What follows belongs to an exercise in optimizing a design on an open flow for small area, a short achievable clock period and few clock cycles; a production flow would make more cautious choices.
At most, simulation tests tie the RTL to the original design; equivalence was not proved.
Not every run is shown, and edits may drop behaviour that the tests do not exercise.
For runs 2 to 4, only the layout was checked, not whether the RTL still works.
Power and IR drop assume default switching activity.

--- design/flow/run.sh ---
#!/bin/bash
# synth_recipe.tcl (not shown) runs the flow's synth.tcl, then flattens the netlist and writes it again
# the make line also repeats each setting of config.mk as NAME=value (left out here)
make -C /OpenROAD-flow-scripts/flow DESIGN_CONFIG=/design/flow/config.mk WORK_HOME=/design/flow/orfs CLKGATE_MAP_FILE= SYNTH_SCRIPT=/design/flow/synth_recipe.tcl finish
--- design/flow/config.mk ---
export PLATFORM = sky130hd
export DESIGN_NAME = SingleCycleCPU
export DESIGN_NICKNAME = SingleCycleCPU
export VERILOG_FILES = /design/flow/design.v
export SDC_FILE = /design/flow/constraint.sdc
export NUM_CORES = 4
export LEC_CHECK = 0
export CAP_MARGIN = 20
export CORE_MARGIN = 2
export CORE_UTILIZATION = 30
export PLACE_DENSITY = 0.5
export SLEW_MARGIN = 20
--- design/flow/constraint.sdc ---
create_clock -name core_clock -period 10.0 [get_ports {clk}]
set_input_delay 2.0000 -clock core_clock [delete_from_list [all_inputs] [get_ports {clk}]]
set_output_delay 2.0000 -clock core_clock [all_outputs]
set_load 0.01 [all_outputs]
--- design/flow/design.v ---
`timescale 1ns / 1ps
module PC(
    input signed[31:0] PC_old,
    input CLK,
    input Reset,
    input PCWre,
    output reg signed[31:0] IAddr
    );
    always@(posedge CLK)
    begin
        if(Reset==1'b0)
            IAddr<=32'h0000_0000;
        else if(PCWre)
            IAddr<=PC_old;
    end
endmodule
`timescale 1ns / 1ps
module RegisterFile(
    input[4:0] ReadReg1,
    input[4:0] ReadReg2,
    input [4:0]WriteReg,
    input [31:0]WriteData,
    output [31:0]ReadData1,
    output [31:0] ReadData2,
    input WE,
    input CLK
    );
    reg[31:0] registers[1:31];
    assign ReadData1=ReadReg1==0?0:registers[ReadReg1];
    assign ReadData2=ReadReg2==0?0:registers[ReadReg2];
    always@(posedge CLK)
    begin
        if(WE==1 && WriteReg!=0)
            registers[WriteReg]<=WriteData;
    end
endmodule
`timescale 1ns / 1ps
module DataMemory(
    input[31:0] DAddr,
    input [31:0]DataIn,
    output reg [31:0]Dataout,
    input RD,
    input WR,
    input CLK
    );
    reg [7:0] memory [0:63];
    wire [5:0] a0 = DAddr[5:0];
    wire [5:0] a1 = DAddr[5:0] + 6'd1;
    wire [5:0] a2 = DAddr[5:0] + 6'd2;
    wire [5:0] a3 = DAddr[5:0] + 6'd3;
    always@(*)
    begin
        Dataout={memory[a0],memory[a1],memory[a2],memory[a3]};
    end
    always@(posedge CLK)
    begin
        if(WR==0)
        begin
            memory[a0]<=DataIn[31:24];
            memory[a1]<=DataIn[23:16];
            memory[a2]<=DataIn[15:8];
            memory[a3]<=DataIn[7:0];
        end
    end
endmodule
`timescale 1ns / 1ps
module SignZeroExtend(
    input ExtSel,
    input [15:0] Input,
    output  reg signed[31:0] Output
    );
    always@(*)
    begin
        if(ExtSel==0)
            Output={16'b0000_0000_0000_0000,Input};
        else
            Output={{16{Input[15]}},Input};
    end
endmodule
`timescale 1ns / 1ps
module ALU(
    input [31:0] ALUInputA,
    input [31:0] ReadData2,
    input[31:0] ExtendOut,
    output reg[31:0] Result,
    input ALUSrcB,
    input [2:0] ALUOp,
    output reg zero
    );
    reg[31:0] TempResult;
    reg[31:0] TempB;
    always@(*)
    begin
        if(ALUSrcB==1)
            TempB=ExtendOut;
        else
            TempB=ReadData2;
        case(ALUOp)
            3'b000: TempResult=ALUInputA+TempB;
            3'b001: TempResult=ALUInputA-TempB;
            3'b010: TempResult=TempB<<ALUInputA;
            3'b011: TempResult=TempB|ALUInputA;
            3'b100: TempResult=TempB&ALUInputA;
            3'b101: TempResult=(~TempB)&ALUInputA;
            3'b110: TempResult=TempB^ALUInputA;
            default: TempResult=TempB^~ALUInputA;
        endcase
        zero=(TempResult==0);
        Result=TempResult;
    end
endmodule
`timescale 1ns / 1ps
module ControlUnit(
    input [5:0] Ins,
    input zero,
    output reg PCWre,
    output reg Extsel,
    output reg InsMemRW,
    output reg ALUSrcB,
    output reg PCSrc,
    output reg[2:0]ALUOp,
    output reg RD,
    output reg WR,
    output reg DBDataSrc,
    output reg RegWre,
    output reg RegDst
    );
    always@(*)
    begin
        Extsel=0;
        RegDst=0;
        ALUSrcB=0;
        ALUOp=3'b000;
        PCWre=1;
        InsMemRW=1;
        RegWre=0;
        PCSrc=0;
        RD=1;
        WR=1;
        DBDataSrc=0;
        case(Ins)
            6'b000000: 
            begin
                Extsel=0;
                RegDst=1;
                ALUSrcB=0;
                ALUOp=3'b000;
                RegWre=1;
            end
            6'b000001: 
            begin
                RegDst=0;
                ALUSrcB=1;
                ALUOp=3'b000;
                Extsel=0;
                RegWre=1;
            end
            6'b000010: 
            begin
                RegDst=1;
                ALUSrcB=0;
                ALUOp=3'b001;
                RegWre=1;
            end
            6'b010000: 
            begin
                RegDst=0;
                ALUSrcB=1;
                ALUOp=3'b011;
                Extsel=0;
                RegWre=1;
            end
            6'b010001: 
            begin
                RegDst=1;
                ALUSrcB=0;
                ALUOp=3'b100;
                RegWre=1;
            end
            6'b010010: 
            begin
                RegDst=1;
                ALUSrcB=0;
                ALUOp=3'b011;
                RegWre=1;
            end
            6'b100110: 
            begin
                Extsel=1;
                ALUSrcB=1;
                WR=0;
                ALUOp=3'b000;
            end
            6'b100111: 
            begin
                Extsel=1;
                RegDst=0;
                ALUSrcB=1;
                RD=0;
                ALUOp=3'b000;
                DBDataSrc=1;
                RegWre=1;
            end
            6'b110000: 
            begin
                Extsel=1;
                ALUSrcB=0;
                ALUOp=3'b001;
                PCSrc=(zero==0);
            end
            6'b111111: 
            begin
                PCWre=0;
            end
            default: ;
        endcase
    end
endmodule
`timescale 1ns / 1ps
module Two2One0(
    input RegDst,
    input [4:0] rd,
    input [4:0] rt,
    output reg[4:0] Output
    );
    always@(*)
    begin
        if(RegDst==0)
            Output=rt;
        else
            Output=rd;
    end
endmodule
`timescale 1ns / 1ps
module Two2One2(
    input PCSrc,
    input signed[31:0] PC,
    input signed[31:0] Imme,
    output reg signed[31:0]PC_new
    );
    always@(*)
    begin
        if(PCSrc==0)
            PC_new=PC+4;
        else
            PC_new=PC+(Imme<<2)+4;
    end
endmodule
`timescale 1ns / 1ps
module Two2One3(
    input [31:0] ALUResult,
    input [31:0] DataMemory,
    input DBDataSrc,
    output reg[31:0] DB
    );
    always@(*)
    begin
        if(DBDataSrc==0)
            DB=ALUResult;
        else
            DB=DataMemory;
    end
endmodule
`timescale 1ns / 1ps
module SingleCycleCPU(
    input clk,
    input Reset,                  
    output [31:0] pc,
    input  [31:0] instr,
    output reg reg_we,
    output reg [4:0] reg_waddr,
    output reg [31:0] reg_wdata,
    output reg mem_we,
    output reg [5:0] mem_addr,
    output reg [31:0] mem_wdata,
    output halted
    );
    wire Extsel,PCWre,InsMemRW,ALUSrcB,DBDataSrc,RegWre,RD,WR,RegDst,PCSrc;
    wire [2:0] ALUOp;
    wire [31:0] _instruction = instr;
    wire signed[31:0] _PCOut;
    wire signed[31:0] _PCIn;
    wire _zero;
    wire signed[31:0] _ExtendOut;
    wire [4:0] _ThirdReg;
    wire [31:0] _RegData1;
    wire [31:0] _RegData2;
    wire [31:0] _WriteData;
    wire [31:0] _ALUResult;
    wire [31:0] _DataOut;
    wire RegWE = RegWre & Reset;
    wire MemWR = WR | ~Reset;
    assign pc = _PCOut;
    assign halted = (_instruction[31:26] == 6'b111111);
    PC pc_reg(
        .CLK(clk),
        .Reset(Reset),
        .PCWre(PCWre),
        .PC_old(_PCIn),
        .IAddr(_PCOut)
    );
    SignZeroExtend sign_zero_extend(
        .ExtSel(Extsel),
        .Input(_instruction[15:0]),
        .Output(_ExtendOut)
    );
    RegisterFile register_file(
        .ReadReg1(_instruction[25:21]),
        .ReadReg2(_instruction[20:16]),
        .WriteReg(_ThirdReg),
        .WriteData(_WriteData),
        .ReadData1(_RegData1),
        .ReadData2(_RegData2),
        .CLK(clk),
        .WE(RegWE)
    );
    DataMemory data_memory(
        .WR(MemWR),
        .RD(RD),
        .DAddr(_ALUResult),
        .DataIn(_RegData2),
        .Dataout(_DataOut),
        .CLK(clk)
    );
    ControlUnit control_unit(
        .Ins(_instruction[31:26]),
        .PCWre(PCWre),
        .Extsel(Extsel),
        .InsMemRW(InsMemRW),
        .ALUSrcB(ALUSrcB),
        .PCSrc(PCSrc),
        .ALUOp(ALUOp),
        .RD(RD),
        .WR(WR),
        .DBDataSrc(DBDataSrc),
        .RegWre(RegWre),
        .RegDst(RegDst),
        .zero(_zero)
    );
    ALU alu(
        .ALUInputA(_RegData1),
        .ReadData2(_RegData2),
        .Result(_ALUResult),
        .ALUSrcB(ALUSrcB),
        .ExtendOut(_ExtendOut),
        .ALUOp(ALUOp),
        .zero(_zero)
    );
    Two2One0 two2one0(
        .RegDst(RegDst),
        .rd(_instruction[15:11]),
        .rt(_instruction[20:16]),
        .Output(_ThirdReg)
    );
    Two2One2 two2one2(
        .PCSrc(PCSrc),
        .PC(_PCOut),
        .Imme(_ExtendOut),
        .PC_new(_PCIn)
    );
    Two2One3 two2one3(
        .ALUResult(_ALUResult),
        .DataMemory(_DataOut),
        .DBDataSrc(DBDataSrc),
        .DB(_WriteData)
    );
    always@(posedge clk)
    begin
        if(Reset==1'b0)
        begin
            reg_we<=1'b0;
            mem_we<=1'b0;
        end
        else
        begin
            reg_we<=RegWE;
            mem_we<=~MemWR;
        end
        reg_waddr<=_ThirdReg;
        reg_wdata<=_WriteData;
        mem_addr<=_ALUResult[5:0];
        mem_wdata<=_RegData2;
    end
endmodule
==> impl_metrics.csv, run 1 <==
group,metric,value,unit
outcome,status,"timing/DRC/antenna clean",
cells_and_area,nets,11700,
cts,numCtsBuffers,196,
pwr,cellPowerDensity,295,nW/µm²
synthesis,synth.distinct_cells,106,
die,core,353000,µm²
routing,drc,0,
sta,setup_viol,0,
cts,clk_path_buf_depth,4,
synthesis,netlist_area,107000,µm²
global_route,grtUsageTotal,0.354,
sta,holdWs,0.584,ns
global_route,grt_max_degree,136,
worst_hold_path,hold_start,"pc_reg.IAddr[2]",
sta,skew,0.101,ns
cells_and_area,fill_cells,35100,
synthesis,synth_ff_type,"edfxtp_1",
synthesis,synthArstFlopShare,0,
global_route,grt_pass1_vias,97900,
cts,holdBufCountCts,0,
cells_and_area,syn2layout_area_growth,19.6,%
worst_setup_path,worstPathMaxFanout,32,
placed_design,port_buffers,141,
die,die_w,600,µm
global_route,grt.overflow.total,0,
sta,period_needed,9.11,ns
cells_and_area,multiInputGateArea,55400,µm²
synthesis,synth_seq_area_share,0.444,
worst_setup_path,slowest_delay,0.67,ns
placed_design,hpwl,454000,µm
cells_and_area,regArea,47300,µm²
worst_setup_path,reg2reg_to,"pc_reg.IAddr[22]",
die,die_h,600,µm
pwr,p_leak,45.4,nW
cts,cts_root_buf,"clkbuf_16",
synthesis,yosysWarnings,10,
worst_hold_path,hold_depth,2,
pwr,total_power,0.0376,W
worst_setup_path,slowest_stage,"xnor2_2",
worst_setup_path,worstPathRequired,10.60,ns
routing,ant_nets,0,
die,dieArea,360000,µm²
synthesis,ys_ff_latch,1611,
worst_setup_path,ff2ff_path_depth,34,
sta,worst_pin_slew,1.28,ns
cells_and_area,drive_above_1_share,0.186,
global_route,grt_pass1_wl,875000,µm
pwr,vdd_drop_max,0.334,mV
worst_hold_path,whs_endpoint,"pc_reg.IAddr[2]",
routing,vias_per_cell,6.47,
cts,insertion_delay,0.98,ns
cts,post-cts-setup-buffers,0,
routing,drtPass1Iterations,9,
worst_setup_path,r2r-start,"register_file.registers[28][0]",
cts,cts_htree_levels,4,
placed_design,gp_congestion,1.04,
worst_setup_path,r2r_slack,1.97,ns
worst_setup_path,cp_data_arrival_time,9.71,ns
global_route,antenna_found_initial,74,
worst_setup_path,crit_top_cell,"buf_4",
cts,path_clk_slew,0.06,ns
synthesis,synth_edf_count,1504,
sta,hold_viol,0,
cts,cts_tree,"done",
die,initial_core_util,0.302,
placed_design,place_ws,-0.186,ns
sta,worst_slack,0.891,ns
synthesis,syn_inst,11100,
worst_setup_path,cp-end-kind,"flop",
synthesis,synth_area_per_cell,9.59,µm²
sta,rsz0062_at_grt,"false",
die,rows,218,
worst_hold_path,min_path_type,"reg -> reg",
flow_run,max_cap_violations,0,
sta,period_share,0.911,
sta,relSlewSlack,0.146,
sta,slew_violations,0,
sta,max_freq,110,MHz
worst_setup_path,crit_type,"in -> reg",
worst_setup_path,startpoint_type,"primary input",
routing,first_iter_violations,16900,
cts,cts.sinks,1611,
die,num_io_pins,144,
Testbench counts for the RTL of run 1, summed over its fixed seeds: cycles 192,077.
==> run 1: kinds of logic (layout without fill, tap and decap cells) <==
| group | after synthesis | count (layout) | synth area share |
|---|---|---|---|
| compound gates | 2828 | 2828 | 0.173 |
| other cells | 1 | 66 | 0.0000352 |
| simple gates | 4324 | 4324 | 0.176 |
| flops | 1611 | 1611 | 0.444 |
| fa+ha+maj | 128 | 128 | 0.0152 |
| mux | 930 | 930 | 0.136 |
| buf+inv | 1182 | 1798 | 0.0469 |
| xor+xnor | 109 | 109 | 0.00917 |
==> run 1: final cells by class <==
cell class | count | area share
Antenna cell | 64 | 0.00126
Clock buffer | 256 | 0.0422
Clock inverter | 97 | 0.00657
Inverter | 103 | 0.00322
Multi-Input combinational cell | 8321 | 0.434
Sequential cell | 1611 | 0.371
Tap cell | 4730 | 0.0464
Timing Repair Buffer | 1342 | 0.0949
==> run 1: critical path, delay by kind of cell <==
kind                     cells  cell delay (ns)
AO/OA/AOI/OAI               10             2.78
buffers and inverters        9             2.04
AND/OR/NAND/NOR              6             1.05
adder cells (fa/ha/maj)      3             1.05
XOR/XNOR                     1             0.67
==> run 1: synthesized netlist by cell type, types with 39 or more instances <==
cell type	count	share of area
xor2_1	39	0.0032
a21oi_1	416	0.020
o211ai_1	480	0.034
a21o_1	55	0.0039
nor2_1	445	0.016
xnor2_1	67	0.0055
and3_1	179	0.011
a211oi_1	153	0.011
inv_1	90	0.0032
ha_1	126	0.015
mux4_2	409	0.086
buf_1	140	0.0049
a221oi_1	52	0.0043
nand3_1	823	0.039
edfxtp_1	1504	0.42
dfxtp_1	107	0.020
mux2i_1	467	0.044
a311oi_1	160	0.013
a31oi_1	210	0.012
nor4_1	39	0.0023
o21ai_0	799	0.038
buf_2	175	0.0082
buf_4	58	0.0041
clkbuf_1	689	0.024
nand4_1	54	0.0032
mux2_2	46	0.0049
nor3_1	105	0.0049
nand2_1	2488	0.088
o22ai_1	144	0.0085
==> run 1: flip-flops by register name, indices dropped and copies added (netlist names) <==
signal,flops
data_memory.memory,512
mem_addr,6
mem_wdata,32
mem_we,1
pc_reg.IAddr,30
reg_waddr,5
reg_wdata,32
reg_we,1
register_file.registers,992
==> run 1: worst max-delay path by stage <==
| stage | cells past startpoint | start | slack [ns] | endpoint |
|---|---|---|---|---|
| 2_1_floorplan | 30 | instr[16] | 0.11 | register_file.registers[10][16] |
| 3_3_place_gp | 27 | instr[28] | -0.42 | register_file.registers[23][9] |
| 3_5_place_dp | 37 | instr[28] | -0.19 | pc_reg.IAddr[18] |
| 4_1_cts | 37 | instr[28] | 0.71 | pc_reg.IAddr[22] |
| 5_1_grt | 37 | instr[28] | 0.26 | pc_reg.IAddr[22] |
| 6_report | 29 | instr[28] | 0.89 | register_file.registers[15][20] |
==> run 1: metrics by stage <==
step	cells	TNS, ns	cell area [µm²]
final	16500	0	128000
after global routing	16500	0	127000
after CTS	16500	0	127000
after detailed placement	16100	-12.20	121000
after global placement	16100	-36.51	121000
after floorplan	11100	0	107000
==> run 1: layer usage <==
layer | vias to the layer above | GRT usage | share of wire
li1 | 43100 | - | -
met1 | 53500 | 0.440 | 0.37
met2 | 8216 | 0.533 | 0.43
met3 | 2066 | 0.0844 | 0.11
met4 | 38 | 0.268 | 0.088
met5 | - | 0.000936 | 0.00043
==> run 1: timing repair <==
item / 4_1_cts / 5_1_grt
endpoints found under the setup margin: 0 / 1
endpoints found under the hold margin: 0 / 0
gates resized for setup: 0 / 1
==> run 1: where the power goes <==
part           internal, W  switching [W]  leakage (nW)
logic              0.00649         0.0156          27.9
clock network      0.00404        0.00318          3.05
registers          0.00826      0.0000574          14.4
total               0.0188         0.0188          45.4
==> run 1: placed cells by master (no fill, tap or decap), types with 38 or more instances in the layout <==
cell,instances
a211oi_1,151
a21o_1,54
a21oi_1,398
a221oi_1,52
a311oi_1,157
a31oi_1,204
and3_1,179
buf_12,132
buf_4,1070
clkbuf_1,38
clkbuf_16,199
clkdlybuf4s50_1,131
dfxtp_1,107
diode_2,64
edfxtp_1,1504
ha_1,124
inv_1,74
mux2_2,46
mux2i_1,467
mux4_2,409
nand2_1,2479
nand3_1,823
nand4_1,54
nor2_1,403
nor2_4,39
nor3_1,93
o211ai_1,480
o21ai_0,796
o22ai_1,144
xnor2_1,59
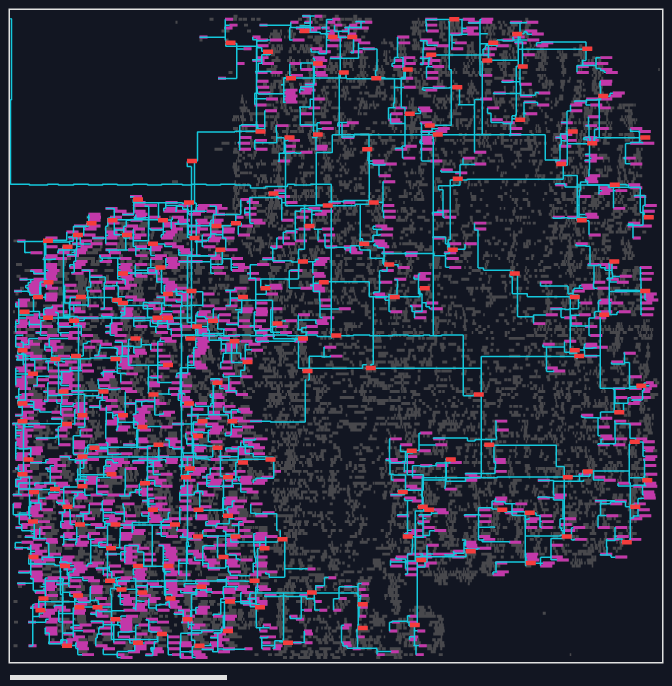
run_1/clock_map.png
Bar = 200 µm.
[magenta] flip-flops | count: 1611
[cyan] clock wires | length: 25.8 mm
[red] cells driving clock nets | count: 196
routed clock nets: 197
flops lie: spread over the die

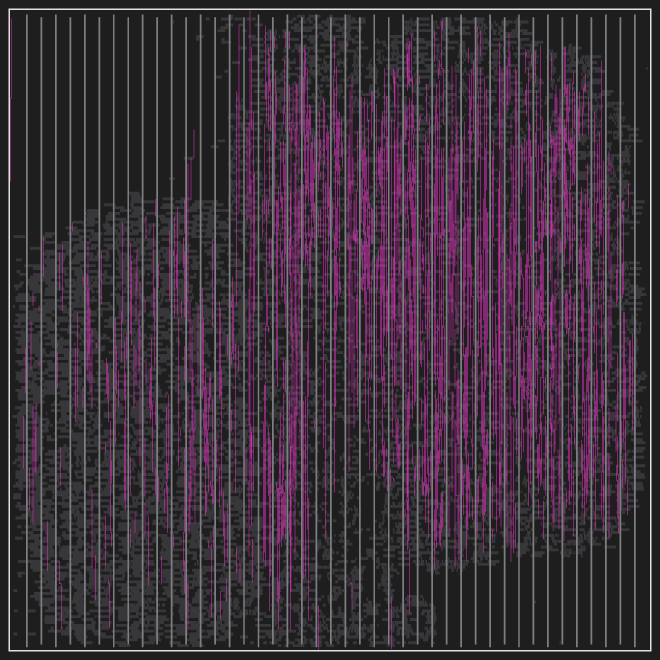
run_1/met4.png
Supply wires on this layer in grey. Cells faint in the background.
nets with wire on the layer: 533
longest straight run: 379 µm
total wire length: 658000 µm
routed vias: 107000

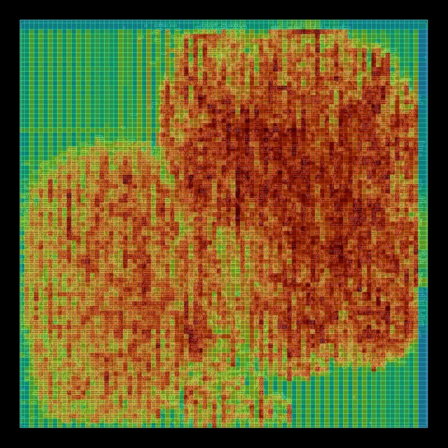
run_1/final_congestion.png
global routing usage on met1: 0.440
met3 Usage GRT: 0.0844
fin util: 0.361
GR peak layer: met2
wire per inst: 39.8 µm

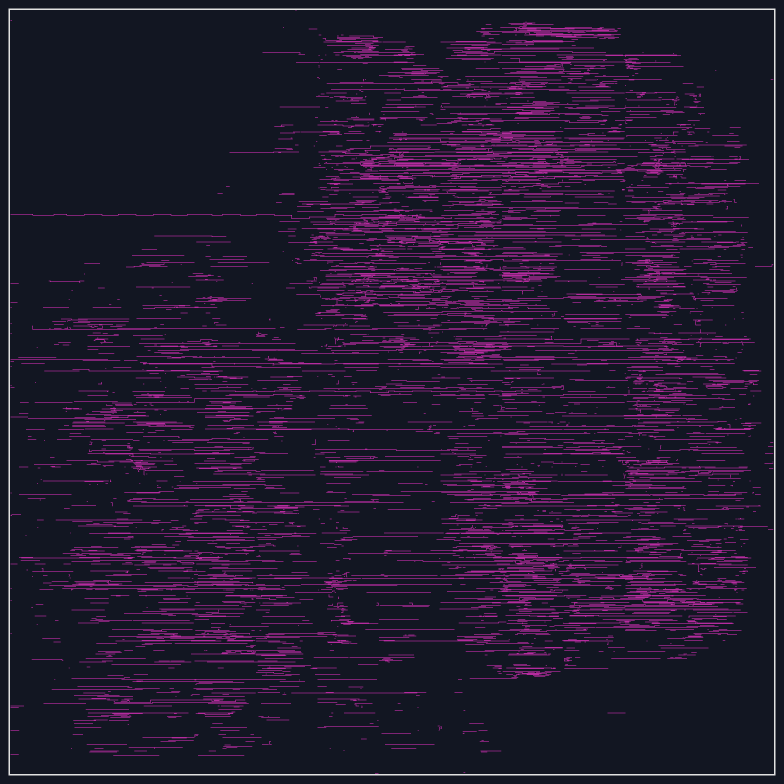
run_1/met3.png
share of all routed wire: 11%
nets with wire on the layer: 1851
main direction: horizontal

==> run 2: a larger rewrite; changed files in full <==
==> design/flow/design.v <==
`timescale 1ns / 1ps
module PC(
    input CLK,
    input Reset,
    input halted,
    input taken,
    input f_halt,
    input [11:2] target,
    output reg [11:2] IAddr
    );
    always@(posedge CLK)
    begin
        if(Reset==1'b0)
            IAddr<=10'd0;
        else if(taken)
            IAddr<=target;
        else if(!halted && !f_halt)
            IAddr<=IAddr+10'd1;
    end
endmodule
`timescale 1ns / 1ps
module RegisterFile(
    input[4:0] ReadReg1,
    input[4:0] ReadReg2,
    input [4:0]WriteReg,
    input [31:0]WriteData,
    output [31:0]ReadData1,
    output [31:0] ReadData2,
    input WE,
    input CLK
    );
    reg[31:0] registers[1:31];
    assign ReadData1=ReadReg1==0?0:registers[ReadReg1];
    assign ReadData2=ReadReg2==0?0:registers[ReadReg2];
    always@(posedge CLK)
    begin
        if(WE==1 && WriteReg!=0)
            registers[WriteReg]<=WriteData;
    end
endmodule
`timescale 1ns / 1ps
module DataMemory(
    input [5:0] A,
    input [31:0] DataIn,
    output [31:0] Dataout,
    input WE,
    input CLK
    );
    reg [7:0] bank0 [0:15];
    reg [7:0] bank1 [0:15];
    reg [7:0] bank2 [0:15];
    reg [7:0] bank3 [0:15];
    wire [1:0] o = A[1:0];
    wire [3:0] r = A[5:2];
    wire [3:0] r1 = A[5:2] + 4'd1;
    wire [3:0] row0 = (o > 2'd0) ? r1 : r;
    wire [3:0] row1 = (o > 2'd1) ? r1 : r;
    wire [3:0] row2 = (o > 2'd2) ? r1 : r;
    wire [3:0] row3 = r;
    wire [7:0] q0 = bank0[row0];
    wire [7:0] q1 = bank1[row1];
    wire [7:0] q2 = bank2[row2];
    wire [7:0] q3 = bank3[row3];
    reg [31:0] rd;
    always @(*) begin
        case (o)
            2'd0: rd = {q0, q1, q2, q3};
            2'd1: rd = {q1, q2, q3, q0};
            2'd2: rd = {q2, q3, q0, q1};
            default: rd = {q3, q0, q1, q2};
        endcase
    end
    assign Dataout = rd;
    reg [31:0] wd;  
    always @(*) begin
        case (o)
            2'd0: wd = DataIn;
            2'd1: wd = {DataIn[7:0], DataIn[31:8]};
            2'd2: wd = {DataIn[15:0], DataIn[31:16]};
            default: wd = {DataIn[23:0], DataIn[31:24]};
        endcase
    end
    always @(posedge CLK) begin
        if (WE) begin
            bank0[row0] <= wd[31:24];
            bank1[row1] <= wd[23:16];
            bank2[row2] <= wd[15:8];
            bank3[row3] <= wd[7:0];
        end
    end
endmodule
`timescale 1ns / 1ps
`timescale 1ns / 1ps
module ALU(
    input [31:0] A,
    input [31:0] B,
    input [15:0] imm,
    input addu, addiu, subu, ori, and_, or_,
    output [31:0] Result,
    output ne
    );
    wire [31:0] b2 = addiu ? {16'b0, imm} : B;
    wire [31:0] sum = A + (subu ? ~b2 : b2) + {31'b0, subu};
    wire [31:0] orv = A | (ori ? {16'b0, imm} : B);
    wire [31:0] andv = A & B;
    assign Result = (addu | addiu | subu) ? sum : (and_ ? andv : orv);
    assign ne = (A != B);
endmodule
`timescale 1ns / 1ps
module ControlUnit(
    input [5:0] Ins,
    input valid,
    output addu, addiu, subu, ori, and_, or_, sw, lw, bne,
    output RegWre,
    output RegDst
    );
    assign addu  = valid & (Ins == 6'b000000);
    assign addiu = valid & (Ins == 6'b000001);
    assign subu  = valid & (Ins == 6'b000010);
    assign ori   = valid & (Ins == 6'b010000);
    assign and_  = valid & (Ins == 6'b010001);
    assign or_   = valid & (Ins == 6'b010010);
    assign sw    = valid & (Ins == 6'b100110);
    assign lw    = valid & (Ins == 6'b100111);
    assign bne   = valid & (Ins == 6'b110000);
    assign RegWre = addu | addiu | subu | ori | and_ | or_ | lw;
    assign RegDst = addu | subu | and_ | or_;
endmodule
`timescale 1ns / 1ps
module Two2One0(
    input RegDst,
    input [4:0] rd,
    input [4:0] rt,
    output [4:0] Output
    );
    assign Output = RegDst ? rd : rt;
endmodule
`timescale 1ns / 1ps
module Two2One2(
    input [11:2] PC,
    input [9:0] Imme,
    output [11:2] PC_new
    );
    assign PC_new = PC + Imme;
endmodule
`timescale 1ns / 1ps
module Two2One3(
    input [31:0] ALUResult,
    input [31:0] DataMemory,
    input DBDataSrc,
    output [31:0] DB
    );
    assign DB = DBDataSrc ? DataMemory : ALUResult;
endmodule
`timescale 1ns / 1ps
module SingleCycleCPU(
    input clk,
    input Reset,                  
    output [31:0] pc,
    input  [31:0] instr,
    output reg reg_we,
    output reg [4:0] reg_waddr,
    output reg [31:0] reg_wdata,
    output reg mem_we,
    output reg [5:0] mem_addr,
    output reg [31:0] mem_wdata,
    output reg halted
    );
    reg [11:2] pcr;
    reg [31:0] ir;
    reg        irv;
    assign pc = {20'b0, pcr, 2'b00};
    wire [5:0] op = ir[31:26];
    wire [4:0] rs = ir[25:21];
    wire [4:0] rt = ir[20:16];
    wire [4:0] rd = ir[15:11];
    wire [15:0] imm = ir[15:0];
    wire [31:0] rsv, rtv;
    wire        c_addu, c_addiu, c_subu, c_ori, c_and, c_or, c_sw, c_lw, c_bne, c_wr, c_dst_rd;
    ControlUnit control_unit(
        .Ins(op), .valid(irv),
        .addu(c_addu), .addiu(c_addiu), .subu(c_subu), .ori(c_ori),
        .and_(c_and), .or_(c_or), .sw(c_sw), .lw(c_lw), .bne(c_bne),
        .RegWre(c_wr), .RegDst(c_dst_rd)
    );
    wire [4:0] waddr;
    Two2One0 two2one0(.RegDst(c_dst_rd), .rd(rd), .rt(rt), .Output(waddr));
    wire [31:0] alu_res;
    wire        ne;
    ALU alu(
        .A(rsv), .B(rtv), .imm(imm),
        .addu(c_addu), .addiu(c_addiu), .subu(c_subu), .ori(c_ori),
        .and_(c_and), .or_(c_or),
        .Result(alu_res), .ne(ne)
    );
    wire [5:0]  maddr = rsv[5:0] + imm[5:0];
    wire [31:0] mdata;
    wire        mwe = c_sw & Reset;
    DataMemory data_memory(
        .A(maddr), .DataIn(rtv), .Dataout(mdata), .WE(mwe), .CLK(clk)
    );
    wire [31:0] wdata;
    Two2One3 two2one3(.ALUResult(alu_res), .DataMemory(mdata), .DBDataSrc(c_lw), .DB(wdata));
    wire rwe = c_wr & Reset;
    RegisterFile register_file(
        .ReadReg1(rs), .ReadReg2(rt), .WriteReg(waddr), .WriteData(wdata),
        .ReadData1(rsv), .ReadData2(rtv), .WE(rwe), .CLK(clk)
    );
    wire taken = c_bne & ne;
    wire [11:2] target;
    Two2One2 two2one2(.PC(pcr), .Imme(imm[9:0]), .PC_new(target));
    wire f_halt = (instr[31:26] == 6'b111111);
    PC pc_reg(
        .CLK(clk), .Reset(Reset), .halted(halted), .taken(taken),
        .f_halt(f_halt), .target(target), .IAddr(pcr)
    );
    always @(posedge clk) begin
        if (Reset == 1'b0) begin
            irv <= 1'b0;
            halted <= 1'b0;
        end else if (halted | taken) begin
            irv <= 1'b0;
        end else if (f_halt) begin
            irv <= 1'b0;
            halted <= 1'b1;
        end else begin
            irv <= 1'b1;
        end
        ir <= instr;
    end
    always @(posedge clk) begin
        if (Reset == 1'b0) begin
            reg_we <= 1'b0;
            mem_we <= 1'b0;
        end else begin
            reg_we <= c_wr;
            mem_we <= c_sw;
        end
        reg_waddr <= waddr;
        reg_wdata <= wdata;
        mem_addr <= maddr;
        mem_wdata <= rtv;
    end
endmodule
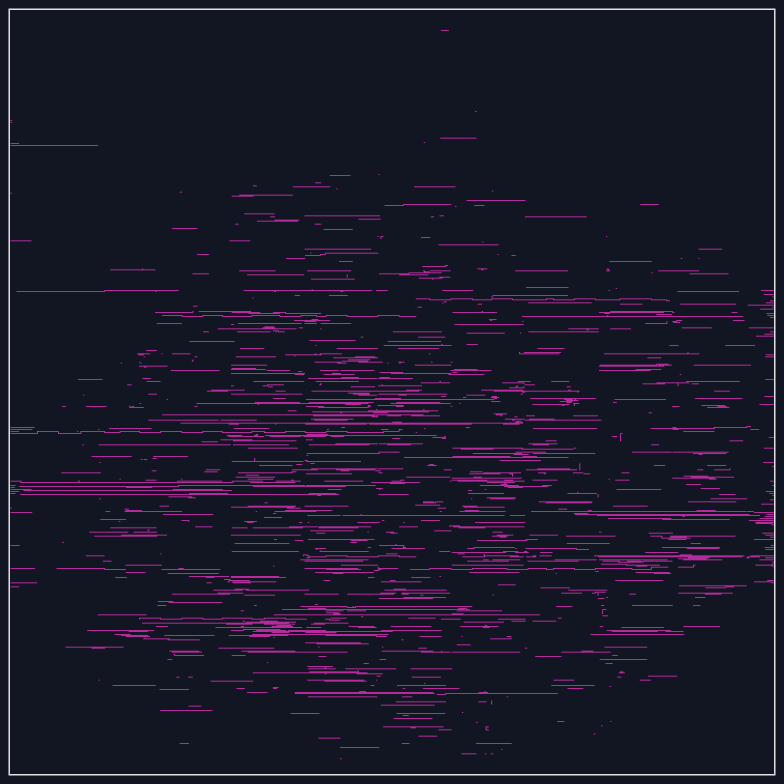
run_2/met3.png
share of all routed wire: 7.7%
longest straight run: 225 µm
met3 Usage GRT: 0.0386
total wire length: 251000 µm
routed vias: 44300

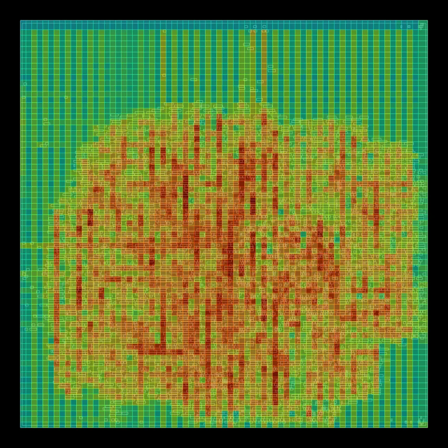
run_2/final_congestion.png
fin util: 0.352
Global Route Usage Sum: 0.196
global routing usage on met1: 0.271
wire per inst: 31.5 µm

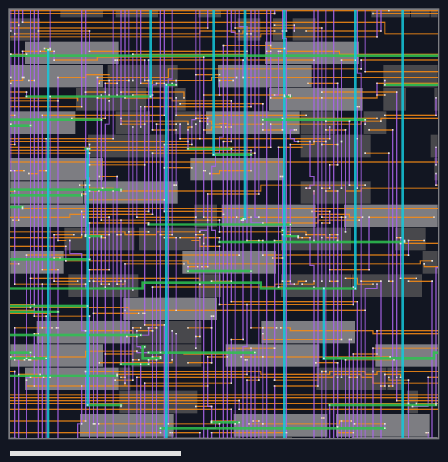
run_2/zoom.png
Bar = 20 µm. Window x 226 to 276, y 125 to 175 µm. Cells in grey, sequential cells in the stronger grey; small squares are vias.
| colour | layer |
|---|---|
| purple | met2 |
| orange | met1 |
| green | met3 |
| cyan | met4 |
most frequent: edfxtp_1 (26), mux4_2 (13), buf_4 (5)
sequential cells in the window: 26
netlist names of flops here include: register_file.registers (26)
cells with their middle in the window: 59

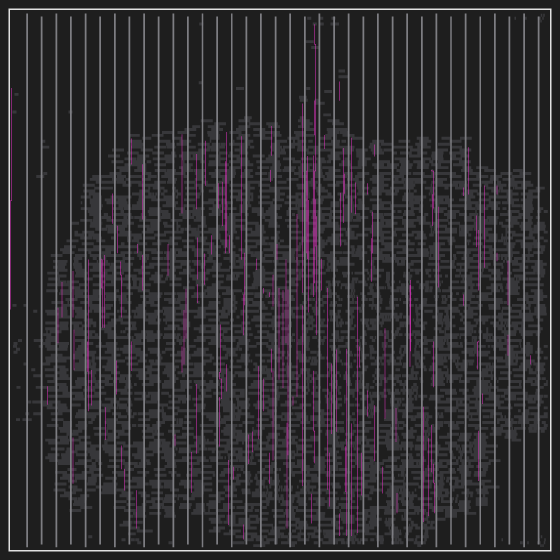
run_2/met4.png
Supply wires on this layer in grey. Cells faint in the background.
nets with wire on the layer: 73
longest straight run: 219 µm
wire length on this layer: 7340 µm
share of all routed wire: 2.9%

==> impl_metrics.csv, run 2 <==
group,metric,value,unit
outcome,status,"timing/DRC/antenna clean",
worst_setup_path,crit_type,"reg -> reg",
sta,fin_tns_setup,0,ns
synthesis,netlist.area_leader.share,0.609,
cells_and_area,fill_cells,23100,
cells_and_area,mostFrequentLayoutCell,"edfxtp_1",
flow_run,max_cap_violations,0,
synthesis,netlist_area,74200,µm²
die,die_h,501,µm
synthesis,ys_ff_latch,1625,
cells_and_area,nets,4696,
routing,drc,0,
pwr,total_power,0.0187,W
routing,first_iter_violations,5189,
sta,relSlewSlack,0.146,
worst_setup_path,worstPathMaxFanout,32,
sta,setup_viol,0,
sta,rsz0062_at_grt,"false",
routing,vias_per_cell,5.57,
die,core,246000,µm²
placed_design,gp_congestion,0.862,
global_route,grt_max_degree,76,
global_route,grt_pass1_vias,44100,
sta,period_needed,8.24,ns
synthesis,synth_ff_type,"edfxtp_1",
pwr,cellPowerDensity,217,nW/µm²
routing,drtPass1Iterations,5,
cts,cts.sinks,1625,
cts,insertion_delay,0.85,ns
cts,cts_root_buf,"clkbuf_16",
worst_setup_path,cp-end-kind,"flop",
cts,path_clk_slew,0.06,ns
die,initial_core_util,0.302,
synthesis,yosys-top-cells-area,"edfxtp_1 (61%), mux4_2 (17%), mux2i_1 (4.0%)",
synthesis,yosysWarnings,4,
cells_and_area,largest_register,"register_file.registers",
synthesis,synth.distinct_cells,76,
cells_and_area,largest_register_ffs,992,
worst_setup_path,startpoint_type,"flop",
cts,cts_htree_levels,4,
cts,post-cts-setup-buffers,0,
routing,ant_nets,0,
cts,holdBufCountCts,0,
sta,skew,0.0474,ns
cts,numCtsBuffers,181,
die,num_io_pins,144,
die,die_w,501,µm
synthesis,synth_top_cell_by_area,"edfxtp_1",
pwr,vdd_drop_max,0.180,mV
synthesis,yosysMostFrequentCell,"edfxtp_1",
synthesis,synth_top_cells_by_count,"edfxtp_1 (1504), mux4_2 (547), mux2i_1 (297), nor2_1 (283), a21oi_1 (246)",
global_route,grt.overflow.total,0,
die,rows,182,
sta,max_freq,121,MHz
global_route,grt_pass1_wl,348000,µm
worst_hold_path,min_path_type,"reg -> reg",
cts,cts_tree,"done",
cells_and_area,drive_above_1_share,0.261,
synthesis,synth_area_per_cell,17.0,µm²
synthesis,syn_inst,4365,
cells_and_area,layout_common_cells,"edfxtp_1 (1504), mux4_2 (547), mux2i_1 (289)",
synthesis,synth_edf_count,1504,
placed_design,port_buffers,121,
sta,hold_viol,0,
die,dieArea,251000,µm²
cts,cts_resized,0,
sta,worst_pin_slew,1.27,ns
pwr,p_leak,28.0,nW
sta,slew_violations,0,
cts,clk_path_buf_depth,3,
placed_design,hpwl,154000,µm
worst_setup_path,cp_data_arrival_time,8.69,ns
global_route,antenna_found_initial,9,
synthesis,synth_seq_area_share,0.641,
worst_setup_path,worstPathRequired,10.46,ns
synthesis,synthArstFlopShare,0,
sta,period_share,0.824,
cells_and_area,syn2layout_area_growth,16.5,%
-- run 2: cell types whose count changed in the layout (fill, tap and decap cells not counted), sizes merged, moves of 169 or more --
cell,previous run,this run
a21oi,418,246
a31oi,210,3
and3,179,10
buf,1210,219
mux2i,468,297
nand2,2488,86
nand3,825,19
o211ai,480,9
o21ai,823,102
-- run 2: logic make-up (layout without fill, tap and decap cells) --
group / Yosys count / after routing / synth area share
xor+xnor: 79 / 79 / 0.00968
buf+inv: 371 / 716 / 0.0216
simple gates: 605 / 605 / 0.0373
other cells: 1 / 27 / 0.0000505
fa+ha+maj: 83 / 83 / 0.0143
mux: 918 / 918 / 0.218
compound gates: 683 / 683 / 0.0579
flops: 1625 / 1625 / 0.641
-- run 2: worst paths after layout --
kind	start	end	slack, ns	cells past startpoint
max reg2reg	ir[22]	register_file.registers[15][12]	1.76	21
min	halted	halted	0.50	2
min reg2reg	halted	halted	0.50	2
max	ir[22]	register_file.registers[15][12]	1.76	21
-- run 2: layout make-up --
type                    count  area, µm²  share of cell area
diodes                      5       12.5            0.000145
clock buffers             251       5040              0.0583
clock inverters            84        862             0.00997
inverters                  41        154             0.00178
multi-input cells        2390      25700               0.297
flip-flops and latches   1625      47600               0.551
well taps                3220       4030              0.0466
repair buffers            340       3030              0.0350
-- run 2: report_power, final --
group	total, W	internal, W	switching, W
Combinational	0.00410	0.00145	0.00265
Clock	0.00670	0.00388	0.00281
Sequential	0.00794	0.00784	0.000102
-- run 2: metrics by stage --
step | hold slack [ns] | cell area (µm²) | cells | worst slack, ns
2_1_floorplan | 0.490 | 74300 | 4386 | 1.37
3_3_place_gp | 0.492 | 80500 | 7615 | 1.94
3_5_place_dp | 0.501 | 80500 | 7616 | 1.88
4_1_cts | 0.508 | 86400 | 7951 | 1.83
5_1_grt | 0.568 | 86500 | 7952 | 1.49
6_report | 0.498 | 86500 | 7956 | 1.76
-- run 2: metal layers --
metal  part of all wire  GRT usage
met2               0.47      0.311
met4              0.029     0.0583
met1               0.43      0.271
met3              0.077     0.0386
met5                  0          0
-- run 2: worst max-delay path, stage by stage, from the launching register on --
cell,delay [ns]
dfxtp_4,0.47
or3_2,0.89
nor3_2,0.26
buf_4,0.40
or3_1,0.38
inv_1,0.17
ha_1,0.31
a21o_1,0.18
a21oi_1,0.28
xnor2_2,0.23
ha_1,0.48
nor2_1,0.13
a22oi_2,0.88
buf_4,0.32
o22ai_1,0.10
o21ai_0,0.20
o221ai_1,0.18
mux2i_1,0.37
mux2i_1,0.26
mux2i_1,0.33
nor2_1,0.13
a21oi_4,0.81
==> run 3: a larger rewrite; changed files in full <==
==> design/flow/design.v <==
`timescale 1ns / 1ps
module PC(
    input CLK,
    input Reset,
    input taken,
    input inc,
    input [11:2] target,
    output reg [11:2] IAddr
    );
    always@(posedge CLK)
    begin
        if(Reset==1'b0)
            IAddr<=10'd0;
        else if(taken)
            IAddr<=target;
        else if(inc)
            IAddr<=IAddr+10'd1;
    end
endmodule
`timescale 1ns / 1ps
module RegisterFile(
    input [31:1] Sel1,
    input [31:1] Sel2,
    input [4:0]WriteReg,
    input [31:0]WriteData,
    output reg [31:0]ReadData1,
    output reg [31:0] ReadData2,
    input WE,
    input CLK
    );
    reg[31:0] registers[1:31];
    integer i;
    always @(*) begin
        ReadData1 = 32'b0;
        ReadData2 = 32'b0;
        for (i = 1; i < 32; i = i + 1) begin
            ReadData1 = ReadData1 | ({32{Sel1[i]}} & registers[i]);
            ReadData2 = ReadData2 | ({32{Sel2[i]}} & registers[i]);
        end
    end
    always@(posedge CLK)
    begin
        if(WE==1 && WriteReg!=0)
            registers[WriteReg]<=WriteData;
    end
endmodule
`timescale 1ns / 1ps
module DataMemory(
    input [5:0] A,
    input [31:0] DataIn,
    output [31:0] Dataout,
    input WE,
    input CLK
    );
    reg [7:0] bank0 [0:15];
    reg [7:0] bank1 [0:15];
    reg [7:0] bank2 [0:15];
    reg [7:0] bank3 [0:15];
    wire [1:0] o = A[1:0];
    wire [3:0] r = A[5:2];
    wire [3:0] r1 = A[5:2] + 4'd1;
    wire [3:0] row0 = (o > 2'd0) ? r1 : r;
    wire [3:0] row1 = (o > 2'd1) ? r1 : r;
    wire [3:0] row2 = (o > 2'd2) ? r1 : r;
    wire [3:0] row3 = r;
    wire [7:0] q0 = bank0[row0];
    wire [7:0] q1 = bank1[row1];
    wire [7:0] q2 = bank2[row2];
    wire [7:0] q3 = bank3[row3];
    reg [31:0] rd;
    always @(*) begin
        case (o)
            2'd0: rd = {q0, q1, q2, q3};
            2'd1: rd = {q1, q2, q3, q0};
            2'd2: rd = {q2, q3, q0, q1};
            default: rd = {q3, q0, q1, q2};
        endcase
    end
    assign Dataout = rd;
    reg [31:0] wd;  
    always @(*) begin
        case (o)
            2'd0: wd = DataIn;
            2'd1: wd = {DataIn[7:0], DataIn[31:8]};
            2'd2: wd = {DataIn[15:0], DataIn[31:16]};
            default: wd = {DataIn[23:0], DataIn[31:24]};
        endcase
    end
    always @(posedge CLK) begin
        if (WE) begin
            bank0[row0] <= wd[31:24];
            bank1[row1] <= wd[23:16];
            bank2[row2] <= wd[15:8];
            bank3[row3] <= wd[7:0];
        end
    end
endmodule
`timescale 1ns / 1ps
`timescale 1ns / 1ps
module ALU(
    input [31:0] A,
    input [31:0] B,
    input [15:0] imm,
    input addu, addiu, subu, ori, and_, or_,
    output [31:0] Result,
    output ne
    );
    wire [31:0] b2 = addiu ? {16'b0, imm} : B;
    wire [31:0] sum = A + (subu ? ~b2 : b2) + {31'b0, subu};
    wire [31:0] orv = A | (ori ? {16'b0, imm} : B);
    wire [31:0] andv = A & B;
    assign Result = (addu | addiu | subu) ? sum : (and_ ? andv : orv);
    assign ne = (A != B);
endmodule
`timescale 1ns / 1ps
module ControlUnit(
    input [5:0] Ins,
    input valid,
    output addu, addiu, subu, ori, and_, or_, sw, lw, bne, halt,
    output RegWre,
    output RegDst,
    output UseRt
    );
    assign addu  = valid & (Ins == 6'b000000);
    assign addiu = valid & (Ins == 6'b000001);
    assign subu  = valid & (Ins == 6'b000010);
    assign ori   = valid & (Ins == 6'b010000);
    assign and_  = valid & (Ins == 6'b010001);
    assign or_   = valid & (Ins == 6'b010010);
    assign sw    = valid & (Ins == 6'b100110);
    assign lw    = valid & (Ins == 6'b100111);
    assign bne   = valid & (Ins == 6'b110000);
    assign halt  = valid & (Ins == 6'b111111);
    assign RegWre = addu | addiu | subu | ori | and_ | or_ | lw;
    assign RegDst = addu | subu | and_ | or_;
    assign UseRt  = addu | subu | and_ | or_ | sw | bne;
endmodule
`timescale 1ns / 1ps
module Two2One0(
    input RegDst,
    input [4:0] rd,
    input [4:0] rt,
    output [4:0] Output
    );
    assign Output = RegDst ? rd : rt;
endmodule
`timescale 1ns / 1ps
module Two2One2(
    input [11:2] PC,
    input [9:0] Imme,
    output [11:2] PC_new
    );
    assign PC_new = PC + Imme;
endmodule
`timescale 1ns / 1ps
module Two2One3(
    input [31:0] ALUResult,
    input [31:0] DataMemory,
    input DBDataSrc,
    output [31:0] DB
    );
    assign DB = DBDataSrc ? DataMemory : ALUResult;
endmodule
`timescale 1ns / 1ps
module SingleCycleCPU(
    input clk,
    input Reset,                  
    output [31:0] pc,
    input  [31:0] instr,
    output reg reg_we,
    output reg [4:0] reg_waddr,
    output reg [31:0] reg_wdata,
    output reg mem_we,
    output reg [5:0] mem_addr,
    output reg [31:0] mem_wdata,
    output reg halted
    );
    wire [11:2] pcr;
    assign pc = {20'b0, pcr, 2'b00};
    reg [31:0] ir;
    reg        irv;
    reg [31:1] rs_sel, rt_sel;     
    reg        fstop;              
    reg        w_wr;               
    reg        w_lw;
    reg [4:0]  w_waddr;
    reg [31:0] w_res;
    wire [5:0] op = ir[31:26];
    wire [4:0] rs = ir[25:21];
    wire [4:0] rt = ir[20:16];
    wire [4:0] rd = ir[15:11];
    wire [15:0] imm = ir[15:0];
    wire c_addu, c_addiu, c_subu, c_ori, c_and, c_or, c_sw, c_lw, c_bne, c_halt, c_wr, c_dst_rd, c_use_rt;
    ControlUnit control_unit(
        .Ins(op), .valid(irv),
        .addu(c_addu), .addiu(c_addiu), .subu(c_subu), .ori(c_ori),
        .and_(c_and), .or_(c_or), .sw(c_sw), .lw(c_lw), .bne(c_bne), .halt(c_halt),
        .RegWre(c_wr), .RegDst(c_dst_rd), .UseRt(c_use_rt)
    );
    wire stall = w_lw & (w_waddr != 5'd0) &
                 ((w_waddr == rs) | (c_use_rt & (w_waddr == rt)));
    wire go = ~stall;
    wire [4:0] waddr;
    Two2One0 two2one0(.RegDst(c_dst_rd), .rd(rd), .rt(rt), .Output(waddr));
    wire [31:0] rf_rs, rf_rt;
    wire [31:0] wb_data;
    wire        wb_we = w_wr & Reset;
    RegisterFile register_file(
        .Sel1(rs_sel), .Sel2(rt_sel), .WriteReg(w_waddr), .WriteData(wb_data),
        .ReadData1(rf_rs), .ReadData2(rf_rt), .WE(wb_we), .CLK(clk)
    );
    wire byp_rs = w_wr & (w_waddr == rs) & (rs != 5'd0);
    wire byp_rt = w_wr & (w_waddr == rt) & (rt != 5'd0);
    wire [31:0] rsv = byp_rs ? w_res : rf_rs;
    wire [31:0] rtv = byp_rt ? w_res : rf_rt;
    wire [31:0] alu_res;
    wire        ne;
    ALU alu(
        .A(rsv), .B(rtv), .imm(imm),
        .addu(c_addu), .addiu(c_addiu), .subu(c_subu), .ori(c_ori),
        .and_(c_and), .or_(c_or),
        .Result(alu_res), .ne(ne)
    );
    wire [5:0] maddr = rsv[5:0] + imm[5:0];
    wire taken = c_bne & go & ne;
    wire [11:2] target;
    Two2One2 two2one2(.PC(pcr), .Imme(imm[9:0]), .PC_new(target));
    wire [31:0] mdata;
    DataMemory data_memory(
        .A(mem_addr), .DataIn(mem_wdata), .Dataout(mdata), .WE(mem_we & Reset), .CLK(clk)
    );
    Two2One3 two2one3(.ALUResult(w_res), .DataMemory(mdata), .DBDataSrc(w_lw), .DB(wb_data));
    wire f_halt = (instr[31:26] == 6'b111111);
    wire [31:0] f_rs_dec = 32'b1 << instr[25:21];
    wire [31:0] f_rt_dec = 32'b1 << instr[20:16];
    wire fetch = go & ~taken & ~fstop;    
    PC pc_reg(
        .CLK(clk), .Reset(Reset), .taken(taken), .inc(fetch & ~f_halt),
        .target(target), .IAddr(pcr)
    );
    always @(posedge clk) begin
        if (Reset == 1'b0) begin
            irv <= 1'b0;
            fstop <= 1'b0;
            halted <= 1'b0;
        end else begin
            if (go)
                irv <= fetch;
            if (fetch & f_halt)
                fstop <= 1'b1;
            if (c_halt)
                halted <= 1'b1;
        end
        if (go) begin
            ir <= instr;
            rs_sel <= f_rs_dec[31:1];
            rt_sel <= f_rt_dec[31:1];
        end
    end
    always @(posedge clk) begin
        if (Reset == 1'b0) begin
            w_wr <= 1'b0;
            w_lw <= 1'b0;
            mem_we <= 1'b0;
        end else begin
            w_wr <= c_wr & go;
            w_lw <= c_lw & go;
            mem_we <= c_sw & go;
        end
        w_waddr <= waddr;
        w_res <= alu_res;
        mem_addr <= maddr;
        mem_wdata <= rtv;
    end
    always @(posedge clk) begin
        if (Reset == 1'b0)
            reg_we <= 1'b0;
        else
            reg_we <= w_wr;
        reg_waddr <= w_waddr;
        reg_wdata <= wb_data;
    end
endmodule
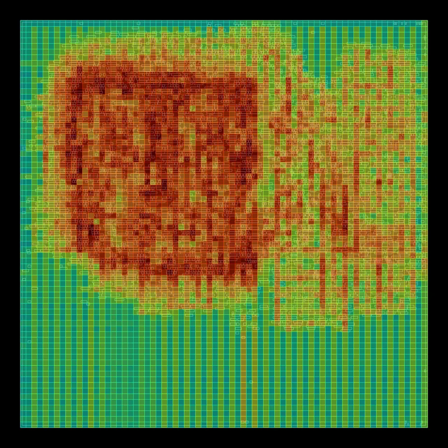
run_3/final_congestion.png
met3 Usage GRT: 0.103
wire per inst: 39.7 µm
fin util: 0.349
GRT met2 Usage: 0.368
global routing usage on met1: 0.319

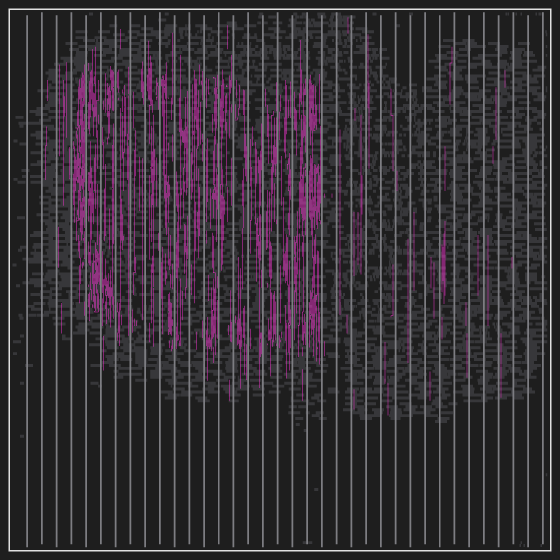
run_3/met4.png
Supply wires on this layer in grey. Cells faint in the background.
nets with wire on the layer: 257
main direction: vertical

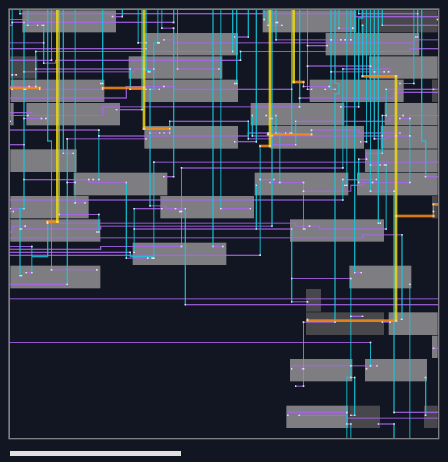
run_3/zoom.png
Bar = 20 µm. Window x 224 to 274, y 124 to 174 µm. Cells in grey, sequential cells in the stronger grey; small squares are vias.
| colour | layer |
|---|---|
| yellow | met4 |
| cyan | met2 |
| orange | met3 |
| purple | met1 |
netlist names of flops here include: register_file.registers (26), reg_wdata (5)
most frequent: edfxtp_1 (26), dfxtp_1 (5), clkbuf_16 (2)
cells with their middle in the window: 35
sequential cells in the window: 31

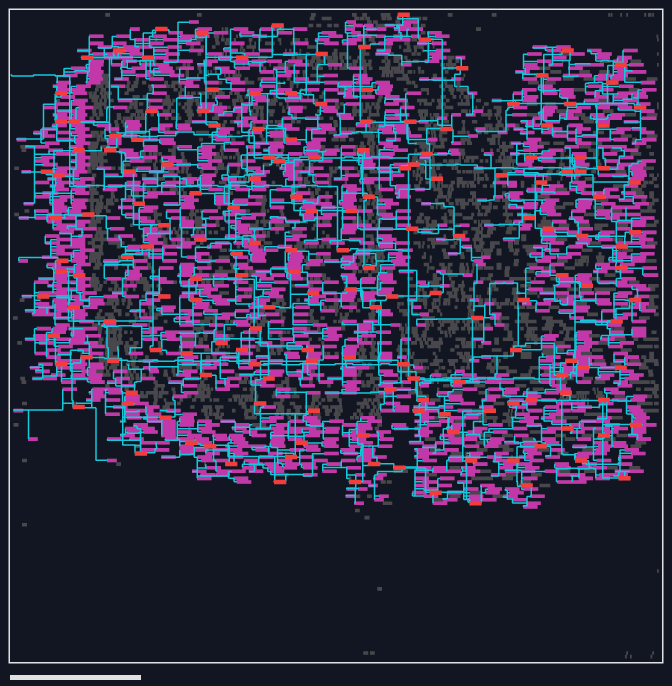
run_3/clock_map.png
Bar = 100 µm.
[cyan] clock wires | length: 21.6 mm
[magenta] flip-flops | count: 1727
[red] cells driving clock nets | count: 173
routed clock nets: 174

==> impl_metrics.csv, run 3 <==
group,metric,value,unit
routing,drt-total-wl,322000,µm
routing,m1WireLength,117000,µm
placed_design,port_buffers,121,
worst_setup_path,crit_top_cell,"a21oi_1",
routing,top_layer,"met5",
worst_setup_path,cp_data_arrival_time,8.04,ns
die,num_io_pins,144,
flow_run,max_cap_violations,0,
pwr,comb_power_share,0.218,
synthesis,synth_top_cell_by_area,"edfxtp_1",
worst_hold_path,min_path_type,"reg -> reg",
sta,period_share,0.735,
synthesis,yosys-top-cells-area,"edfxtp_1 (66%), mux4_2 (5.9%), a22oi_1 (4.1%)",
routing,vias,52100,
synthesis,synthAdderAreaFrac,0.0145,
outcome,status,"timing/DRC/antenna clean",
cells_and_area,syn2layout_area_growth,16.0,%
pwr,p_leak,27.0,nW
cells_and_area,instances_no_fill,8112,
synthesis,synth_area_per_cell,16.0,µm²
synthesis,synthXorXnorAreaFrac,0.0111,
die,die_w,497,µm
cells_and_area,fill_cells,22800,
worst_setup_path,critical_path.cell_chain,"buf_4 > a22o_1 > a221oi_1 > nand4_1 > nor3_1 > a21oi_1 > ha_1 > nor4_1 > nand4_1 > o21ai_0 > nor2_1 > and2_1 > ha_1 > a21o_1 > a21oi_1 > o21bai_1 > a21oi_1 > o21bai_1 > a21oi_1 > o21ai_0 > xnor2_1 > nand2_1 > xor2_1 > nor2_1",
sta,worst_pin_slew,1.31,ns
cells_and_area,fin_area,84700,µm²
sta,rsz0062_at_grt,"false",
placed_design,placed_cells,7784,
pwr,total_power,0.0194,W
cts,insertion_delay,0.85,ns
worst_setup_path,worstPathRequired,10.69,ns
global_route,grt.overflow.total,0,
cts,holdBufCountCts,0,
worst_setup_path,crit_type,"reg -> reg",
cells_and_area,nets,4875,
cells_and_area,largest_register,"register_file.registers",
cts,clk_path_buf_depth,3,
global_route,grt_max_degree,73,
cells_and_area,layout_common_cells,"edfxtp_1 (1598), a22oi_1 (394), a22o_1 (251), a221oi_1 (251), nor2_1 (232)",
synthesis,netlist_area,73000,µm²
pwr,power.switching,0.00586,W
worst_setup_path,slowest_delay,0.89,ns
synthesis,yosysWarnings,4,
## run 3: cell type report
type | count | area [µm²] | share of cell area
tap | 3202 | 4010 | 0.0473
sequential | 1727 | 50600 | 0.597
inverter | 20 | 76.3 | 0.000901
antenna | 4 | 10.0 | 0.000118
clock inverter | 111 | 1040 | 0.0123
timing repair buffer | 313 | 2770 | 0.0327
clock buffer | 212 | 4600 | 0.0543
multi-input combinational | 2523 | 21600 | 0.255
## run 3: stage by stage
stage | hold WS (ns) | utilization | setup slack [ns]
finish | 0.494 | 0.349 | 2.65
detailed placement | 0.480 | 0.325 | 2.94
global placement | 0.477 | 0.325 | 2.80
floorplan | 0.326 | - | 4.98
global route | 0.519 | 0.349 | 2.42
CTS | 0.494 | 0.349 | 2.91
## run 3: worst paths after layout
check,startpoint,to,slack [ns],cells after the start
setup / recovery,rs_sel[23],pc_reg.IAddr[11],2.65,24
hold / removal,fstop,fstop,0.49,2
setup reg to reg,rs_sel[23],pc_reg.IAddr[11],2.65,24
hold reg to reg,fstop,fstop,0.49,2
## run 3: metal layers
metal	up-vias	track usage
li1	19600	-
met3	1299	0.103
met1	26300	0.319
met2	4969	0.368
met5	-	0.00560
met4	8	0.119
## run 3: logic make-up after synthesis
family / count (synthesis)
buf+inv: 342
fa+ha+maj: 83
compound gates: 1225
flops: 1727
xor+xnor: 91
other cells: 1
simple gates: 779
mux: 323
## run 3: worst min-delay path, stage by stage, from the launching register on
cell and delay (ns):
dfxtp_1 0.33, a31oi_1 0.04, nor2_1 0.08
## run 3: power groups by stage
stage / registers (W) / logic, W / clock network [W]
2_1_floorplan: 0.00868 / 0.00247 / 0
3_3_place_gp: 0.00878 / 0.00417 / 0
3_5_place_dp: 0.00878 / 0.00420 / 0
4_1_cts: 0.00863 / 0.00421 / 0.00663
5_1_grt: 0.00864 / 0.00444 / 0.00691
6_report: 0.00863 / 0.00423 / 0.00658
run_3/met3.png
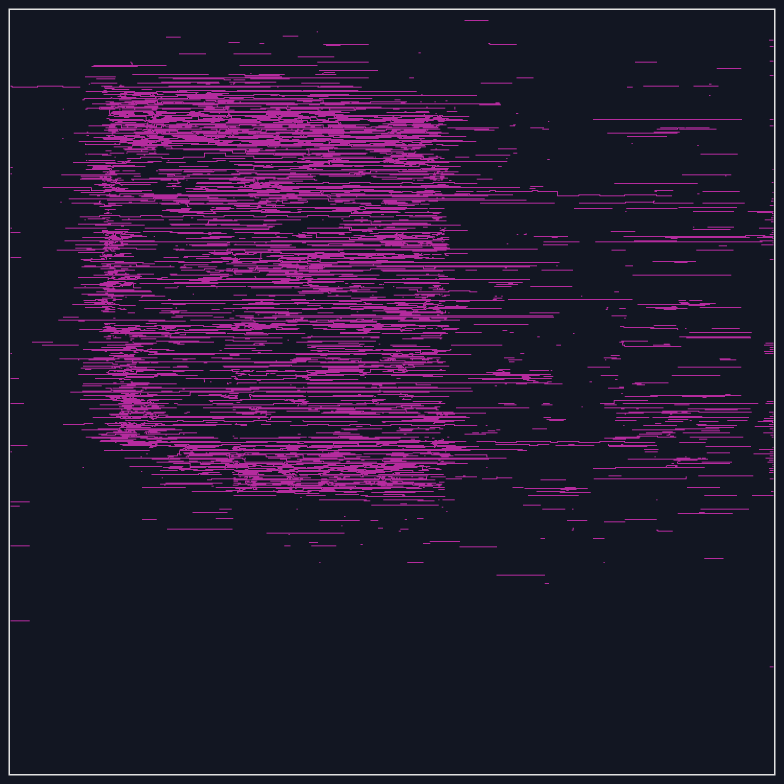

## Run 4: what changed since run 3
--- a/design/flow/config.mk
+++ b/design/flow/config.mk
@@ -11,2 +11,3 @@
 export PLACE_DENSITY = 0.5
+export SETUP_SLACK_MARGIN = 5
 export SLEW_MARGIN = 20
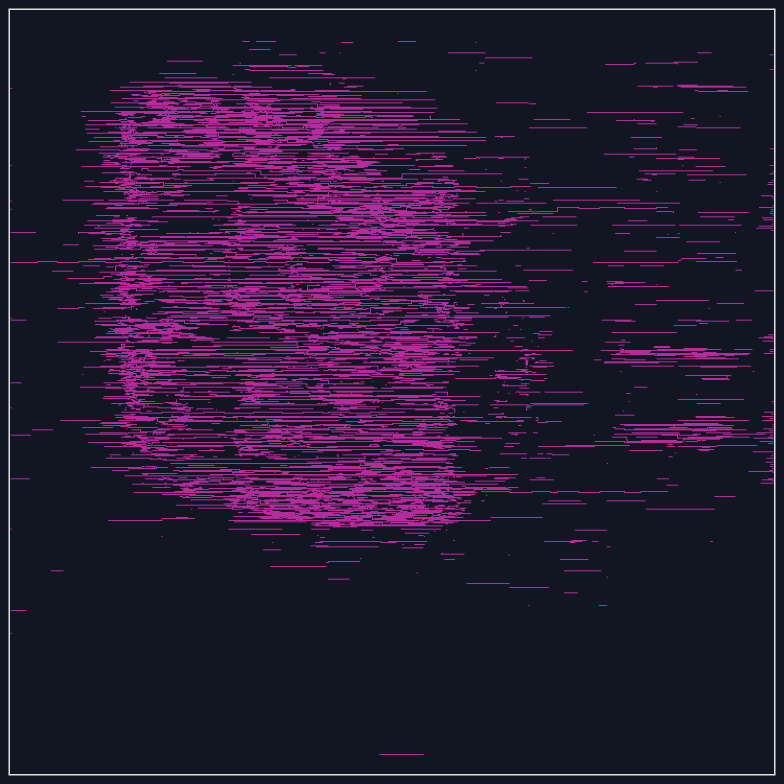
run_4/met3.png
wire length on this layer: 50.7 mm
longest straight run: 237 µm
nets with wire on the layer: 1140
share of all routed wire: 15%
main direction: horizontal
routed vias: 54500
total wire length: 337000 µm
met3 Usage GRT: 0.109

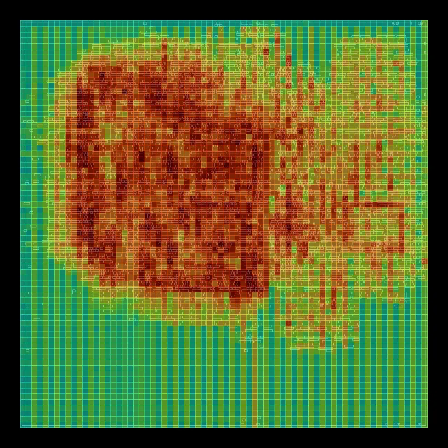
run_4/final_congestion.png
global routing usage on met1: 0.321
GRT met2 Usage: 0.385
wire per inst: 40.3 µm
Global Route Usage Sum: 0.260
fin util: 0.370

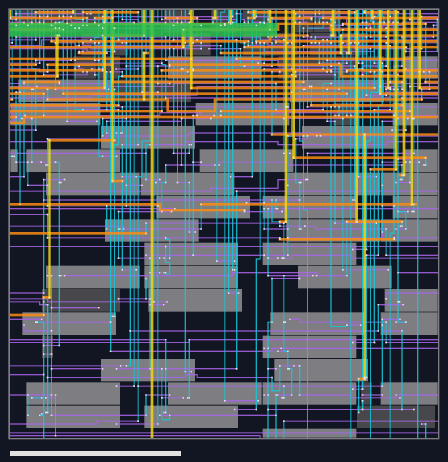
run_4/zoom.png
Bar = 20 µm. Window x 224 to 274, y 124 to 174 µm. Cells in grey, sequential cells in the stronger grey; small squares are vias.
| colour | layer |
|---|---|
| yellow | met4 |
| orange | met3 |
| purple | met1 |
| cyan | met2 |
| green | met5 |
sequential cells in the window: 37
cells with their middle in the window: 65
netlist names of flops here include: register_file.registers (37)
most frequent: edfxtp_1 (37), a22oi_1 (8)

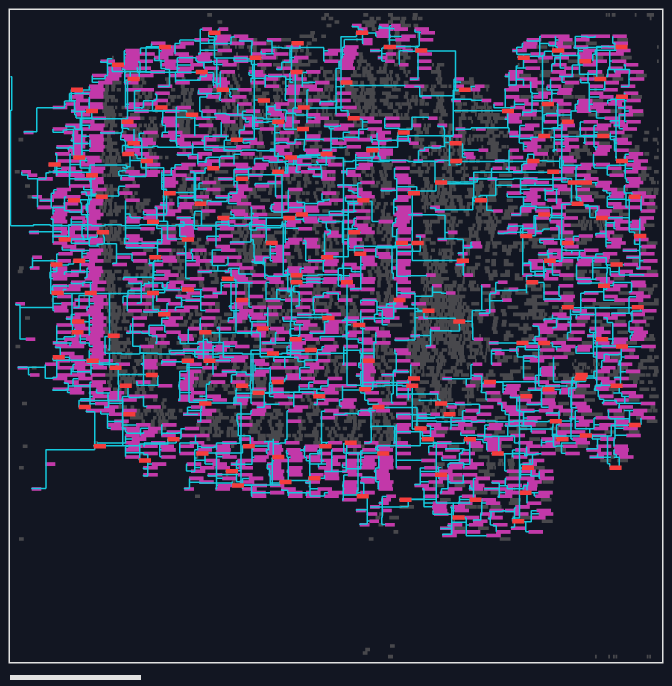
run_4/clock_map.png
Bar = 100 µm.
[red] cells driving clock nets | count: 178
[magenta] flip-flops | count: 1727
[cyan] clock wires | length: 21.8 mm
routed clock nets: 179
Clk. pwr: 0.00677 W
latest clock arrival within the worst-skew pair: 0.85 ns
Final Skew: 0.0424 ns
Clk network pwr share: 0.338

==> impl_metrics.csv, run 4 <==
group,metric,value,unit
global_route,antenna_found_initial,25,
sta,period_needed,5.44,ns
cells_and_area,syn2layout_area_growth,23.0,%
cts,cts_htree_levels,4,
synthesis,yosysWarnings,4,
worst_setup_path,slowest_stage,"edfxtp_1",
worst_setup_path,worstPathMaxFanout,6,
synthesis,synth.distinct_cells,73,
pwr,total_power,0.0200,W
synthesis,synth_seq_area_share,0.692,
synthesis,syn_inst,4571,
cts,cts.sinks,1727,
worst_setup_path,crit_top_cell,"a21oi_2",
sta,fin_tns_setup,0,ns
synthesis,ys_ff_latch,1727,
cells_and_area,largest_register,"register_file.registers",
cts,path_clk_slew,0.06,ns
sta,slew_violations,0,
cts,clk_path_buf_depth,3,
cells_and_area,fill_cells,22500,
global_route,top_usage_layer,"met2",
placed_design,placedInstanceArea,78900,µm²
sta,max_freq,184,MHz
pwr,power.switching,0.00609,W
routing,ant_nets,0,
worst_setup_path,critical_path.cell_chain,"buf_12 > buf_4 > a22oi_1 > nand4_1 > nor3_4 > a21oi_2 > ha_1 > nor4_4 > nand4_1 > o21ai_2 > nor2_4 > and2_4 > ha_4 > a21o_1 > a21oi_2 > o21bai_1 > a21oi_2 > o21bai_1 > a21oi_2 > o21ai_1 > xnor2_1 > nand2_1 > xor2_1 > nor2_1",
sta,worst_pin_slew,1.16,ns
cells_and_area,mostFrequentLayoutCell,"edfxtp_1",
synthesis,synth_top_cell_by_area,"edfxtp_1",
die,initial_core_util,0.301,
worst_setup_path,reg2reg_to,"pc_reg.IAddr[11]",
worst_setup_path,startpoint_type,"flop",
worst_setup_path,cp_data_arrival_time,6.14,ns
die,rows,181,
pwr,p_leak,29.2,nW
worst_hold_path,min_path_type,"reg -> reg",
worst_hold_path,hold_depth,0,
synthesis,synth_top_cells_by_count,"edfxtp_1 (1598), a22oi_1 (394), nor2_1 (264), a221oi_1 (251), a22o_1 (251)",
routing,vias_per_cell,6.51,
global_route,grt_max_degree,69,
synthesis,yosysMostFrequentCell,"edfxtp_1",
die,num_io_pins,144,
placed_design,hpwl,184000,µm
synthesis,synth_area_per_cell,16.0,µm²
outcome,status,"timing/DRC/antenna clean",
pwr,comb_power_share,0.231,
sta,relSlewSlack,0.225,
synthesis,synth_ff_type,"edfxtp_1",
die,die_h,497,µm
global_route,grt_pass1_wl,444000,µm
pwr,swShare,0.304,
cts,numCtsBuffers,178,
placed_design,gp_congestion,0.936,
sta,hold_viol,0,
routing,drc,0,
routing,drtPass1Iterations,13,
worst_setup_path,slowest_delay,0.56,ns
pwr,vdd_drop_max,0.194,mV
cells_and_area,layout_common_cells,"edfxtp_1 (1598), a22oi_1 (393), buf_4 (257)",
worst_setup_path,crit_type,"reg -> reg",
sta,setup_viol,0,
pwr,p_int,0.0139,W
worst_setup_path,r2r_slack,4.56,ns
cells_and_area,drive_above_1_share,0.233,
synthesis,netlist.area_leader.share,0.657,
worst_setup_path,worstPathRequired,10.70,ns
sta,rsz0062_at_grt,"true",
cts,cts_root_buf,"clkbuf_16",
synthesis,yosys-top-cells-area,"edfxtp_1 (66%), mux4_2 (5.9%), a22oi_1 (4.1%)",
flow_run,max_cap_violations,0,
worst_hold_path,whs_endpoint,"reg_waddr[4]",
==> run 4: cell counts after synthesis <==
No cell type changed its count.
==> run 4: through the flow <==
| step | util | instances | setup WS, ns | hold WS (ns) |
|---|---|---|---|---|
| 4_1_cts | 0.365 | 8300 | 4.81 | 0.488 |
| 2_1_floorplan | - | 4592 | 5.01 | 0.326 |
| 3_5_place_dp | 0.325 | 7778 | 2.87 | 0.481 |
| 6_report | 0.370 | 8373 | 4.56 | 0.462 |
| 3_3_place_gp | 0.325 | 7775 | 2.67 | 0.468 |
| 5_1_grt | 0.370 | 8359 | 4.49 | 0.494 |
==> run 4: layout make-up <==
type                       instances  area [µm²]  area share
sequential                      1727       50600       0.563
multi-input combinational       2523       23000       0.256
timing repair buffer             555        6310      0.0703
clock buffer                     217        4730      0.0527
tap                             3202        4010      0.0446
clock inverter                   115        1120      0.0125
inverter                          20        76.3    0.000850
antenna                           14        35.0    0.000390
==> run 4: power groups by stage <==
stage	Combinational [W]	Sequential [W]	Clock, W
finish	0.00464	0.00863	0.00677
global route	0.00480	0.00863	0.00712
CTS	0.00445	0.00863	0.00682
detailed placement	0.00425	0.00878	0
global placement	0.00421	0.00878	0
floorplan	0.00247	0.00868	0
==> run 4: routing by layer <==
metal / part of all wire / vias to the layer above / routed length, µm
met5: 0.00085 / - / 288
met2: 0.42 / 5389 / 143000
met4: 0.073 / 26 / 24800
met3: 0.15 / 1633 / 50700
met1: 0.35 / 27300 / 119000
li1: - / 20100 / -
==> run 4: how the worst max path moves through the flow <==
| stage | start | endpoint | slack [ns] | cells past startpoint |
|---|---|---|---|---|
| 4_1_cts | rt_sel[5] | pc_reg.IAddr[11] | 4.81 | 23 |
| 5_1_grt | rt_sel[11] | pc_reg.IAddr[11] | 4.49 | 24 |
| 2_1_floorplan | ir[17] | pc_reg.IAddr[11] | 5.01 | 26 |
| 6_report | rt_sel[5] | pc_reg.IAddr[11] | 4.56 | 24 |
| 3_5_place_dp | rs_sel[12] | pc_reg.IAddr[11] | 2.87 | 23 |
| 3_3_place_gp | rs_sel[12] | pc_reg.IAddr[11] | 2.67 | 23 |
==> run 4: critical path: cells and delay by family (launching register included) <==
kind | cells | cell delay [ns]
AOI/OAI and AO/OA | 10 | 1.67
xor gates and xnor gates | 2 | 0.34
adders and majority gates | 2 | 0.56
buffers and inverters | 2 | 0.39
DFF | 1 | 0.56
and+or+nand+nor | 8 | 1.77
==> run 4: kinds of logic (layout without fill, tap and decap cells) <==
kind of cell / after synthesis / in the layout / share of synthesized area
adder cells (fa/ha/maj): 83 / 83 / 0.0145
flip-flops: 1727 / 1727 / 0.692
multiplexers: 323 / 323 / 0.0778
AO/OA/AOI/OAI: 1225 / 1225 / 0.132
other: 1 / 36 / 0.0000514
XOR/XNOR: 91 / 91 / 0.0111
AND/OR/NAND/NOR: 779 / 779 / 0.0526
buffers and inverters: 342 / 907 / 0.0191
==> run 4: timing repair <==
| item | CTS | global route |
|---|---|---|
| hold endpoints to repair | 0 | 0 |
| setup endpoints to repair | 149 | 83 |
| cloned | 20 | 8 |
| gates resized for setup | 403 | 129 |
| pin swaps | 110 | 69 |
| hold buffers | 0 | 0 |
| setup buffers | 170 | 50 |
run_4/met4.png
Supply wires on this layer in grey. Cells faint in the background.
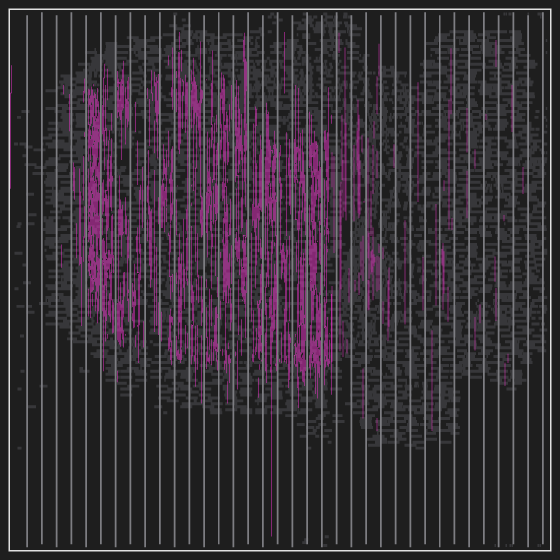

--- run 5 (changed files replaced; the others as in run 4) ---
removed: design/flow/run.sh
==> design/flow/design.v <==
`timescale 1ns / 1ps
module PC(
    input CLK,
    input Reset,
    input taken,
    input inc,
    input [11:2] target,
    output reg [11:2] IAddr
    );
    always@(posedge CLK)
    begin
        if(Reset==1'b0)
            IAddr<=10'd0;
        else if(taken)
            IAddr<=target;
        else if(inc)
            IAddr<=IAddr+10'd1;
    end
endmodule
`timescale 1ns / 1ps
module RegisterFile(
    input [4:0] ReadReg1,
    input [4:0] ReadReg2,
    input [4:0]WriteReg,
    input [31:0]WriteData,
    output reg [31:0]ReadData1,
    output reg [31:0] ReadData2,
    input WE,
    input CLK
    );
    reg[31:0] registers[1:31];
    integer i;
    always @(*) begin
        ReadData1 = 32'b0;
        ReadData2 = 32'b0;
        for (i = 1; i < 32; i = i + 1) begin
            ReadData1 = ReadData1 | ({32{ReadReg1 == i}} & registers[i]);
            ReadData2 = ReadData2 | ({32{ReadReg2 == i}} & registers[i]);
        end
    end
    always@(posedge CLK)
    begin
        if(WE==1 && WriteReg!=0)
            registers[WriteReg]<=WriteData;
    end
endmodule
`timescale 1ns / 1ps
module DataMemory(
    input [1:0] O,
    input [15:0] Row,
    input [31:0] DataIn,
    output [31:0] Dataout,
    input WE,
    input CLK
    );
    reg [7:0] bank0 [0:15];
    reg [7:0] bank1 [0:15];
    reg [7:0] bank2 [0:15];
    reg [7:0] bank3 [0:15];
    wire [15:0] row1 = {Row[14:0], Row[15]};
    wire [15:0] s0 = (O > 2'd0) ? row1 : Row;
    wire [15:0] s1 = (O > 2'd1) ? row1 : Row;
    wire [15:0] s2 = (O > 2'd2) ? row1 : Row;
    wire [15:0] s3 = Row;
    reg [7:0] q0, q1, q2, q3;
    integer i;
    always @(*) begin
        q0 = 8'b0; q1 = 8'b0; q2 = 8'b0; q3 = 8'b0;
        for (i = 0; i < 16; i = i + 1) begin
            q0 = q0 | ({8{s0[i]}} & bank0[i]);
            q1 = q1 | ({8{s1[i]}} & bank1[i]);
            q2 = q2 | ({8{s2[i]}} & bank2[i]);
            q3 = q3 | ({8{s3[i]}} & bank3[i]);
        end
    end
    reg [31:0] rd;
    always @(*) begin
        case (O)
            2'd0: rd = {q0, q1, q2, q3};
            2'd1: rd = {q1, q2, q3, q0};
            2'd2: rd = {q2, q3, q0, q1};
            default: rd = {q3, q0, q1, q2};
        endcase
    end
    assign Dataout = rd;
    reg [31:0] wd;  
    always @(*) begin
        case (O)
            2'd0: wd = DataIn;
            2'd1: wd = {DataIn[7:0], DataIn[31:8]};
            2'd2: wd = {DataIn[15:0], DataIn[31:16]};
            default: wd = {DataIn[23:0], DataIn[31:24]};
        endcase
    end
    always @(posedge CLK) begin
        for (i = 0; i < 16; i = i + 1) begin
            if (WE & s0[i]) bank0[i] <= wd[31:24];
            if (WE & s1[i]) bank1[i] <= wd[23:16];
            if (WE & s2[i]) bank2[i] <= wd[15:8];
            if (WE & s3[i]) bank3[i] <= wd[7:0];
        end
    end
endmodule
`timescale 1ns / 1ps
`timescale 1ns / 1ps
module ALU(
    input [31:0] A,
    input [31:0] B,
    input add, sub, and_,
    output [31:0] Result,
    output ne
    );
    wire [31:0] sum;
    PrefixAdd #(.W(32)) adder(.a(A), .b(sub ? ~B : B), .cin(sub), .s(sum));
    assign Result = add ? sum : (and_ ? (A & B) : (A | B));
    assign ne = |(A ^ B);
endmodule
module PrefixAdd #(parameter W = 32, parameter L = 5) (
    input [W-1:0] a,
    input [W-1:0] b,
    input cin,
    output [W-1:0] s
    );
    wire [W-1:0] p0 = a ^ b;
    wire [W-1:0] g0 = (a & b) | {{(W-1){1'b0}}, p0[0] & cin};
    wire [W-1:0] g [0:L];
    wire [W-1:0] p [0:L];
    assign g[0] = g0;
    assign p[0] = p0;
    genvar l, i;
    generate
        for (l = 0; l < L; l = l + 1) begin : lvl
            for (i = 0; i < W; i = i + 1) begin : bit_
                if ((i >> l) % 2 == 1) begin : comb
                    localparam integer J = ((i >> l) << l) - 1;
                    assign g[l+1][i] = g[l][i] | (p[l][i] & g[l][J]);
                    assign p[l+1][i] = p[l][i] & p[l][J];
                end else begin : pass
                    assign g[l+1][i] = g[l][i];
                    assign p[l+1][i] = p[l][i];
                end
            end
        end
    endgenerate
    wire [W-1:0] c = {g[L][W-2:0], cin};
    assign s = p0 ^ c;
endmodule
`timescale 1ns / 1ps
module ControlUnit(
    input [5:0] Ins,
    output add,       
    output sub,       
    output and_,      
    output imm,       
    output sw, lw, bne, halt,
    output RegWre,
    output RegDst,
    output UseRs,
    output UseRt
    );
    wire addu  = (Ins == 6'b000000);
    wire addiu = (Ins == 6'b000001);
    wire subu  = (Ins == 6'b000010);
    wire ori   = (Ins == 6'b010000);
    wire andr  = (Ins == 6'b010001);
    wire orr   = (Ins == 6'b010010);
    assign sw    = (Ins == 6'b100110);
    assign lw    = (Ins == 6'b100111);
    assign bne   = (Ins == 6'b110000);
    assign halt  = (Ins == 6'b111111);
    assign add   = addu | addiu | subu;
    assign sub   = subu;
    assign and_  = andr;
    assign imm   = addiu | ori;
    assign RegWre = addu | addiu | subu | ori | andr | orr | lw;
    assign RegDst = addu | subu | andr | orr;
    assign UseRs  = RegWre | sw | bne;
    assign UseRt  = addu | subu | andr | orr | sw | bne;
endmodule
`timescale 1ns / 1ps
module Two2One0(
    input RegDst,
    input [4:0] rd,
    input [4:0] rt,
    output [4:0] Output
    );
    assign Output = RegDst ? rd : rt;
endmodule
`timescale 1ns / 1ps
module Two2One2(
    input [11:2] PC,
    input [9:0] Imme,
    output [11:2] PC_new
    );
    PrefixAdd #(.W(10), .L(4)) add(.a(PC), .b(Imme), .cin(1'b0), .s(PC_new));
endmodule
`timescale 1ns / 1ps
module Two2One3(
    input [31:0] ALUResult,
    input [31:0] DataMemory,
    input DBDataSrc,
    output [31:0] DB
    );
    assign DB = DBDataSrc ? DataMemory : ALUResult;
endmodule
`timescale 1ns / 1ps
module SingleCycleCPU(
    input clk,
    input Reset,                  
    output [31:0] pc,
    input  [31:0] instr,
    output reg reg_we,
    output reg [4:0] reg_waddr,
    output reg [31:0] reg_wdata,
    output reg mem_we,
    output reg [5:0] mem_addr,
    output reg [31:0] mem_wdata,
    output reg halted
    );
    wire [11:2] pcr;
    assign pc = {20'b0, pcr, 2'b00};
    reg fstop;                     
    reg [31:0] x_a, x_b;           
    reg [9:0]  x_imm;              
    reg [4:0]  x_dst;
    reg        x_wr, x_add, x_sub, x_and, x_sw, x_lw, x_bne, x_halt;
    reg [31:0] m_res;
    reg [15:0] m_row;              
    reg [4:0]  m_dst;
    reg        m_wr, m_lw;
    wire [31:0] alu_res;
    wire        ne;
    ALU alu(.A(x_a), .B(x_b), .add(x_add), .sub(x_sub), .and_(x_and),
            .Result(alu_res), .ne(ne));
    wire [5:0] maddr = x_a[5:0] + x_imm[5:0];
    wire taken = x_bne & ne;
    wire [11:2] target;
    Two2One2 two2one2(.PC(pcr), .Imme(x_imm), .PC_new(target));
    wire [31:0] mdata;
    DataMemory data_memory(.O(mem_addr[1:0]), .Row(m_row), .DataIn(mem_wdata),
                           .Dataout(mdata), .WE(mem_we & Reset), .CLK(clk));
    wire [31:0] wdata;
    Two2One3 two2one3(.ALUResult(m_res), .DataMemory(mdata), .DBDataSrc(m_lw), .DB(wdata));
    wire [5:0] op = instr[31:26];
    wire [4:0] rs = instr[25:21];
    wire [4:0] rt = instr[20:16];
    wire [4:0] rd = instr[15:11];
    wire [15:0] imm = instr[15:0];
    wire c_add, c_sub, c_and, c_imm, c_sw, c_lw, c_bne, c_halt, c_wr, c_dst_rd, c_use_rs, c_use_rt;
    ControlUnit control_unit(
        .Ins(op), .add(c_add), .sub(c_sub), .and_(c_and), .imm(c_imm),
        .sw(c_sw), .lw(c_lw), .bne(c_bne), .halt(c_halt),
        .RegWre(c_wr), .RegDst(c_dst_rd), .UseRs(c_use_rs), .UseRt(c_use_rt)
    );
    wire [4:0] dst;
    Two2One0 two2one0(.RegDst(c_dst_rd), .rd(rd), .rt(rt), .Output(dst));
    wire [31:0] rf_rs, rf_rt;
    RegisterFile register_file(
        .ReadReg1(rs), .ReadReg2(rt), .WriteReg(m_dst), .WriteData(wdata),
        .ReadData1(rf_rs), .ReadData2(rf_rt), .WE(m_wr & Reset), .CLK(clk)
    );
    wire xs = x_wr & (x_dst == rs);
    wire xt = x_wr & (x_dst == rt);
    wire ms = m_wr & (m_dst == rs);
    wire mt = m_wr & (m_dst == rt);
    wire [31:0] rsv = xs ? alu_res : (ms ? wdata : rf_rs);
    wire [31:0] rtv = xt ? alu_res : (mt ? wdata : rf_rt);
    wire wait_ld = x_lw & ((xs & c_use_rs) | (xt & c_use_rt));
    wire go = ~taken & ~fstop & ~wait_ld;
    PC pc_reg(.CLK(clk), .Reset(Reset), .taken(taken), .inc(go & ~c_halt),
              .target(target), .IAddr(pcr));
    always @(posedge clk) begin
        if (Reset == 1'b0) begin
            fstop <= 1'b0;
            halted <= 1'b0;
            x_wr <= 1'b0; x_add <= 1'b0; x_sub <= 1'b0; x_and <= 1'b0;
            x_sw <= 1'b0; x_lw <= 1'b0; x_bne <= 1'b0; x_halt <= 1'b0;
        end else begin
            if (go & c_halt)
                fstop <= 1'b1;
            if (x_halt)
                halted <= 1'b1;
            x_wr  <= go & c_wr & (dst != 5'd0);
            x_add <= go & c_add;
            x_sub <= go & c_sub;
            x_and <= go & c_and;
            x_sw  <= go & c_sw;
            x_lw  <= go & c_lw;
            x_bne <= go & c_bne;
            x_halt <= go & c_halt;
        end
        x_a <= rsv;
        x_b <= c_imm ? {16'b0, imm} : rtv;
        x_imm <= imm[9:0];
        x_dst <= dst;
    end
    always @(posedge clk) begin
        if (Reset == 1'b0) begin
            m_wr <= 1'b0;
            m_lw <= 1'b0;
            mem_we <= 1'b0;
        end else begin
            m_wr <= x_wr;
            m_lw <= x_lw;
            mem_we <= x_sw;
        end
        m_dst <= x_dst;
        m_res <= alu_res;
        m_row <= 16'b1 << maddr[5:2];
        mem_addr <= maddr;
        mem_wdata <= x_b;
    end
    always @(posedge clk) begin
        if (Reset == 1'b0)
            reg_we <= 1'b0;
        else
            reg_we <= m_wr;
        reg_waddr <= m_dst;
        reg_wdata <= wdata;
    end
endmodule
==> design/flow/flow/run.sh <==
#!/bin/bash
set -euo pipefail
cd "$(dirname "$0")/.."
bash standard.sh SETUP_SLACK_MARGIN=6.5 finish > make_finish.log 2>&1
==> design/flow/standard.sh <==
#!/bin/bash
# synth_recipe.tcl (not shown) runs the flow's synth.tcl, then flattens the netlist and writes it again
# the make line also repeats each setting of config.mk as NAME=value (left out here)
make -C /OpenROAD-flow-scripts/flow DESIGN_CONFIG=/design/flow/config.mk WORK_HOME=/design/flow/orfs CLKGATE_MAP_FILE= SYNTH_SCRIPT=/design/flow/synth_recipe.tcl "${@:-finish}"
==> design/flow/config.mk <==
export PLATFORM = sky130hd
export DESIGN_NAME = SingleCycleCPU
export DESIGN_NICKNAME = SingleCycleCPU
export VERILOG_FILES = /design/flow/design.v
export SDC_FILE = /design/flow/constraint.sdc
export NUM_CORES = 4
export LEC_CHECK = 0
export CAP_MARGIN = 20
export CORE_MARGIN = 2
export CORE_UTILIZATION = 50
export PLACE_DENSITY = 0.65
export SLEW_MARGIN = 20
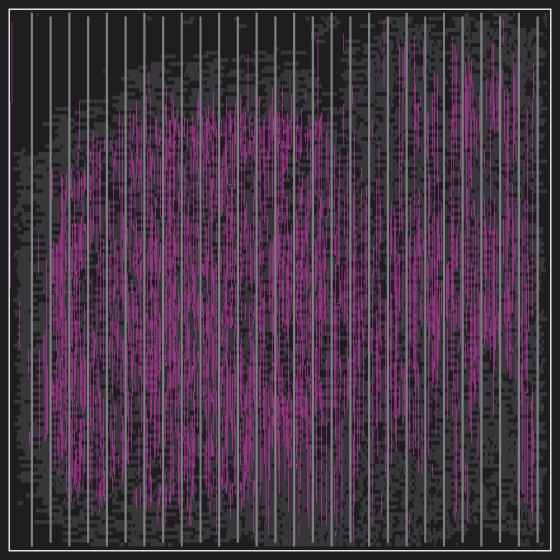
run_5/met4.png
Supply wires on this layer in grey. Cells faint in the background.
main direction: vertical
share of all routed wire: 11%
nets with wire on the layer: 570
wire length on this layer: 41.9 mm
routed vias: 64400
total wire length: 370000 µm

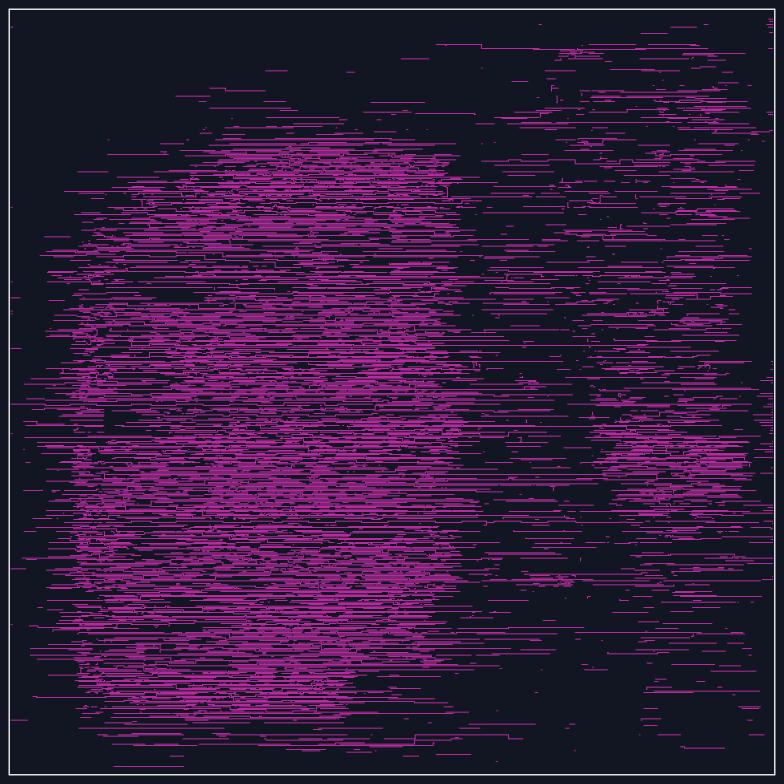
run_5/met3.png
share of all routed wire: 17%
nets with wire on the layer: 1479
longest straight run: 243 µm
main direction: horizontal
wire length on this layer: 64.6 mm

==> impl_metrics.csv, run 5 <==
group,metric,value,unit
worst_setup_path,crit_type,"in -> reg",
placed_design,port_buffers,121,
synthesis,netlist.area_leader.share,0.602,
synthesis,yosys.area_share.simple,0.0876,
synthesis,synth_edf_count,1504,
routing,drc,0,
synthesis,synth_top_cell_by_area,"edfxtp_1",
worst_hold_path,min_path_type,"reg -> reg",
worst_setup_path,cp-end-kind,"flop",
cells_and_area,layout_common_cells,"edfxtp_1 (1504), a22oi_1 (918), nand2_1 (421)",
sta,slew_violations,0,
cells_and_area,drive_above_1_share,0.255,
placed_design,hpwl,200000,µm
sta,fin_tns_setup,0,ns
sta,worst_pin_slew,1.32,ns
die,die_w,391,µm
synthesis,synth.distinct_cells,94,
cts,cts_root_buf,"clkbuf_16",
synthesis,synth_top_cells_by_count,"edfxtp_1 (1504), a22oi_1 (1002), nand2_1 (427), nor2_1 (271), clkbuf_1 (254)",
worst_setup_path,startpoint_type,"primary input",
sta,rsz0062_at_grt,"true",
cts,clk_path_buf_depth,3,
cts,numCtsBuffers,177,
synthesis,netlist_area,75000,µm²
synthesis,synth_compound_area_frac,0.171,
synthesis,yosys-top-cells-area,"edfxtp_1 (60%), a22oi_1 (10%), dfxtp_1 (6.2%)",
cells_and_area,mostFrequentLayoutCell,"edfxtp_1",
cts,cts_tree,"done",
synthesis,synth_mux_area_frac,0.0190,
synthesis,yosysWarnings,10,
cts,holdBufCountCts,0,
synthesis,synthArstFlopShare,0,
cells_and_area,syn2layout_area_growth,25.4,%
die,die_h,391,µm
cts,path_clk_slew,0.06,ns
routing,drtPass1Iterations,17,
global_route,grt_pass1_wl,486000,µm
cts,cts_htree_levels,4,
synthesis,synth_ff_type,"edfxtp_1",
worst_setup_path,worstPathMaxFanout,14,
outcome,status,"timing/DRC/antenna clean",
global_route,grt_pass1_vias,59000,
die,dieArea,153000,µm²
synthesis,ys_ff_latch,1735,
pwr,cellPowerDensity,220,nW/µm²
sta,period_share,0.367,
die,num_io_pins,144,
sta,relSlewSlack,0.111,
pwr,p_leak,32.6,nW
global_route,grt_max_degree,62,
placed_design,gp_congestion,0.978,
sta,setup_viol,0,
synthesis,synth_seq_area_share,0.664,
die,initial_core_util,0.502,
die,rows,142,
flow_run,max_cap_violations,0,
sta,max_freq,273,MHz
worst_setup_path,cp_data_arrival_time,4.42,ns
worst_setup_path,worstPathRequired,10.75,ns
routing,ant_nets,0,
synthesis,yosysMostFrequentCell,"edfxtp_1",
sta,period_needed,3.67,ns
synthesis,synthXorXnorAreaFrac,0.00876,
routing,first_iter_violations,14800,
die,core,149000,µm²
cells_and_area,fill_cells,10900,
sta,hold_viol,0,
synthesis,syn_inst,5612,
pwr,vdd_drop_max,0.170,mV
synthesis,synthAdderAreaFrac,0.0204,
synthesis,synth_top_family_by_area,"compound AO/OA/AOI/OAI gates",
cells_and_area,nets,6267,
synthesis,synth_area_per_cell,13.4,µm²
cells_and_area,largest_register_ffs,992,
cells_and_area,largest_register,"register_file.registers",
routing,vias_per_cell,7.75,
cts,cts.sinks,1735,
global_route,antenna_found_initial,17,
global_route,grt.overflow.total,0,
Testbench counts for the RTL of run 5, summed over its fixed seeds: cycles 211,539.
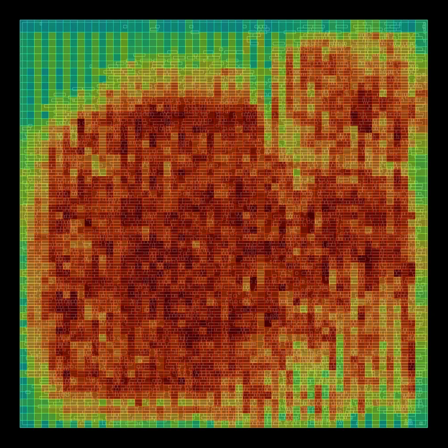
run_5/final_congestion.png
fin util: 0.629
met3 Usage GRT: 0.227
global routing usage on met1: 0.532
wire per inst: 44.6 µm
Global Route Usage Sum: 0.468

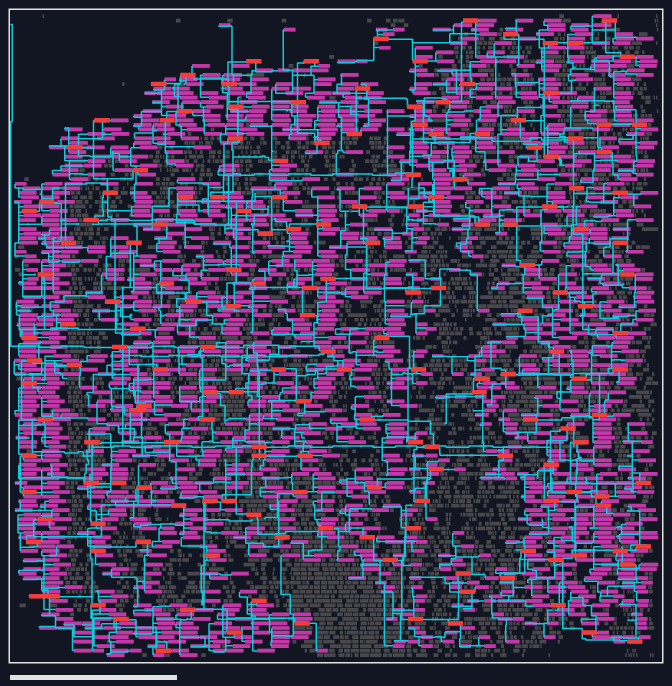
run_5/clock_map.png
Bar = 100 µm.
[cyan] clock wires | length: 20.4 mm
[red] cells driving clock nets | count: 177
[magenta] flip-flops | count: 1735
flops lie: spread over the die
Final Skew: 0.0524 ns
latest clock arrival within the worst-skew pair: 0.89 ns

## run 5: cell families (layout without fill, tap and decap cells)
logic type               Yosys count  after routing
adder cells (fa/ha/maj)          116            116
XOR/XNOR                          75             75
buffers and inverters            513           1134
AO/OA/AOI/OAI                   1737           1745
multiplexers                      96             96
flip-flops                      1735           1735
AND/OR/NAND/NOR                 1339           1351
other                              1             38
## run 5: critical path: stages
cell and delay [ns]:
buf_4 0.18, buf_12 0.17, nor2_1 0.08, buf_6 0.18
and2_4 0.24, buf_12 0.17, a22oi_2 0.20, nand2_1 0.09
nor4_2 0.25, nand4_1 0.44, o221a_2 0.40
## run 5: where the power goes
group	total, W	internal, W	switching, W
Clock	0.00703	0.00399	0.00304
Sequential	0.00870	0.00849	0.000215
Combinational	0.00499	0.00164	0.00335
## run 5: worst paths after layout
check | from | to | slack [ns] | cells past startpoint
setup reg to reg | mem_addr[1] | x_b[29] | 6.42 | 12
hold / removal | x_b[19] | mem_wdata[19] | 0.37 | 0
hold reg to reg | x_b[19] | mem_wdata[19] | 0.37 | 0
setup / recovery | instr[22] | x_a[7] | 6.33 | 11
## run 5: stage by stage
stage	total power (W)	cell area, µm²	hold WS [ns]	worst slack, ns	instances
floorplan	0.0107	77200	0.329	6.12	5633
global placement	0.0124	79900	0.385	3.68	7568
detailed placement	0.0124	80000	0.393	3.74	7570
CTS	0.0201	91600	0.360	6.39	8177
global route	0.0210	94000	0.375	6.42	8290
finish	0.0207	94000	0.367	6.33	8306
## run 5: per-layer routing
metal	GRT usage	routed length (µm)
met1	0.532	113000
met2	0.664	149000
met3	0.227	64600
met4	0.380	41900
met5	0.0217	910
## run 5: timing repair
action                                  in CTS  in global routing
cloned                                      41                 11
gates resized for setup                    917                352
buffers inserted                           230                102
pin swaps                                  134                109
endpoints found under the setup margin    2619               1414
## run 5: layout make-up
cell class	instances	area (µm²)	share of cell area
sequential	1735	50000	0.532
multi-input combinational	3405	26900	0.286
timing repair buffer	662	7860	0.0836
clock buffer	234	4870	0.0518
tap	2016	2520	0.0268
clock inverter	102	1280	0.0136
inverter	128	503	0.00535
timing repair inverter	8	60.1	0.000639
antenna	16	40.0	0.000426
run_5/zoom.png
Bar = 20 µm. Window x 171 to 221, y 92 to 142 µm. Cells in grey, sequential cells in the stronger grey; small squares are vias.
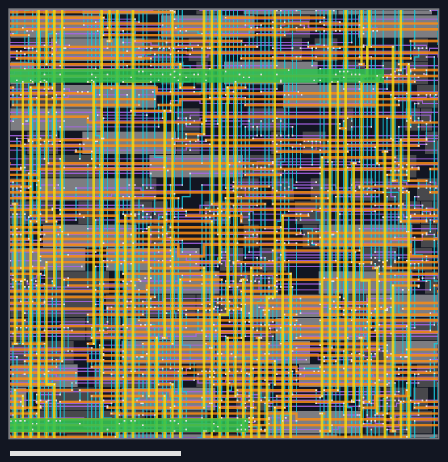

==> run 6: a larger rewrite; changed files in full <==
==> design/flow/design.v <==
`timescale 1ns / 1ps
module PC(
    input CLK,
    input Reset,
    input redirect,
    input [11:2] alt,
    input inc,
    input pred,
    input [11:2] target,
    output reg [11:2] IAddr,
    output [11:2] Next
    );
    assign Next = IAddr + 10'd1;
    always@(posedge CLK)
    begin
        if(Reset==1'b0)
            IAddr<=10'd0;
        else if(redirect)
            IAddr<=alt;
        else if(inc)
            IAddr<=pred ? target : Next;
    end
endmodule
`timescale 1ns / 1ps
module RegisterFile(
    input [4:0] ReadReg1,
    input [4:0] ReadReg2,
    input [4:0]WriteReg,
    input [31:0]WriteData,
    output reg [31:0]ReadData1,
    output reg [31:0] ReadData2,
    input WE,
    input CLK
    );
    reg[31:0] registers[1:31];
    integer i;
    always @(*) begin
        ReadData1 = 32'b0;
        ReadData2 = 32'b0;
        for (i = 1; i < 32; i = i + 1) begin
            ReadData1 = ReadData1 | ({32{ReadReg1 == i}} & registers[i]);
            ReadData2 = ReadData2 | ({32{ReadReg2 == i}} & registers[i]);
        end
    end
    always@(posedge CLK)
    begin
        if(WE==1 && WriteReg!=0)
            registers[WriteReg]<=WriteData;
    end
endmodule
`timescale 1ns / 1ps
module DataMemory(
    input [1:0] O,
    input [15:0] S0, S1, S2, S3,
    input [31:0] DataIn,
    output reg [7:0] Q0, Q1, Q2, Q3,
    input WE,
    input CLK
    );
    reg [7:0] bank0 [0:15];
    reg [7:0] bank1 [0:15];
    reg [7:0] bank2 [0:15];
    reg [7:0] bank3 [0:15];
    integer i;
    always @(*) begin
        Q0 = 8'b0; Q1 = 8'b0; Q2 = 8'b0; Q3 = 8'b0;
        for (i = 0; i < 16; i = i + 1) begin
            Q0 = Q0 | ({8{S0[i]}} & bank0[i]);
            Q1 = Q1 | ({8{S1[i]}} & bank1[i]);
            Q2 = Q2 | ({8{S2[i]}} & bank2[i]);
            Q3 = Q3 | ({8{S3[i]}} & bank3[i]);
        end
    end
    reg [31:0] wd;  
    always @(*) begin
        case (O)
            2'd0: wd = DataIn;
            2'd1: wd = {DataIn[7:0], DataIn[31:8]};
            2'd2: wd = {DataIn[15:0], DataIn[31:16]};
            default: wd = {DataIn[23:0], DataIn[31:24]};
        endcase
    end
    always @(posedge CLK) begin
        for (i = 0; i < 16; i = i + 1) begin
            if (WE & S0[i]) bank0[i] <= wd[31:24];
            if (WE & S1[i]) bank1[i] <= wd[23:16];
            if (WE & S2[i]) bank2[i] <= wd[15:8];
            if (WE & S3[i]) bank3[i] <= wd[7:0];
        end
    end
endmodule
`timescale 1ns / 1ps
`timescale 1ns / 1ps
module ALU(
    input [31:0] A,
    input [31:0] B,
    input add, sub, and_,
    output [31:0] Sum,
    output [31:0] Logic,
    output [31:0] Result,
    output ne
    );
    PrefixAdd #(.W(32)) adder(.a(A), .b(sub ? ~B : B), .cin(sub), .s(Sum));
    assign Logic = and_ ? (A & B) : (A | B);
    assign Result = add ? Sum : Logic;
    assign ne = |(A ^ B);
endmodule
module PrefixAdd #(parameter W = 32, parameter L = 5) (
    input [W-1:0] a,
    input [W-1:0] b,
    input cin,
    output [W-1:0] s
    );
    wire [W-1:0] p0 = a ^ b;
    wire [W-1:0] g0 = (a & b) | {{(W-1){1'b0}}, p0[0] & cin};
    wire [W-1:0] g [0:L];
    wire [W-1:0] p [0:L];
    assign g[0] = g0;
    assign p[0] = p0;
    genvar l, i;
    generate
        for (l = 0; l < L; l = l + 1) begin : lvl
            for (i = 0; i < W; i = i + 1) begin : bit_
                if ((i >> l) % 2 == 1) begin : comb
                    localparam integer J = ((i >> l) << l) - 1;
                    assign g[l+1][i] = g[l][i] | (p[l][i] & g[l][J]);
                    assign p[l+1][i] = p[l][i] & p[l][J];
                end else begin : pass
                    assign g[l+1][i] = g[l][i];
                    assign p[l+1][i] = p[l][i];
                end
            end
        end
    endgenerate
    wire [W-1:0] c = {g[L][W-2:0], cin};
    assign s = p0 ^ c;
endmodule
`timescale 1ns / 1ps
module ControlUnit(
    input [5:0] Ins,
    output add,       
    output sub,       
    output and_,      
    output imm,       
    output sw, lw, bne, halt,
    output RegWre,
    output RegDst,
    output UseRs,
    output UseRt
    );
    wire addu  = (Ins == 6'b000000);
    wire addiu = (Ins == 6'b000001);
    wire subu  = (Ins == 6'b000010);
    wire ori   = (Ins == 6'b010000);
    wire andr  = (Ins == 6'b010001);
    wire orr   = (Ins == 6'b010010);
    assign sw    = (Ins == 6'b100110);
    assign lw    = (Ins == 6'b100111);
    assign bne   = (Ins == 6'b110000);
    assign halt  = (Ins == 6'b111111);
    assign add   = addu | addiu | subu;
    assign sub   = subu;
    assign and_  = andr;
    assign imm   = addiu | ori;
    assign RegWre = addu | addiu | subu | ori | andr | orr | lw;
    assign RegDst = addu | subu | andr | orr;
    assign UseRs  = RegWre | sw | bne;
    assign UseRt  = addu | subu | andr | orr | sw | bne;
endmodule
`timescale 1ns / 1ps
module Two2One0(
    input RegDst,
    input [4:0] rd,
    input [4:0] rt,
    output [4:0] Output
    );
    assign Output = RegDst ? rd : rt;
endmodule
`timescale 1ns / 1ps
module Two2One2(
    input [11:2] PC_next,
    input [9:0] Imme,
    output [11:2] PC_new
    );
    PrefixAdd #(.W(10), .L(4)) add(.a(PC_next), .b(Imme), .cin(1'b0), .s(PC_new));
endmodule
module ShortTarget(
    input [11:2] PC,
    input [5:0] Off,
    output [11:2] Target
    );
    wire [5:0] lo = {1'b0, PC[6:2]} + {1'b0, Off[4:0]} + 6'd1;
    wire [4:0] hi = PC[11:7];
    wire [4:0] hi_p = hi + 5'd1;
    wire [4:0] hi_m = hi - 5'd1;
    wire [4:0] hi_t = Off[5] ? (lo[5] ? hi : hi_m) : (lo[5] ? hi_p : hi);
    assign Target = {hi_t, lo[4:0]};
endmodule
`timescale 1ns / 1ps
module Two2One3(
    input [31:0] ALUResult,
    input [7:0] Q0, Q1, Q2, Q3,
    input [4:0] Sel,
    output [31:0] DB
    );
    assign DB = ({32{Sel[0]}} & ALUResult)
              | ({32{Sel[1]}} & {Q0, Q1, Q2, Q3})
              | ({32{Sel[2]}} & {Q1, Q2, Q3, Q0})
              | ({32{Sel[3]}} & {Q2, Q3, Q0, Q1})
              | ({32{Sel[4]}} & {Q3, Q0, Q1, Q2});
endmodule
`timescale 1ns / 1ps
module SingleCycleCPU(
    input clk,
    input Reset,                  
    output [31:0] pc,
    input  [31:0] instr,
    output reg reg_we,
    output reg [4:0] reg_waddr,
    output reg [31:0] reg_wdata,
    output reg mem_we,
    output reg [5:0] mem_addr,
    output reg [31:0] mem_wdata,
    output reg halted
    );
    wire [11:2] pcr;
    assign pc = {20'b0, pcr, 2'b00};
    reg fstop;                     
    reg [31:0] x_a, x_b;           
    reg [9:0]  x_imm;              
    reg [4:0]  x_dst;
    reg        x_wr, x_add, x_sub, x_and, x_sw, x_lw, x_bne, x_halt;
    reg        x_pred;             
    reg [11:2] x_pcn;              
    reg [31:0] m_res;
    reg [15:0] m_s0, m_s1, m_s2, m_s3;   
    reg [4:0]  m_sel;              
    reg [4:0]  m_dst;
    reg        m_wr;
    wire [31:0] alu_sum, alu_logic, alu_res;
    wire        ne;
    ALU alu(.A(x_a), .B(x_b), .add(x_add), .sub(x_sub), .and_(x_and),
            .Sum(alu_sum), .Logic(alu_logic), .Result(alu_res), .ne(ne));
    wire [5:0] maddr = x_a[5:0] + x_imm[5:0];
    wire [15:0] hr = 16'b1 << maddr[5:2];
    wire [15:0] hr1 = {hr[14:0], hr[15]};
    wire redirect = x_bne & (ne ^ x_pred);
    wire [11:2] x_target;
    Two2One2 two2one2(.PC_next(x_pcn), .Imme(x_imm), .PC_new(x_target));
    wire [11:2] x_alt = x_pred ? x_pcn : x_target;
    wire [7:0] q0, q1, q2, q3;
    DataMemory data_memory(.O(mem_addr[1:0]), .S0(m_s0), .S1(m_s1), .S2(m_s2), .S3(m_s3),
                           .DataIn(mem_wdata), .Q0(q0), .Q1(q1), .Q2(q2), .Q3(q3),
                           .WE(mem_we & Reset), .CLK(clk));
    wire [31:0] wdata;
    Two2One3 two2one3(.ALUResult(m_res), .Q0(q0), .Q1(q1), .Q2(q2), .Q3(q3),
                      .Sel(m_sel), .DB(wdata));
    wire [5:0] op = instr[31:26];
    wire [4:0] rs = instr[25:21];
    wire [4:0] rt = instr[20:16];
    wire [4:0] rd = instr[15:11];
    wire [15:0] imm = instr[15:0];
    wire c_add, c_sub, c_and, c_imm, c_sw, c_lw, c_bne, c_halt, c_wr, c_dst_rd, c_use_rs, c_use_rt;
    ControlUnit control_unit(
        .Ins(op), .add(c_add), .sub(c_sub), .and_(c_and), .imm(c_imm),
        .sw(c_sw), .lw(c_lw), .bne(c_bne), .halt(c_halt),
        .RegWre(c_wr), .RegDst(c_dst_rd), .UseRs(c_use_rs), .UseRt(c_use_rt)
    );
    wire [4:0] dst;
    Two2One0 two2one0(.RegDst(c_dst_rd), .rd(rd), .rt(rt), .Output(dst));
    wire [31:0] rf_rs, rf_rt;
    RegisterFile register_file(
        .ReadReg1(rs), .ReadReg2(rt), .WriteReg(m_dst), .WriteData(wdata),
        .ReadData1(rf_rs), .ReadData2(rf_rt), .WE(m_wr & Reset), .CLK(clk)
    );
    wire xs = x_wr & (x_dst == rs);
    wire xt = x_wr & (x_dst == rt);
    wire ms = m_wr & (m_dst == rs);
    wire mt = m_wr & (m_dst == rt);
    wire [3:0] ss = {xs & x_add, xs & ~x_add, ~xs & ms, ~xs & ~ms};
    wire [3:0] st = {xt & x_add, xt & ~x_add, ~xt & mt, ~xt & ~mt} & {4{~c_imm}};
    wire [31:0] rsv = ({32{ss[3]}} & alu_sum) | ({32{ss[2]}} & alu_logic)
                    | ({32{ss[1]}} & wdata) | ({32{ss[0]}} & rf_rs);
    wire [31:0] bv = ({32{st[3]}} & alu_sum) | ({32{st[2]}} & alu_logic)
                   | ({32{st[1]}} & wdata) | ({32{st[0]}} & rf_rt)
                   | ({32{c_imm}} & {16'b0, imm});
    wire wait_ld = x_lw & ((xs & c_use_rs) | (xt & c_use_rt));
    wire go = ~redirect & ~fstop & ~wait_ld;
    wire short = (imm[9:5] == 5'b00000) | (imm[9:5] == 5'b11111);
    wire pred = c_bne & (rs != rt) & short;
    wire [11:2] pc_next, target;
    ShortTarget short_target(.PC(pcr), .Off(imm[5:0]), .Target(target));
    PC pc_reg(.CLK(clk), .Reset(Reset), .redirect(redirect), .alt(x_alt),
              .inc(go & ~c_halt), .pred(pred), .target(target),
              .IAddr(pcr), .Next(pc_next));
    always @(posedge clk) begin
        if (Reset == 1'b0) begin
            fstop <= 1'b0;
            halted <= 1'b0;
            x_wr <= 1'b0; x_add <= 1'b0; x_sub <= 1'b0; x_and <= 1'b0;
            x_sw <= 1'b0; x_lw <= 1'b0; x_bne <= 1'b0; x_halt <= 1'b0;
        end else begin
            if (go & c_halt)
                fstop <= 1'b1;
            if (x_halt)
                halted <= 1'b1;
            x_wr  <= go & c_wr & (dst != 5'd0);
            x_add <= go & c_add;
            x_sub <= go & c_sub;
            x_and <= go & c_and;
            x_sw  <= go & c_sw;
            x_lw  <= go & c_lw;
            x_bne <= go & c_bne;
            x_halt <= go & c_halt;
        end
        x_a <= rsv;
        x_b <= bv;
        x_imm <= imm[9:0];
        x_pred <= pred;
        x_pcn <= pc_next;
        x_dst <= dst;
    end
    always @(posedge clk) begin
        if (Reset == 1'b0) begin
            m_wr <= 1'b0;
            mem_we <= 1'b0;
        end else begin
            m_wr <= x_wr;
            mem_we <= x_sw;
        end
        m_sel <= {x_lw & (maddr[1:0] == 2'd3), x_lw & (maddr[1:0] == 2'd2),
                  x_lw & (maddr[1:0] == 2'd1), x_lw & (maddr[1:0] == 2'd0), ~x_lw};
        m_dst <= x_dst;
        m_res <= alu_res;
        m_s0 <= (maddr[1:0] > 2'd0) ? hr1 : hr;
        m_s1 <= (maddr[1:0] > 2'd1) ? hr1 : hr;
        m_s2 <= (maddr[1:0] > 2'd2) ? hr1 : hr;
        m_s3 <= hr;
        mem_addr <= maddr;
        mem_wdata <= x_b;
    end
    always @(posedge clk) begin
        if (Reset == 1'b0)
            reg_we <= 1'b0;
        else
            reg_we <= m_wr;
        reg_waddr <= m_dst;
        reg_wdata <= wdata;
    end
endmodule
==> design/flow/config.mk <==
export PLATFORM = sky130hd
export DESIGN_NAME = SingleCycleCPU
export DESIGN_NICKNAME = SingleCycleCPU
export VERILOG_FILES = /design/flow/design.v
export SDC_FILE = /design/flow/constraint.sdc
export NUM_CORES = 4
export LEC_CHECK = 0
export CAP_MARGIN = 20
export CORE_MARGIN = 2
export CORE_UTILIZATION = 50
export CTS_CLUSTER_DIAMETER = 50
export CTS_CLUSTER_SIZE = 35
export PLACE_DENSITY = 0.65
export SLEW_MARGIN = 20
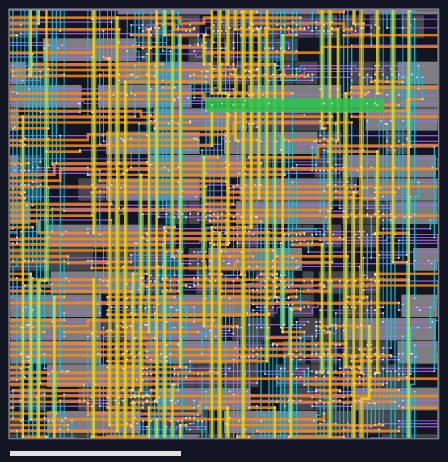
run_6/zoom.png
Bar = 20 µm. Window x 171 to 221, y 92 to 142 µm. Cells in grey, sequential cells in the stronger grey; small squares are vias.
| colour | layer |
|---|---|
| orange | met3 |
| yellow | met4 |
| green | met5 |
| purple | met1 |
| cyan | met2 |
most frequent: a22oi_1 (39), edfxtp_1 (32), nand2_1 (12)
sequential cells in the window: 32
netlist names of flops here include: register_file.registers (32)
cells with their middle in the window: 122

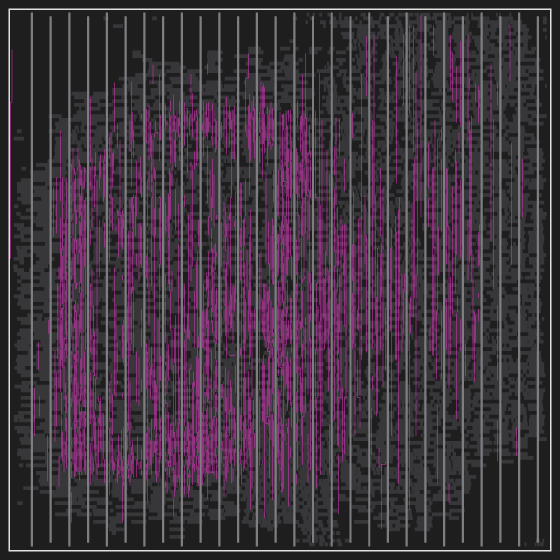
run_6/met4.png
Supply wires on this layer in grey. Cells faint in the background.
main direction: vertical
share of all routed wire: 10%
wire length on this layer: 31.5 mm
routed vias: 59300
total wire length: 317000 µm

==> impl_metrics.csv, run 6 <==
group,metric,value,unit
worst_setup_path,r2r-start,"x_sub",
cells_and_area,nets,5794,
worst_setup_path,critical_path.top_delay_family,"simple AND/OR/NAND/NOR gates",
synthesis,synth_top_family_by_area,"compound AO/OA/AOI/OAI gates",
sta,slew_violations,0,
cts,cts.sinks,1798,
die,num_io_pins,144,
cts,holdBufCountCts,0,
synthesis,synth_ff_type,"edfxtp_1",
synthesis,synth_area_per_cell,13.8,µm²
global_route,grtUsageTotal,0.402,
routing,drtPass1Iterations,17,
synthesis,ys_ff_latch,1798,
synthesis,synth_compound_area_frac,0.164,
sta,holdWs,0.378,ns
worst_setup_path,crit_type,"in -> reg",
sta,period_needed,3.74,ns
sta,hold_viol,0,
routing,routedWlPerCell,41.0,µm
die,core,149000,µm²
sta,max_freq,267,MHz
worst_setup_path,slowest_stage,"a222oi_1",
pwr,p_leak,30.2,nW
placed_design,port_buffers,121,
worst_setup_path,startpoint_type,"primary input",
worst_setup_path,worstPathMaxFanout,32,
flow_run,max_cap_violations,0,
worst_hold_path,hold_depth,0,
cells_and_area,syn2layout_area_growth,16.6,%
worst_setup_path,slowest_delay,0.58,ns
worst_setup_path,critical_path.cell_chain,"buf_6 > nand2b_4 > buf_4 > nor2_4 > buf_6 > a222oi_1 > nand3_1 > nor3_1 > nand3_1 > o21ai_0 > o21ai_0",
cells_and_area,largest_register,"register_file.registers",
cts,cts_root_buf,"clkbuf_16",
cells_and_area,fill_cells,11500,
worst_setup_path,ff2ff_path_depth,11,
synthesis,synthArstFlopShare,0,
worst_setup_path,r2r_slack,6.54,ns
synthesis,synth_seq_area_share,0.682,
synthesis,yosysWarnings,10,
die,die_w,391,µm
routing,drc,0,
cells_and_area,drive_above_1_share,0.171,
synthesis,synth_mux_area_frac,0.0183,
placed_design,gp_congestion,0.952,
worst_setup_path,cp_num_buf_inv,3,
worst_setup_path,reg2reg_to,"x_b[17]",
worst_setup_path,cp_data_arrival_time,4.42,ns
synthesis,netlist.area_leader.share,0.603,
pwr,vdd_drop_max,0.193,mV
pwr,cellPowerDensity,217,nW/µm²
placed_design,placed_cells,7273,
global_route,grt_pass1_wl,426000,µm
synthesis,synth_top_cell_by_area,"edfxtp_1",
cells_and_area,fin_util,0.585,
synthesis,netlist_area,74900,µm²
die,dieArea,153000,µm²
synthesis,synth.distinct_cells,83,
worst_setup_path,worstPathRequired,10.68,ns
routing,first_iter_violations,13700,
outcome,status,"timing/DRC/antenna clean",
sta,fin_tns_setup,0,ns
synthesis,synth_top_cells_by_count,"edfxtp_1 (1504), a22oi_1 (960), nand2_1 (416), clkbuf_1 (307), dfxtp_1 (294)",
cells_and_area,mostFrequentLayoutCell,"edfxtp_1",
routing,ant_nets,0,
die,rows,142,
cells_and_area,largest_register_ffs,992,
global_route,grt_pass1_vias,54700,
sta,rsz0062_at_grt,"true",
sta,period_share,0.374,
Testbench counts for the RTL of run 6, summed over its fixed seeds: cycles 199,094.
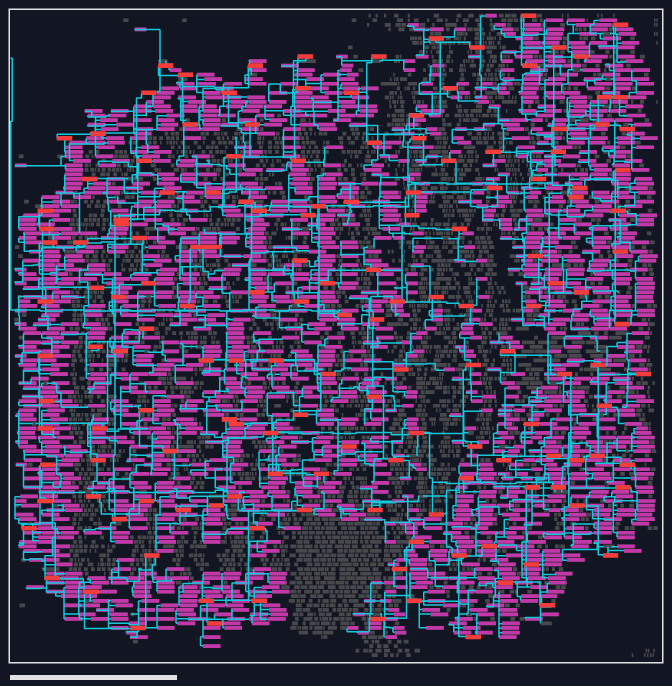
run_6/clock_map.png
Bar = 100 µm.
[cyan] clock wires | length: 19500 µm
[red] cells driving clock nets | count: 156
[magenta] flip-flops | count: 1798
flops lie: spread over the die
routed clock nets: 157
Clk. pwr: 0.00660 W
Final Skew: 0.0509 ns
Clk network pwr share: 0.348
latest clock arrival within the worst-skew pair: 0.85 ns

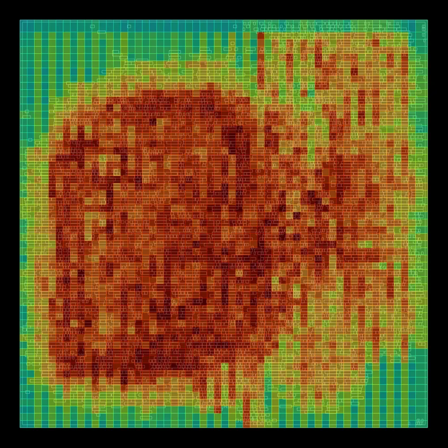
run_6/final_congestion.png
global routing usage on met1: 0.477
met3 Usage GRT: 0.178
GRT met2 Usage: 0.586

==> run 6: cell count changes after synthesis, moves of 53 or more <==
| cell | previous run | this run |
|---|---|---|
| nor4_1 | 96 | 37 |
| a221oi_1 | 41 | 115 |
| clkbuf_1 | 254 | 307 |
| nor2_1 | 271 | 202 |
| dfxtp_1 | 231 | 294 |
| a22o_1 | 35 | 111 |
==> run 6: worst max path at each step <==
stage	startpoint	endpoint	slack, ns	cells past startpoint
floorplan	instr[31]	pc_reg.IAddr[11]	6.10	10
global placement	instr[23]	x_a[29]	4.27	10
detailed placement	instr[23]	x_a[29]	4.26	10
CTS	mem_wdata[30]	mem_wdata[30]	6.50	1
global route	instr[24]	x_a[12]	6.42	11
finish	instr[22]	x_a[5]	6.26	11
==> run 6: metal layers <==
layer  GRT usage  part of all wire  vias to the layer above  wire (µm)
met5     0.00351           0.00051                        -        163
met4       0.277              0.10                       16      31500
met3       0.178              0.16                     2106      51700
met2       0.586              0.42                     6431     132000
met1       0.477              0.32                    28500     101000
li1            -                 -                    22300          -
==> run 6: power breakdown <==
part | internal, W | total (W) | switching [W] | leakage, nW
clock | 0.00330 | 0.00660 | 0.00330 | 2.72
combinational | 0.000933 | 0.00318 | 0.00224 | 11.5
sequential | 0.00880 | 0.00920 | 0.000403 | 16.0
total | 0.0130 | 0.0190 | 0.00595 | 30.2
==> run 6: layout make-up <==
cell class                 instances  area [µm²]  share of cell area
inverter                         122         460             0.00527
sequential                      1798       51200               0.587
clock inverter                   129        1720              0.0196
clock buffer                     165        3980              0.0455
timing repair buffer             405        3950              0.0452
multi-input combinational       3151       23500               0.269
tap                             1944        2430              0.0279
antenna                           19        47.5            0.000545
==> run 6: logic make-up (layout without fill, tap and decap cells) <==
group,Yosys count,in the layout
xor+xnor,103,103
fa+ha+maj,126,126
other cells,1,41
simple gates,1167,1169
buf+inv,510,821
flops,1798,1798
compound gates,1636,1636
mux,95,95
==> run 6: worst reg2reg max path, stage by stage, from the launching register on <==
cell,delay [ns]
dfxtp_4,0.40
buf_12,0.16
xor2_1,0.16
ha_1,0.35
a21o_1,0.18
a221o_1,0.38
a221oi_4,0.44
nand2_1,0.13
fa_1,0.46
xnor2_1,0.23
a21oi_2,0.13
a221o_1,0.36
==> run 6: timing repair <==
| action | in CTS | in global routing |
|---|---|---|
| pin swaps | 53 | 41 |
| buffers inserted | 105 | 33 |
| endpoints found under the setup margin | 581 | 286 |
| gates cloned | 5 | 4 |
| gates resized for setup | 480 | 169 |
==> run 6: through the flow <==
stage	setup WS [ns]	cell area, µm²
floorplan	6.10	76500
finish	6.26	87300
global placement	4.27	79100
detailed placement	4.26	79100
CTS	6.50	86600
global route	6.42	87300

port drivers added, routing unchanged:
How much do the figures lean on ideal ports? The routed layouts below were timed once more, with nothing changed but the port constraints. Step 1 sets driving cells, clkbuf_16 on the clock port and buf_2 on the other inputs (assumed; they add their load-dependent delay and slew). Step 2, shift: input delay + t, output delay - t, t = (earliest + latest rising clock arrival at the registers) / 2. This alone moves slack from input paths to output paths. Slacks: ideal ports / drivers / drivers and shift; pairs: ideal ports / drivers.
| run | t, ns | setup WS [ns] | slew at the worst register clock pin (ns) | worst slew at a driven data input, ns |
|---|---|---|---|---|
| run 1 | 1.036 | 0.891 / 0.954 / -0.083 | 0.07 / 0.07 | 0.18 |
| run 2 | 0.918 | 1.763 / 1.763 / 1.763 | 0.07 / 0.07 | 0.05 |
| run 3 | 0.923 | 2.648 / 2.648 / 2.648 | 0.07 / 0.07 | 0.05 |
| run 4 | 0.920 | 4.559 / 4.559 / 4.269 | 0.07 / 0.07 | 0.05 |
| run 5 | 0.945 | 6.331 / 6.332 / 5.387 | 0.08 / 0.08 | 0.14 |
| run 6 | 0.901 | 6.262 / 6.300 / 5.398 | 0.09 / 0.09 | 0.16 |
With both steps, setup timing fails in run 1, where it was met with ideal ports. For run 1, which loses most, drivers alone change the setup slack by +0.063 ns; drivers and shift together by -0.974 ns.
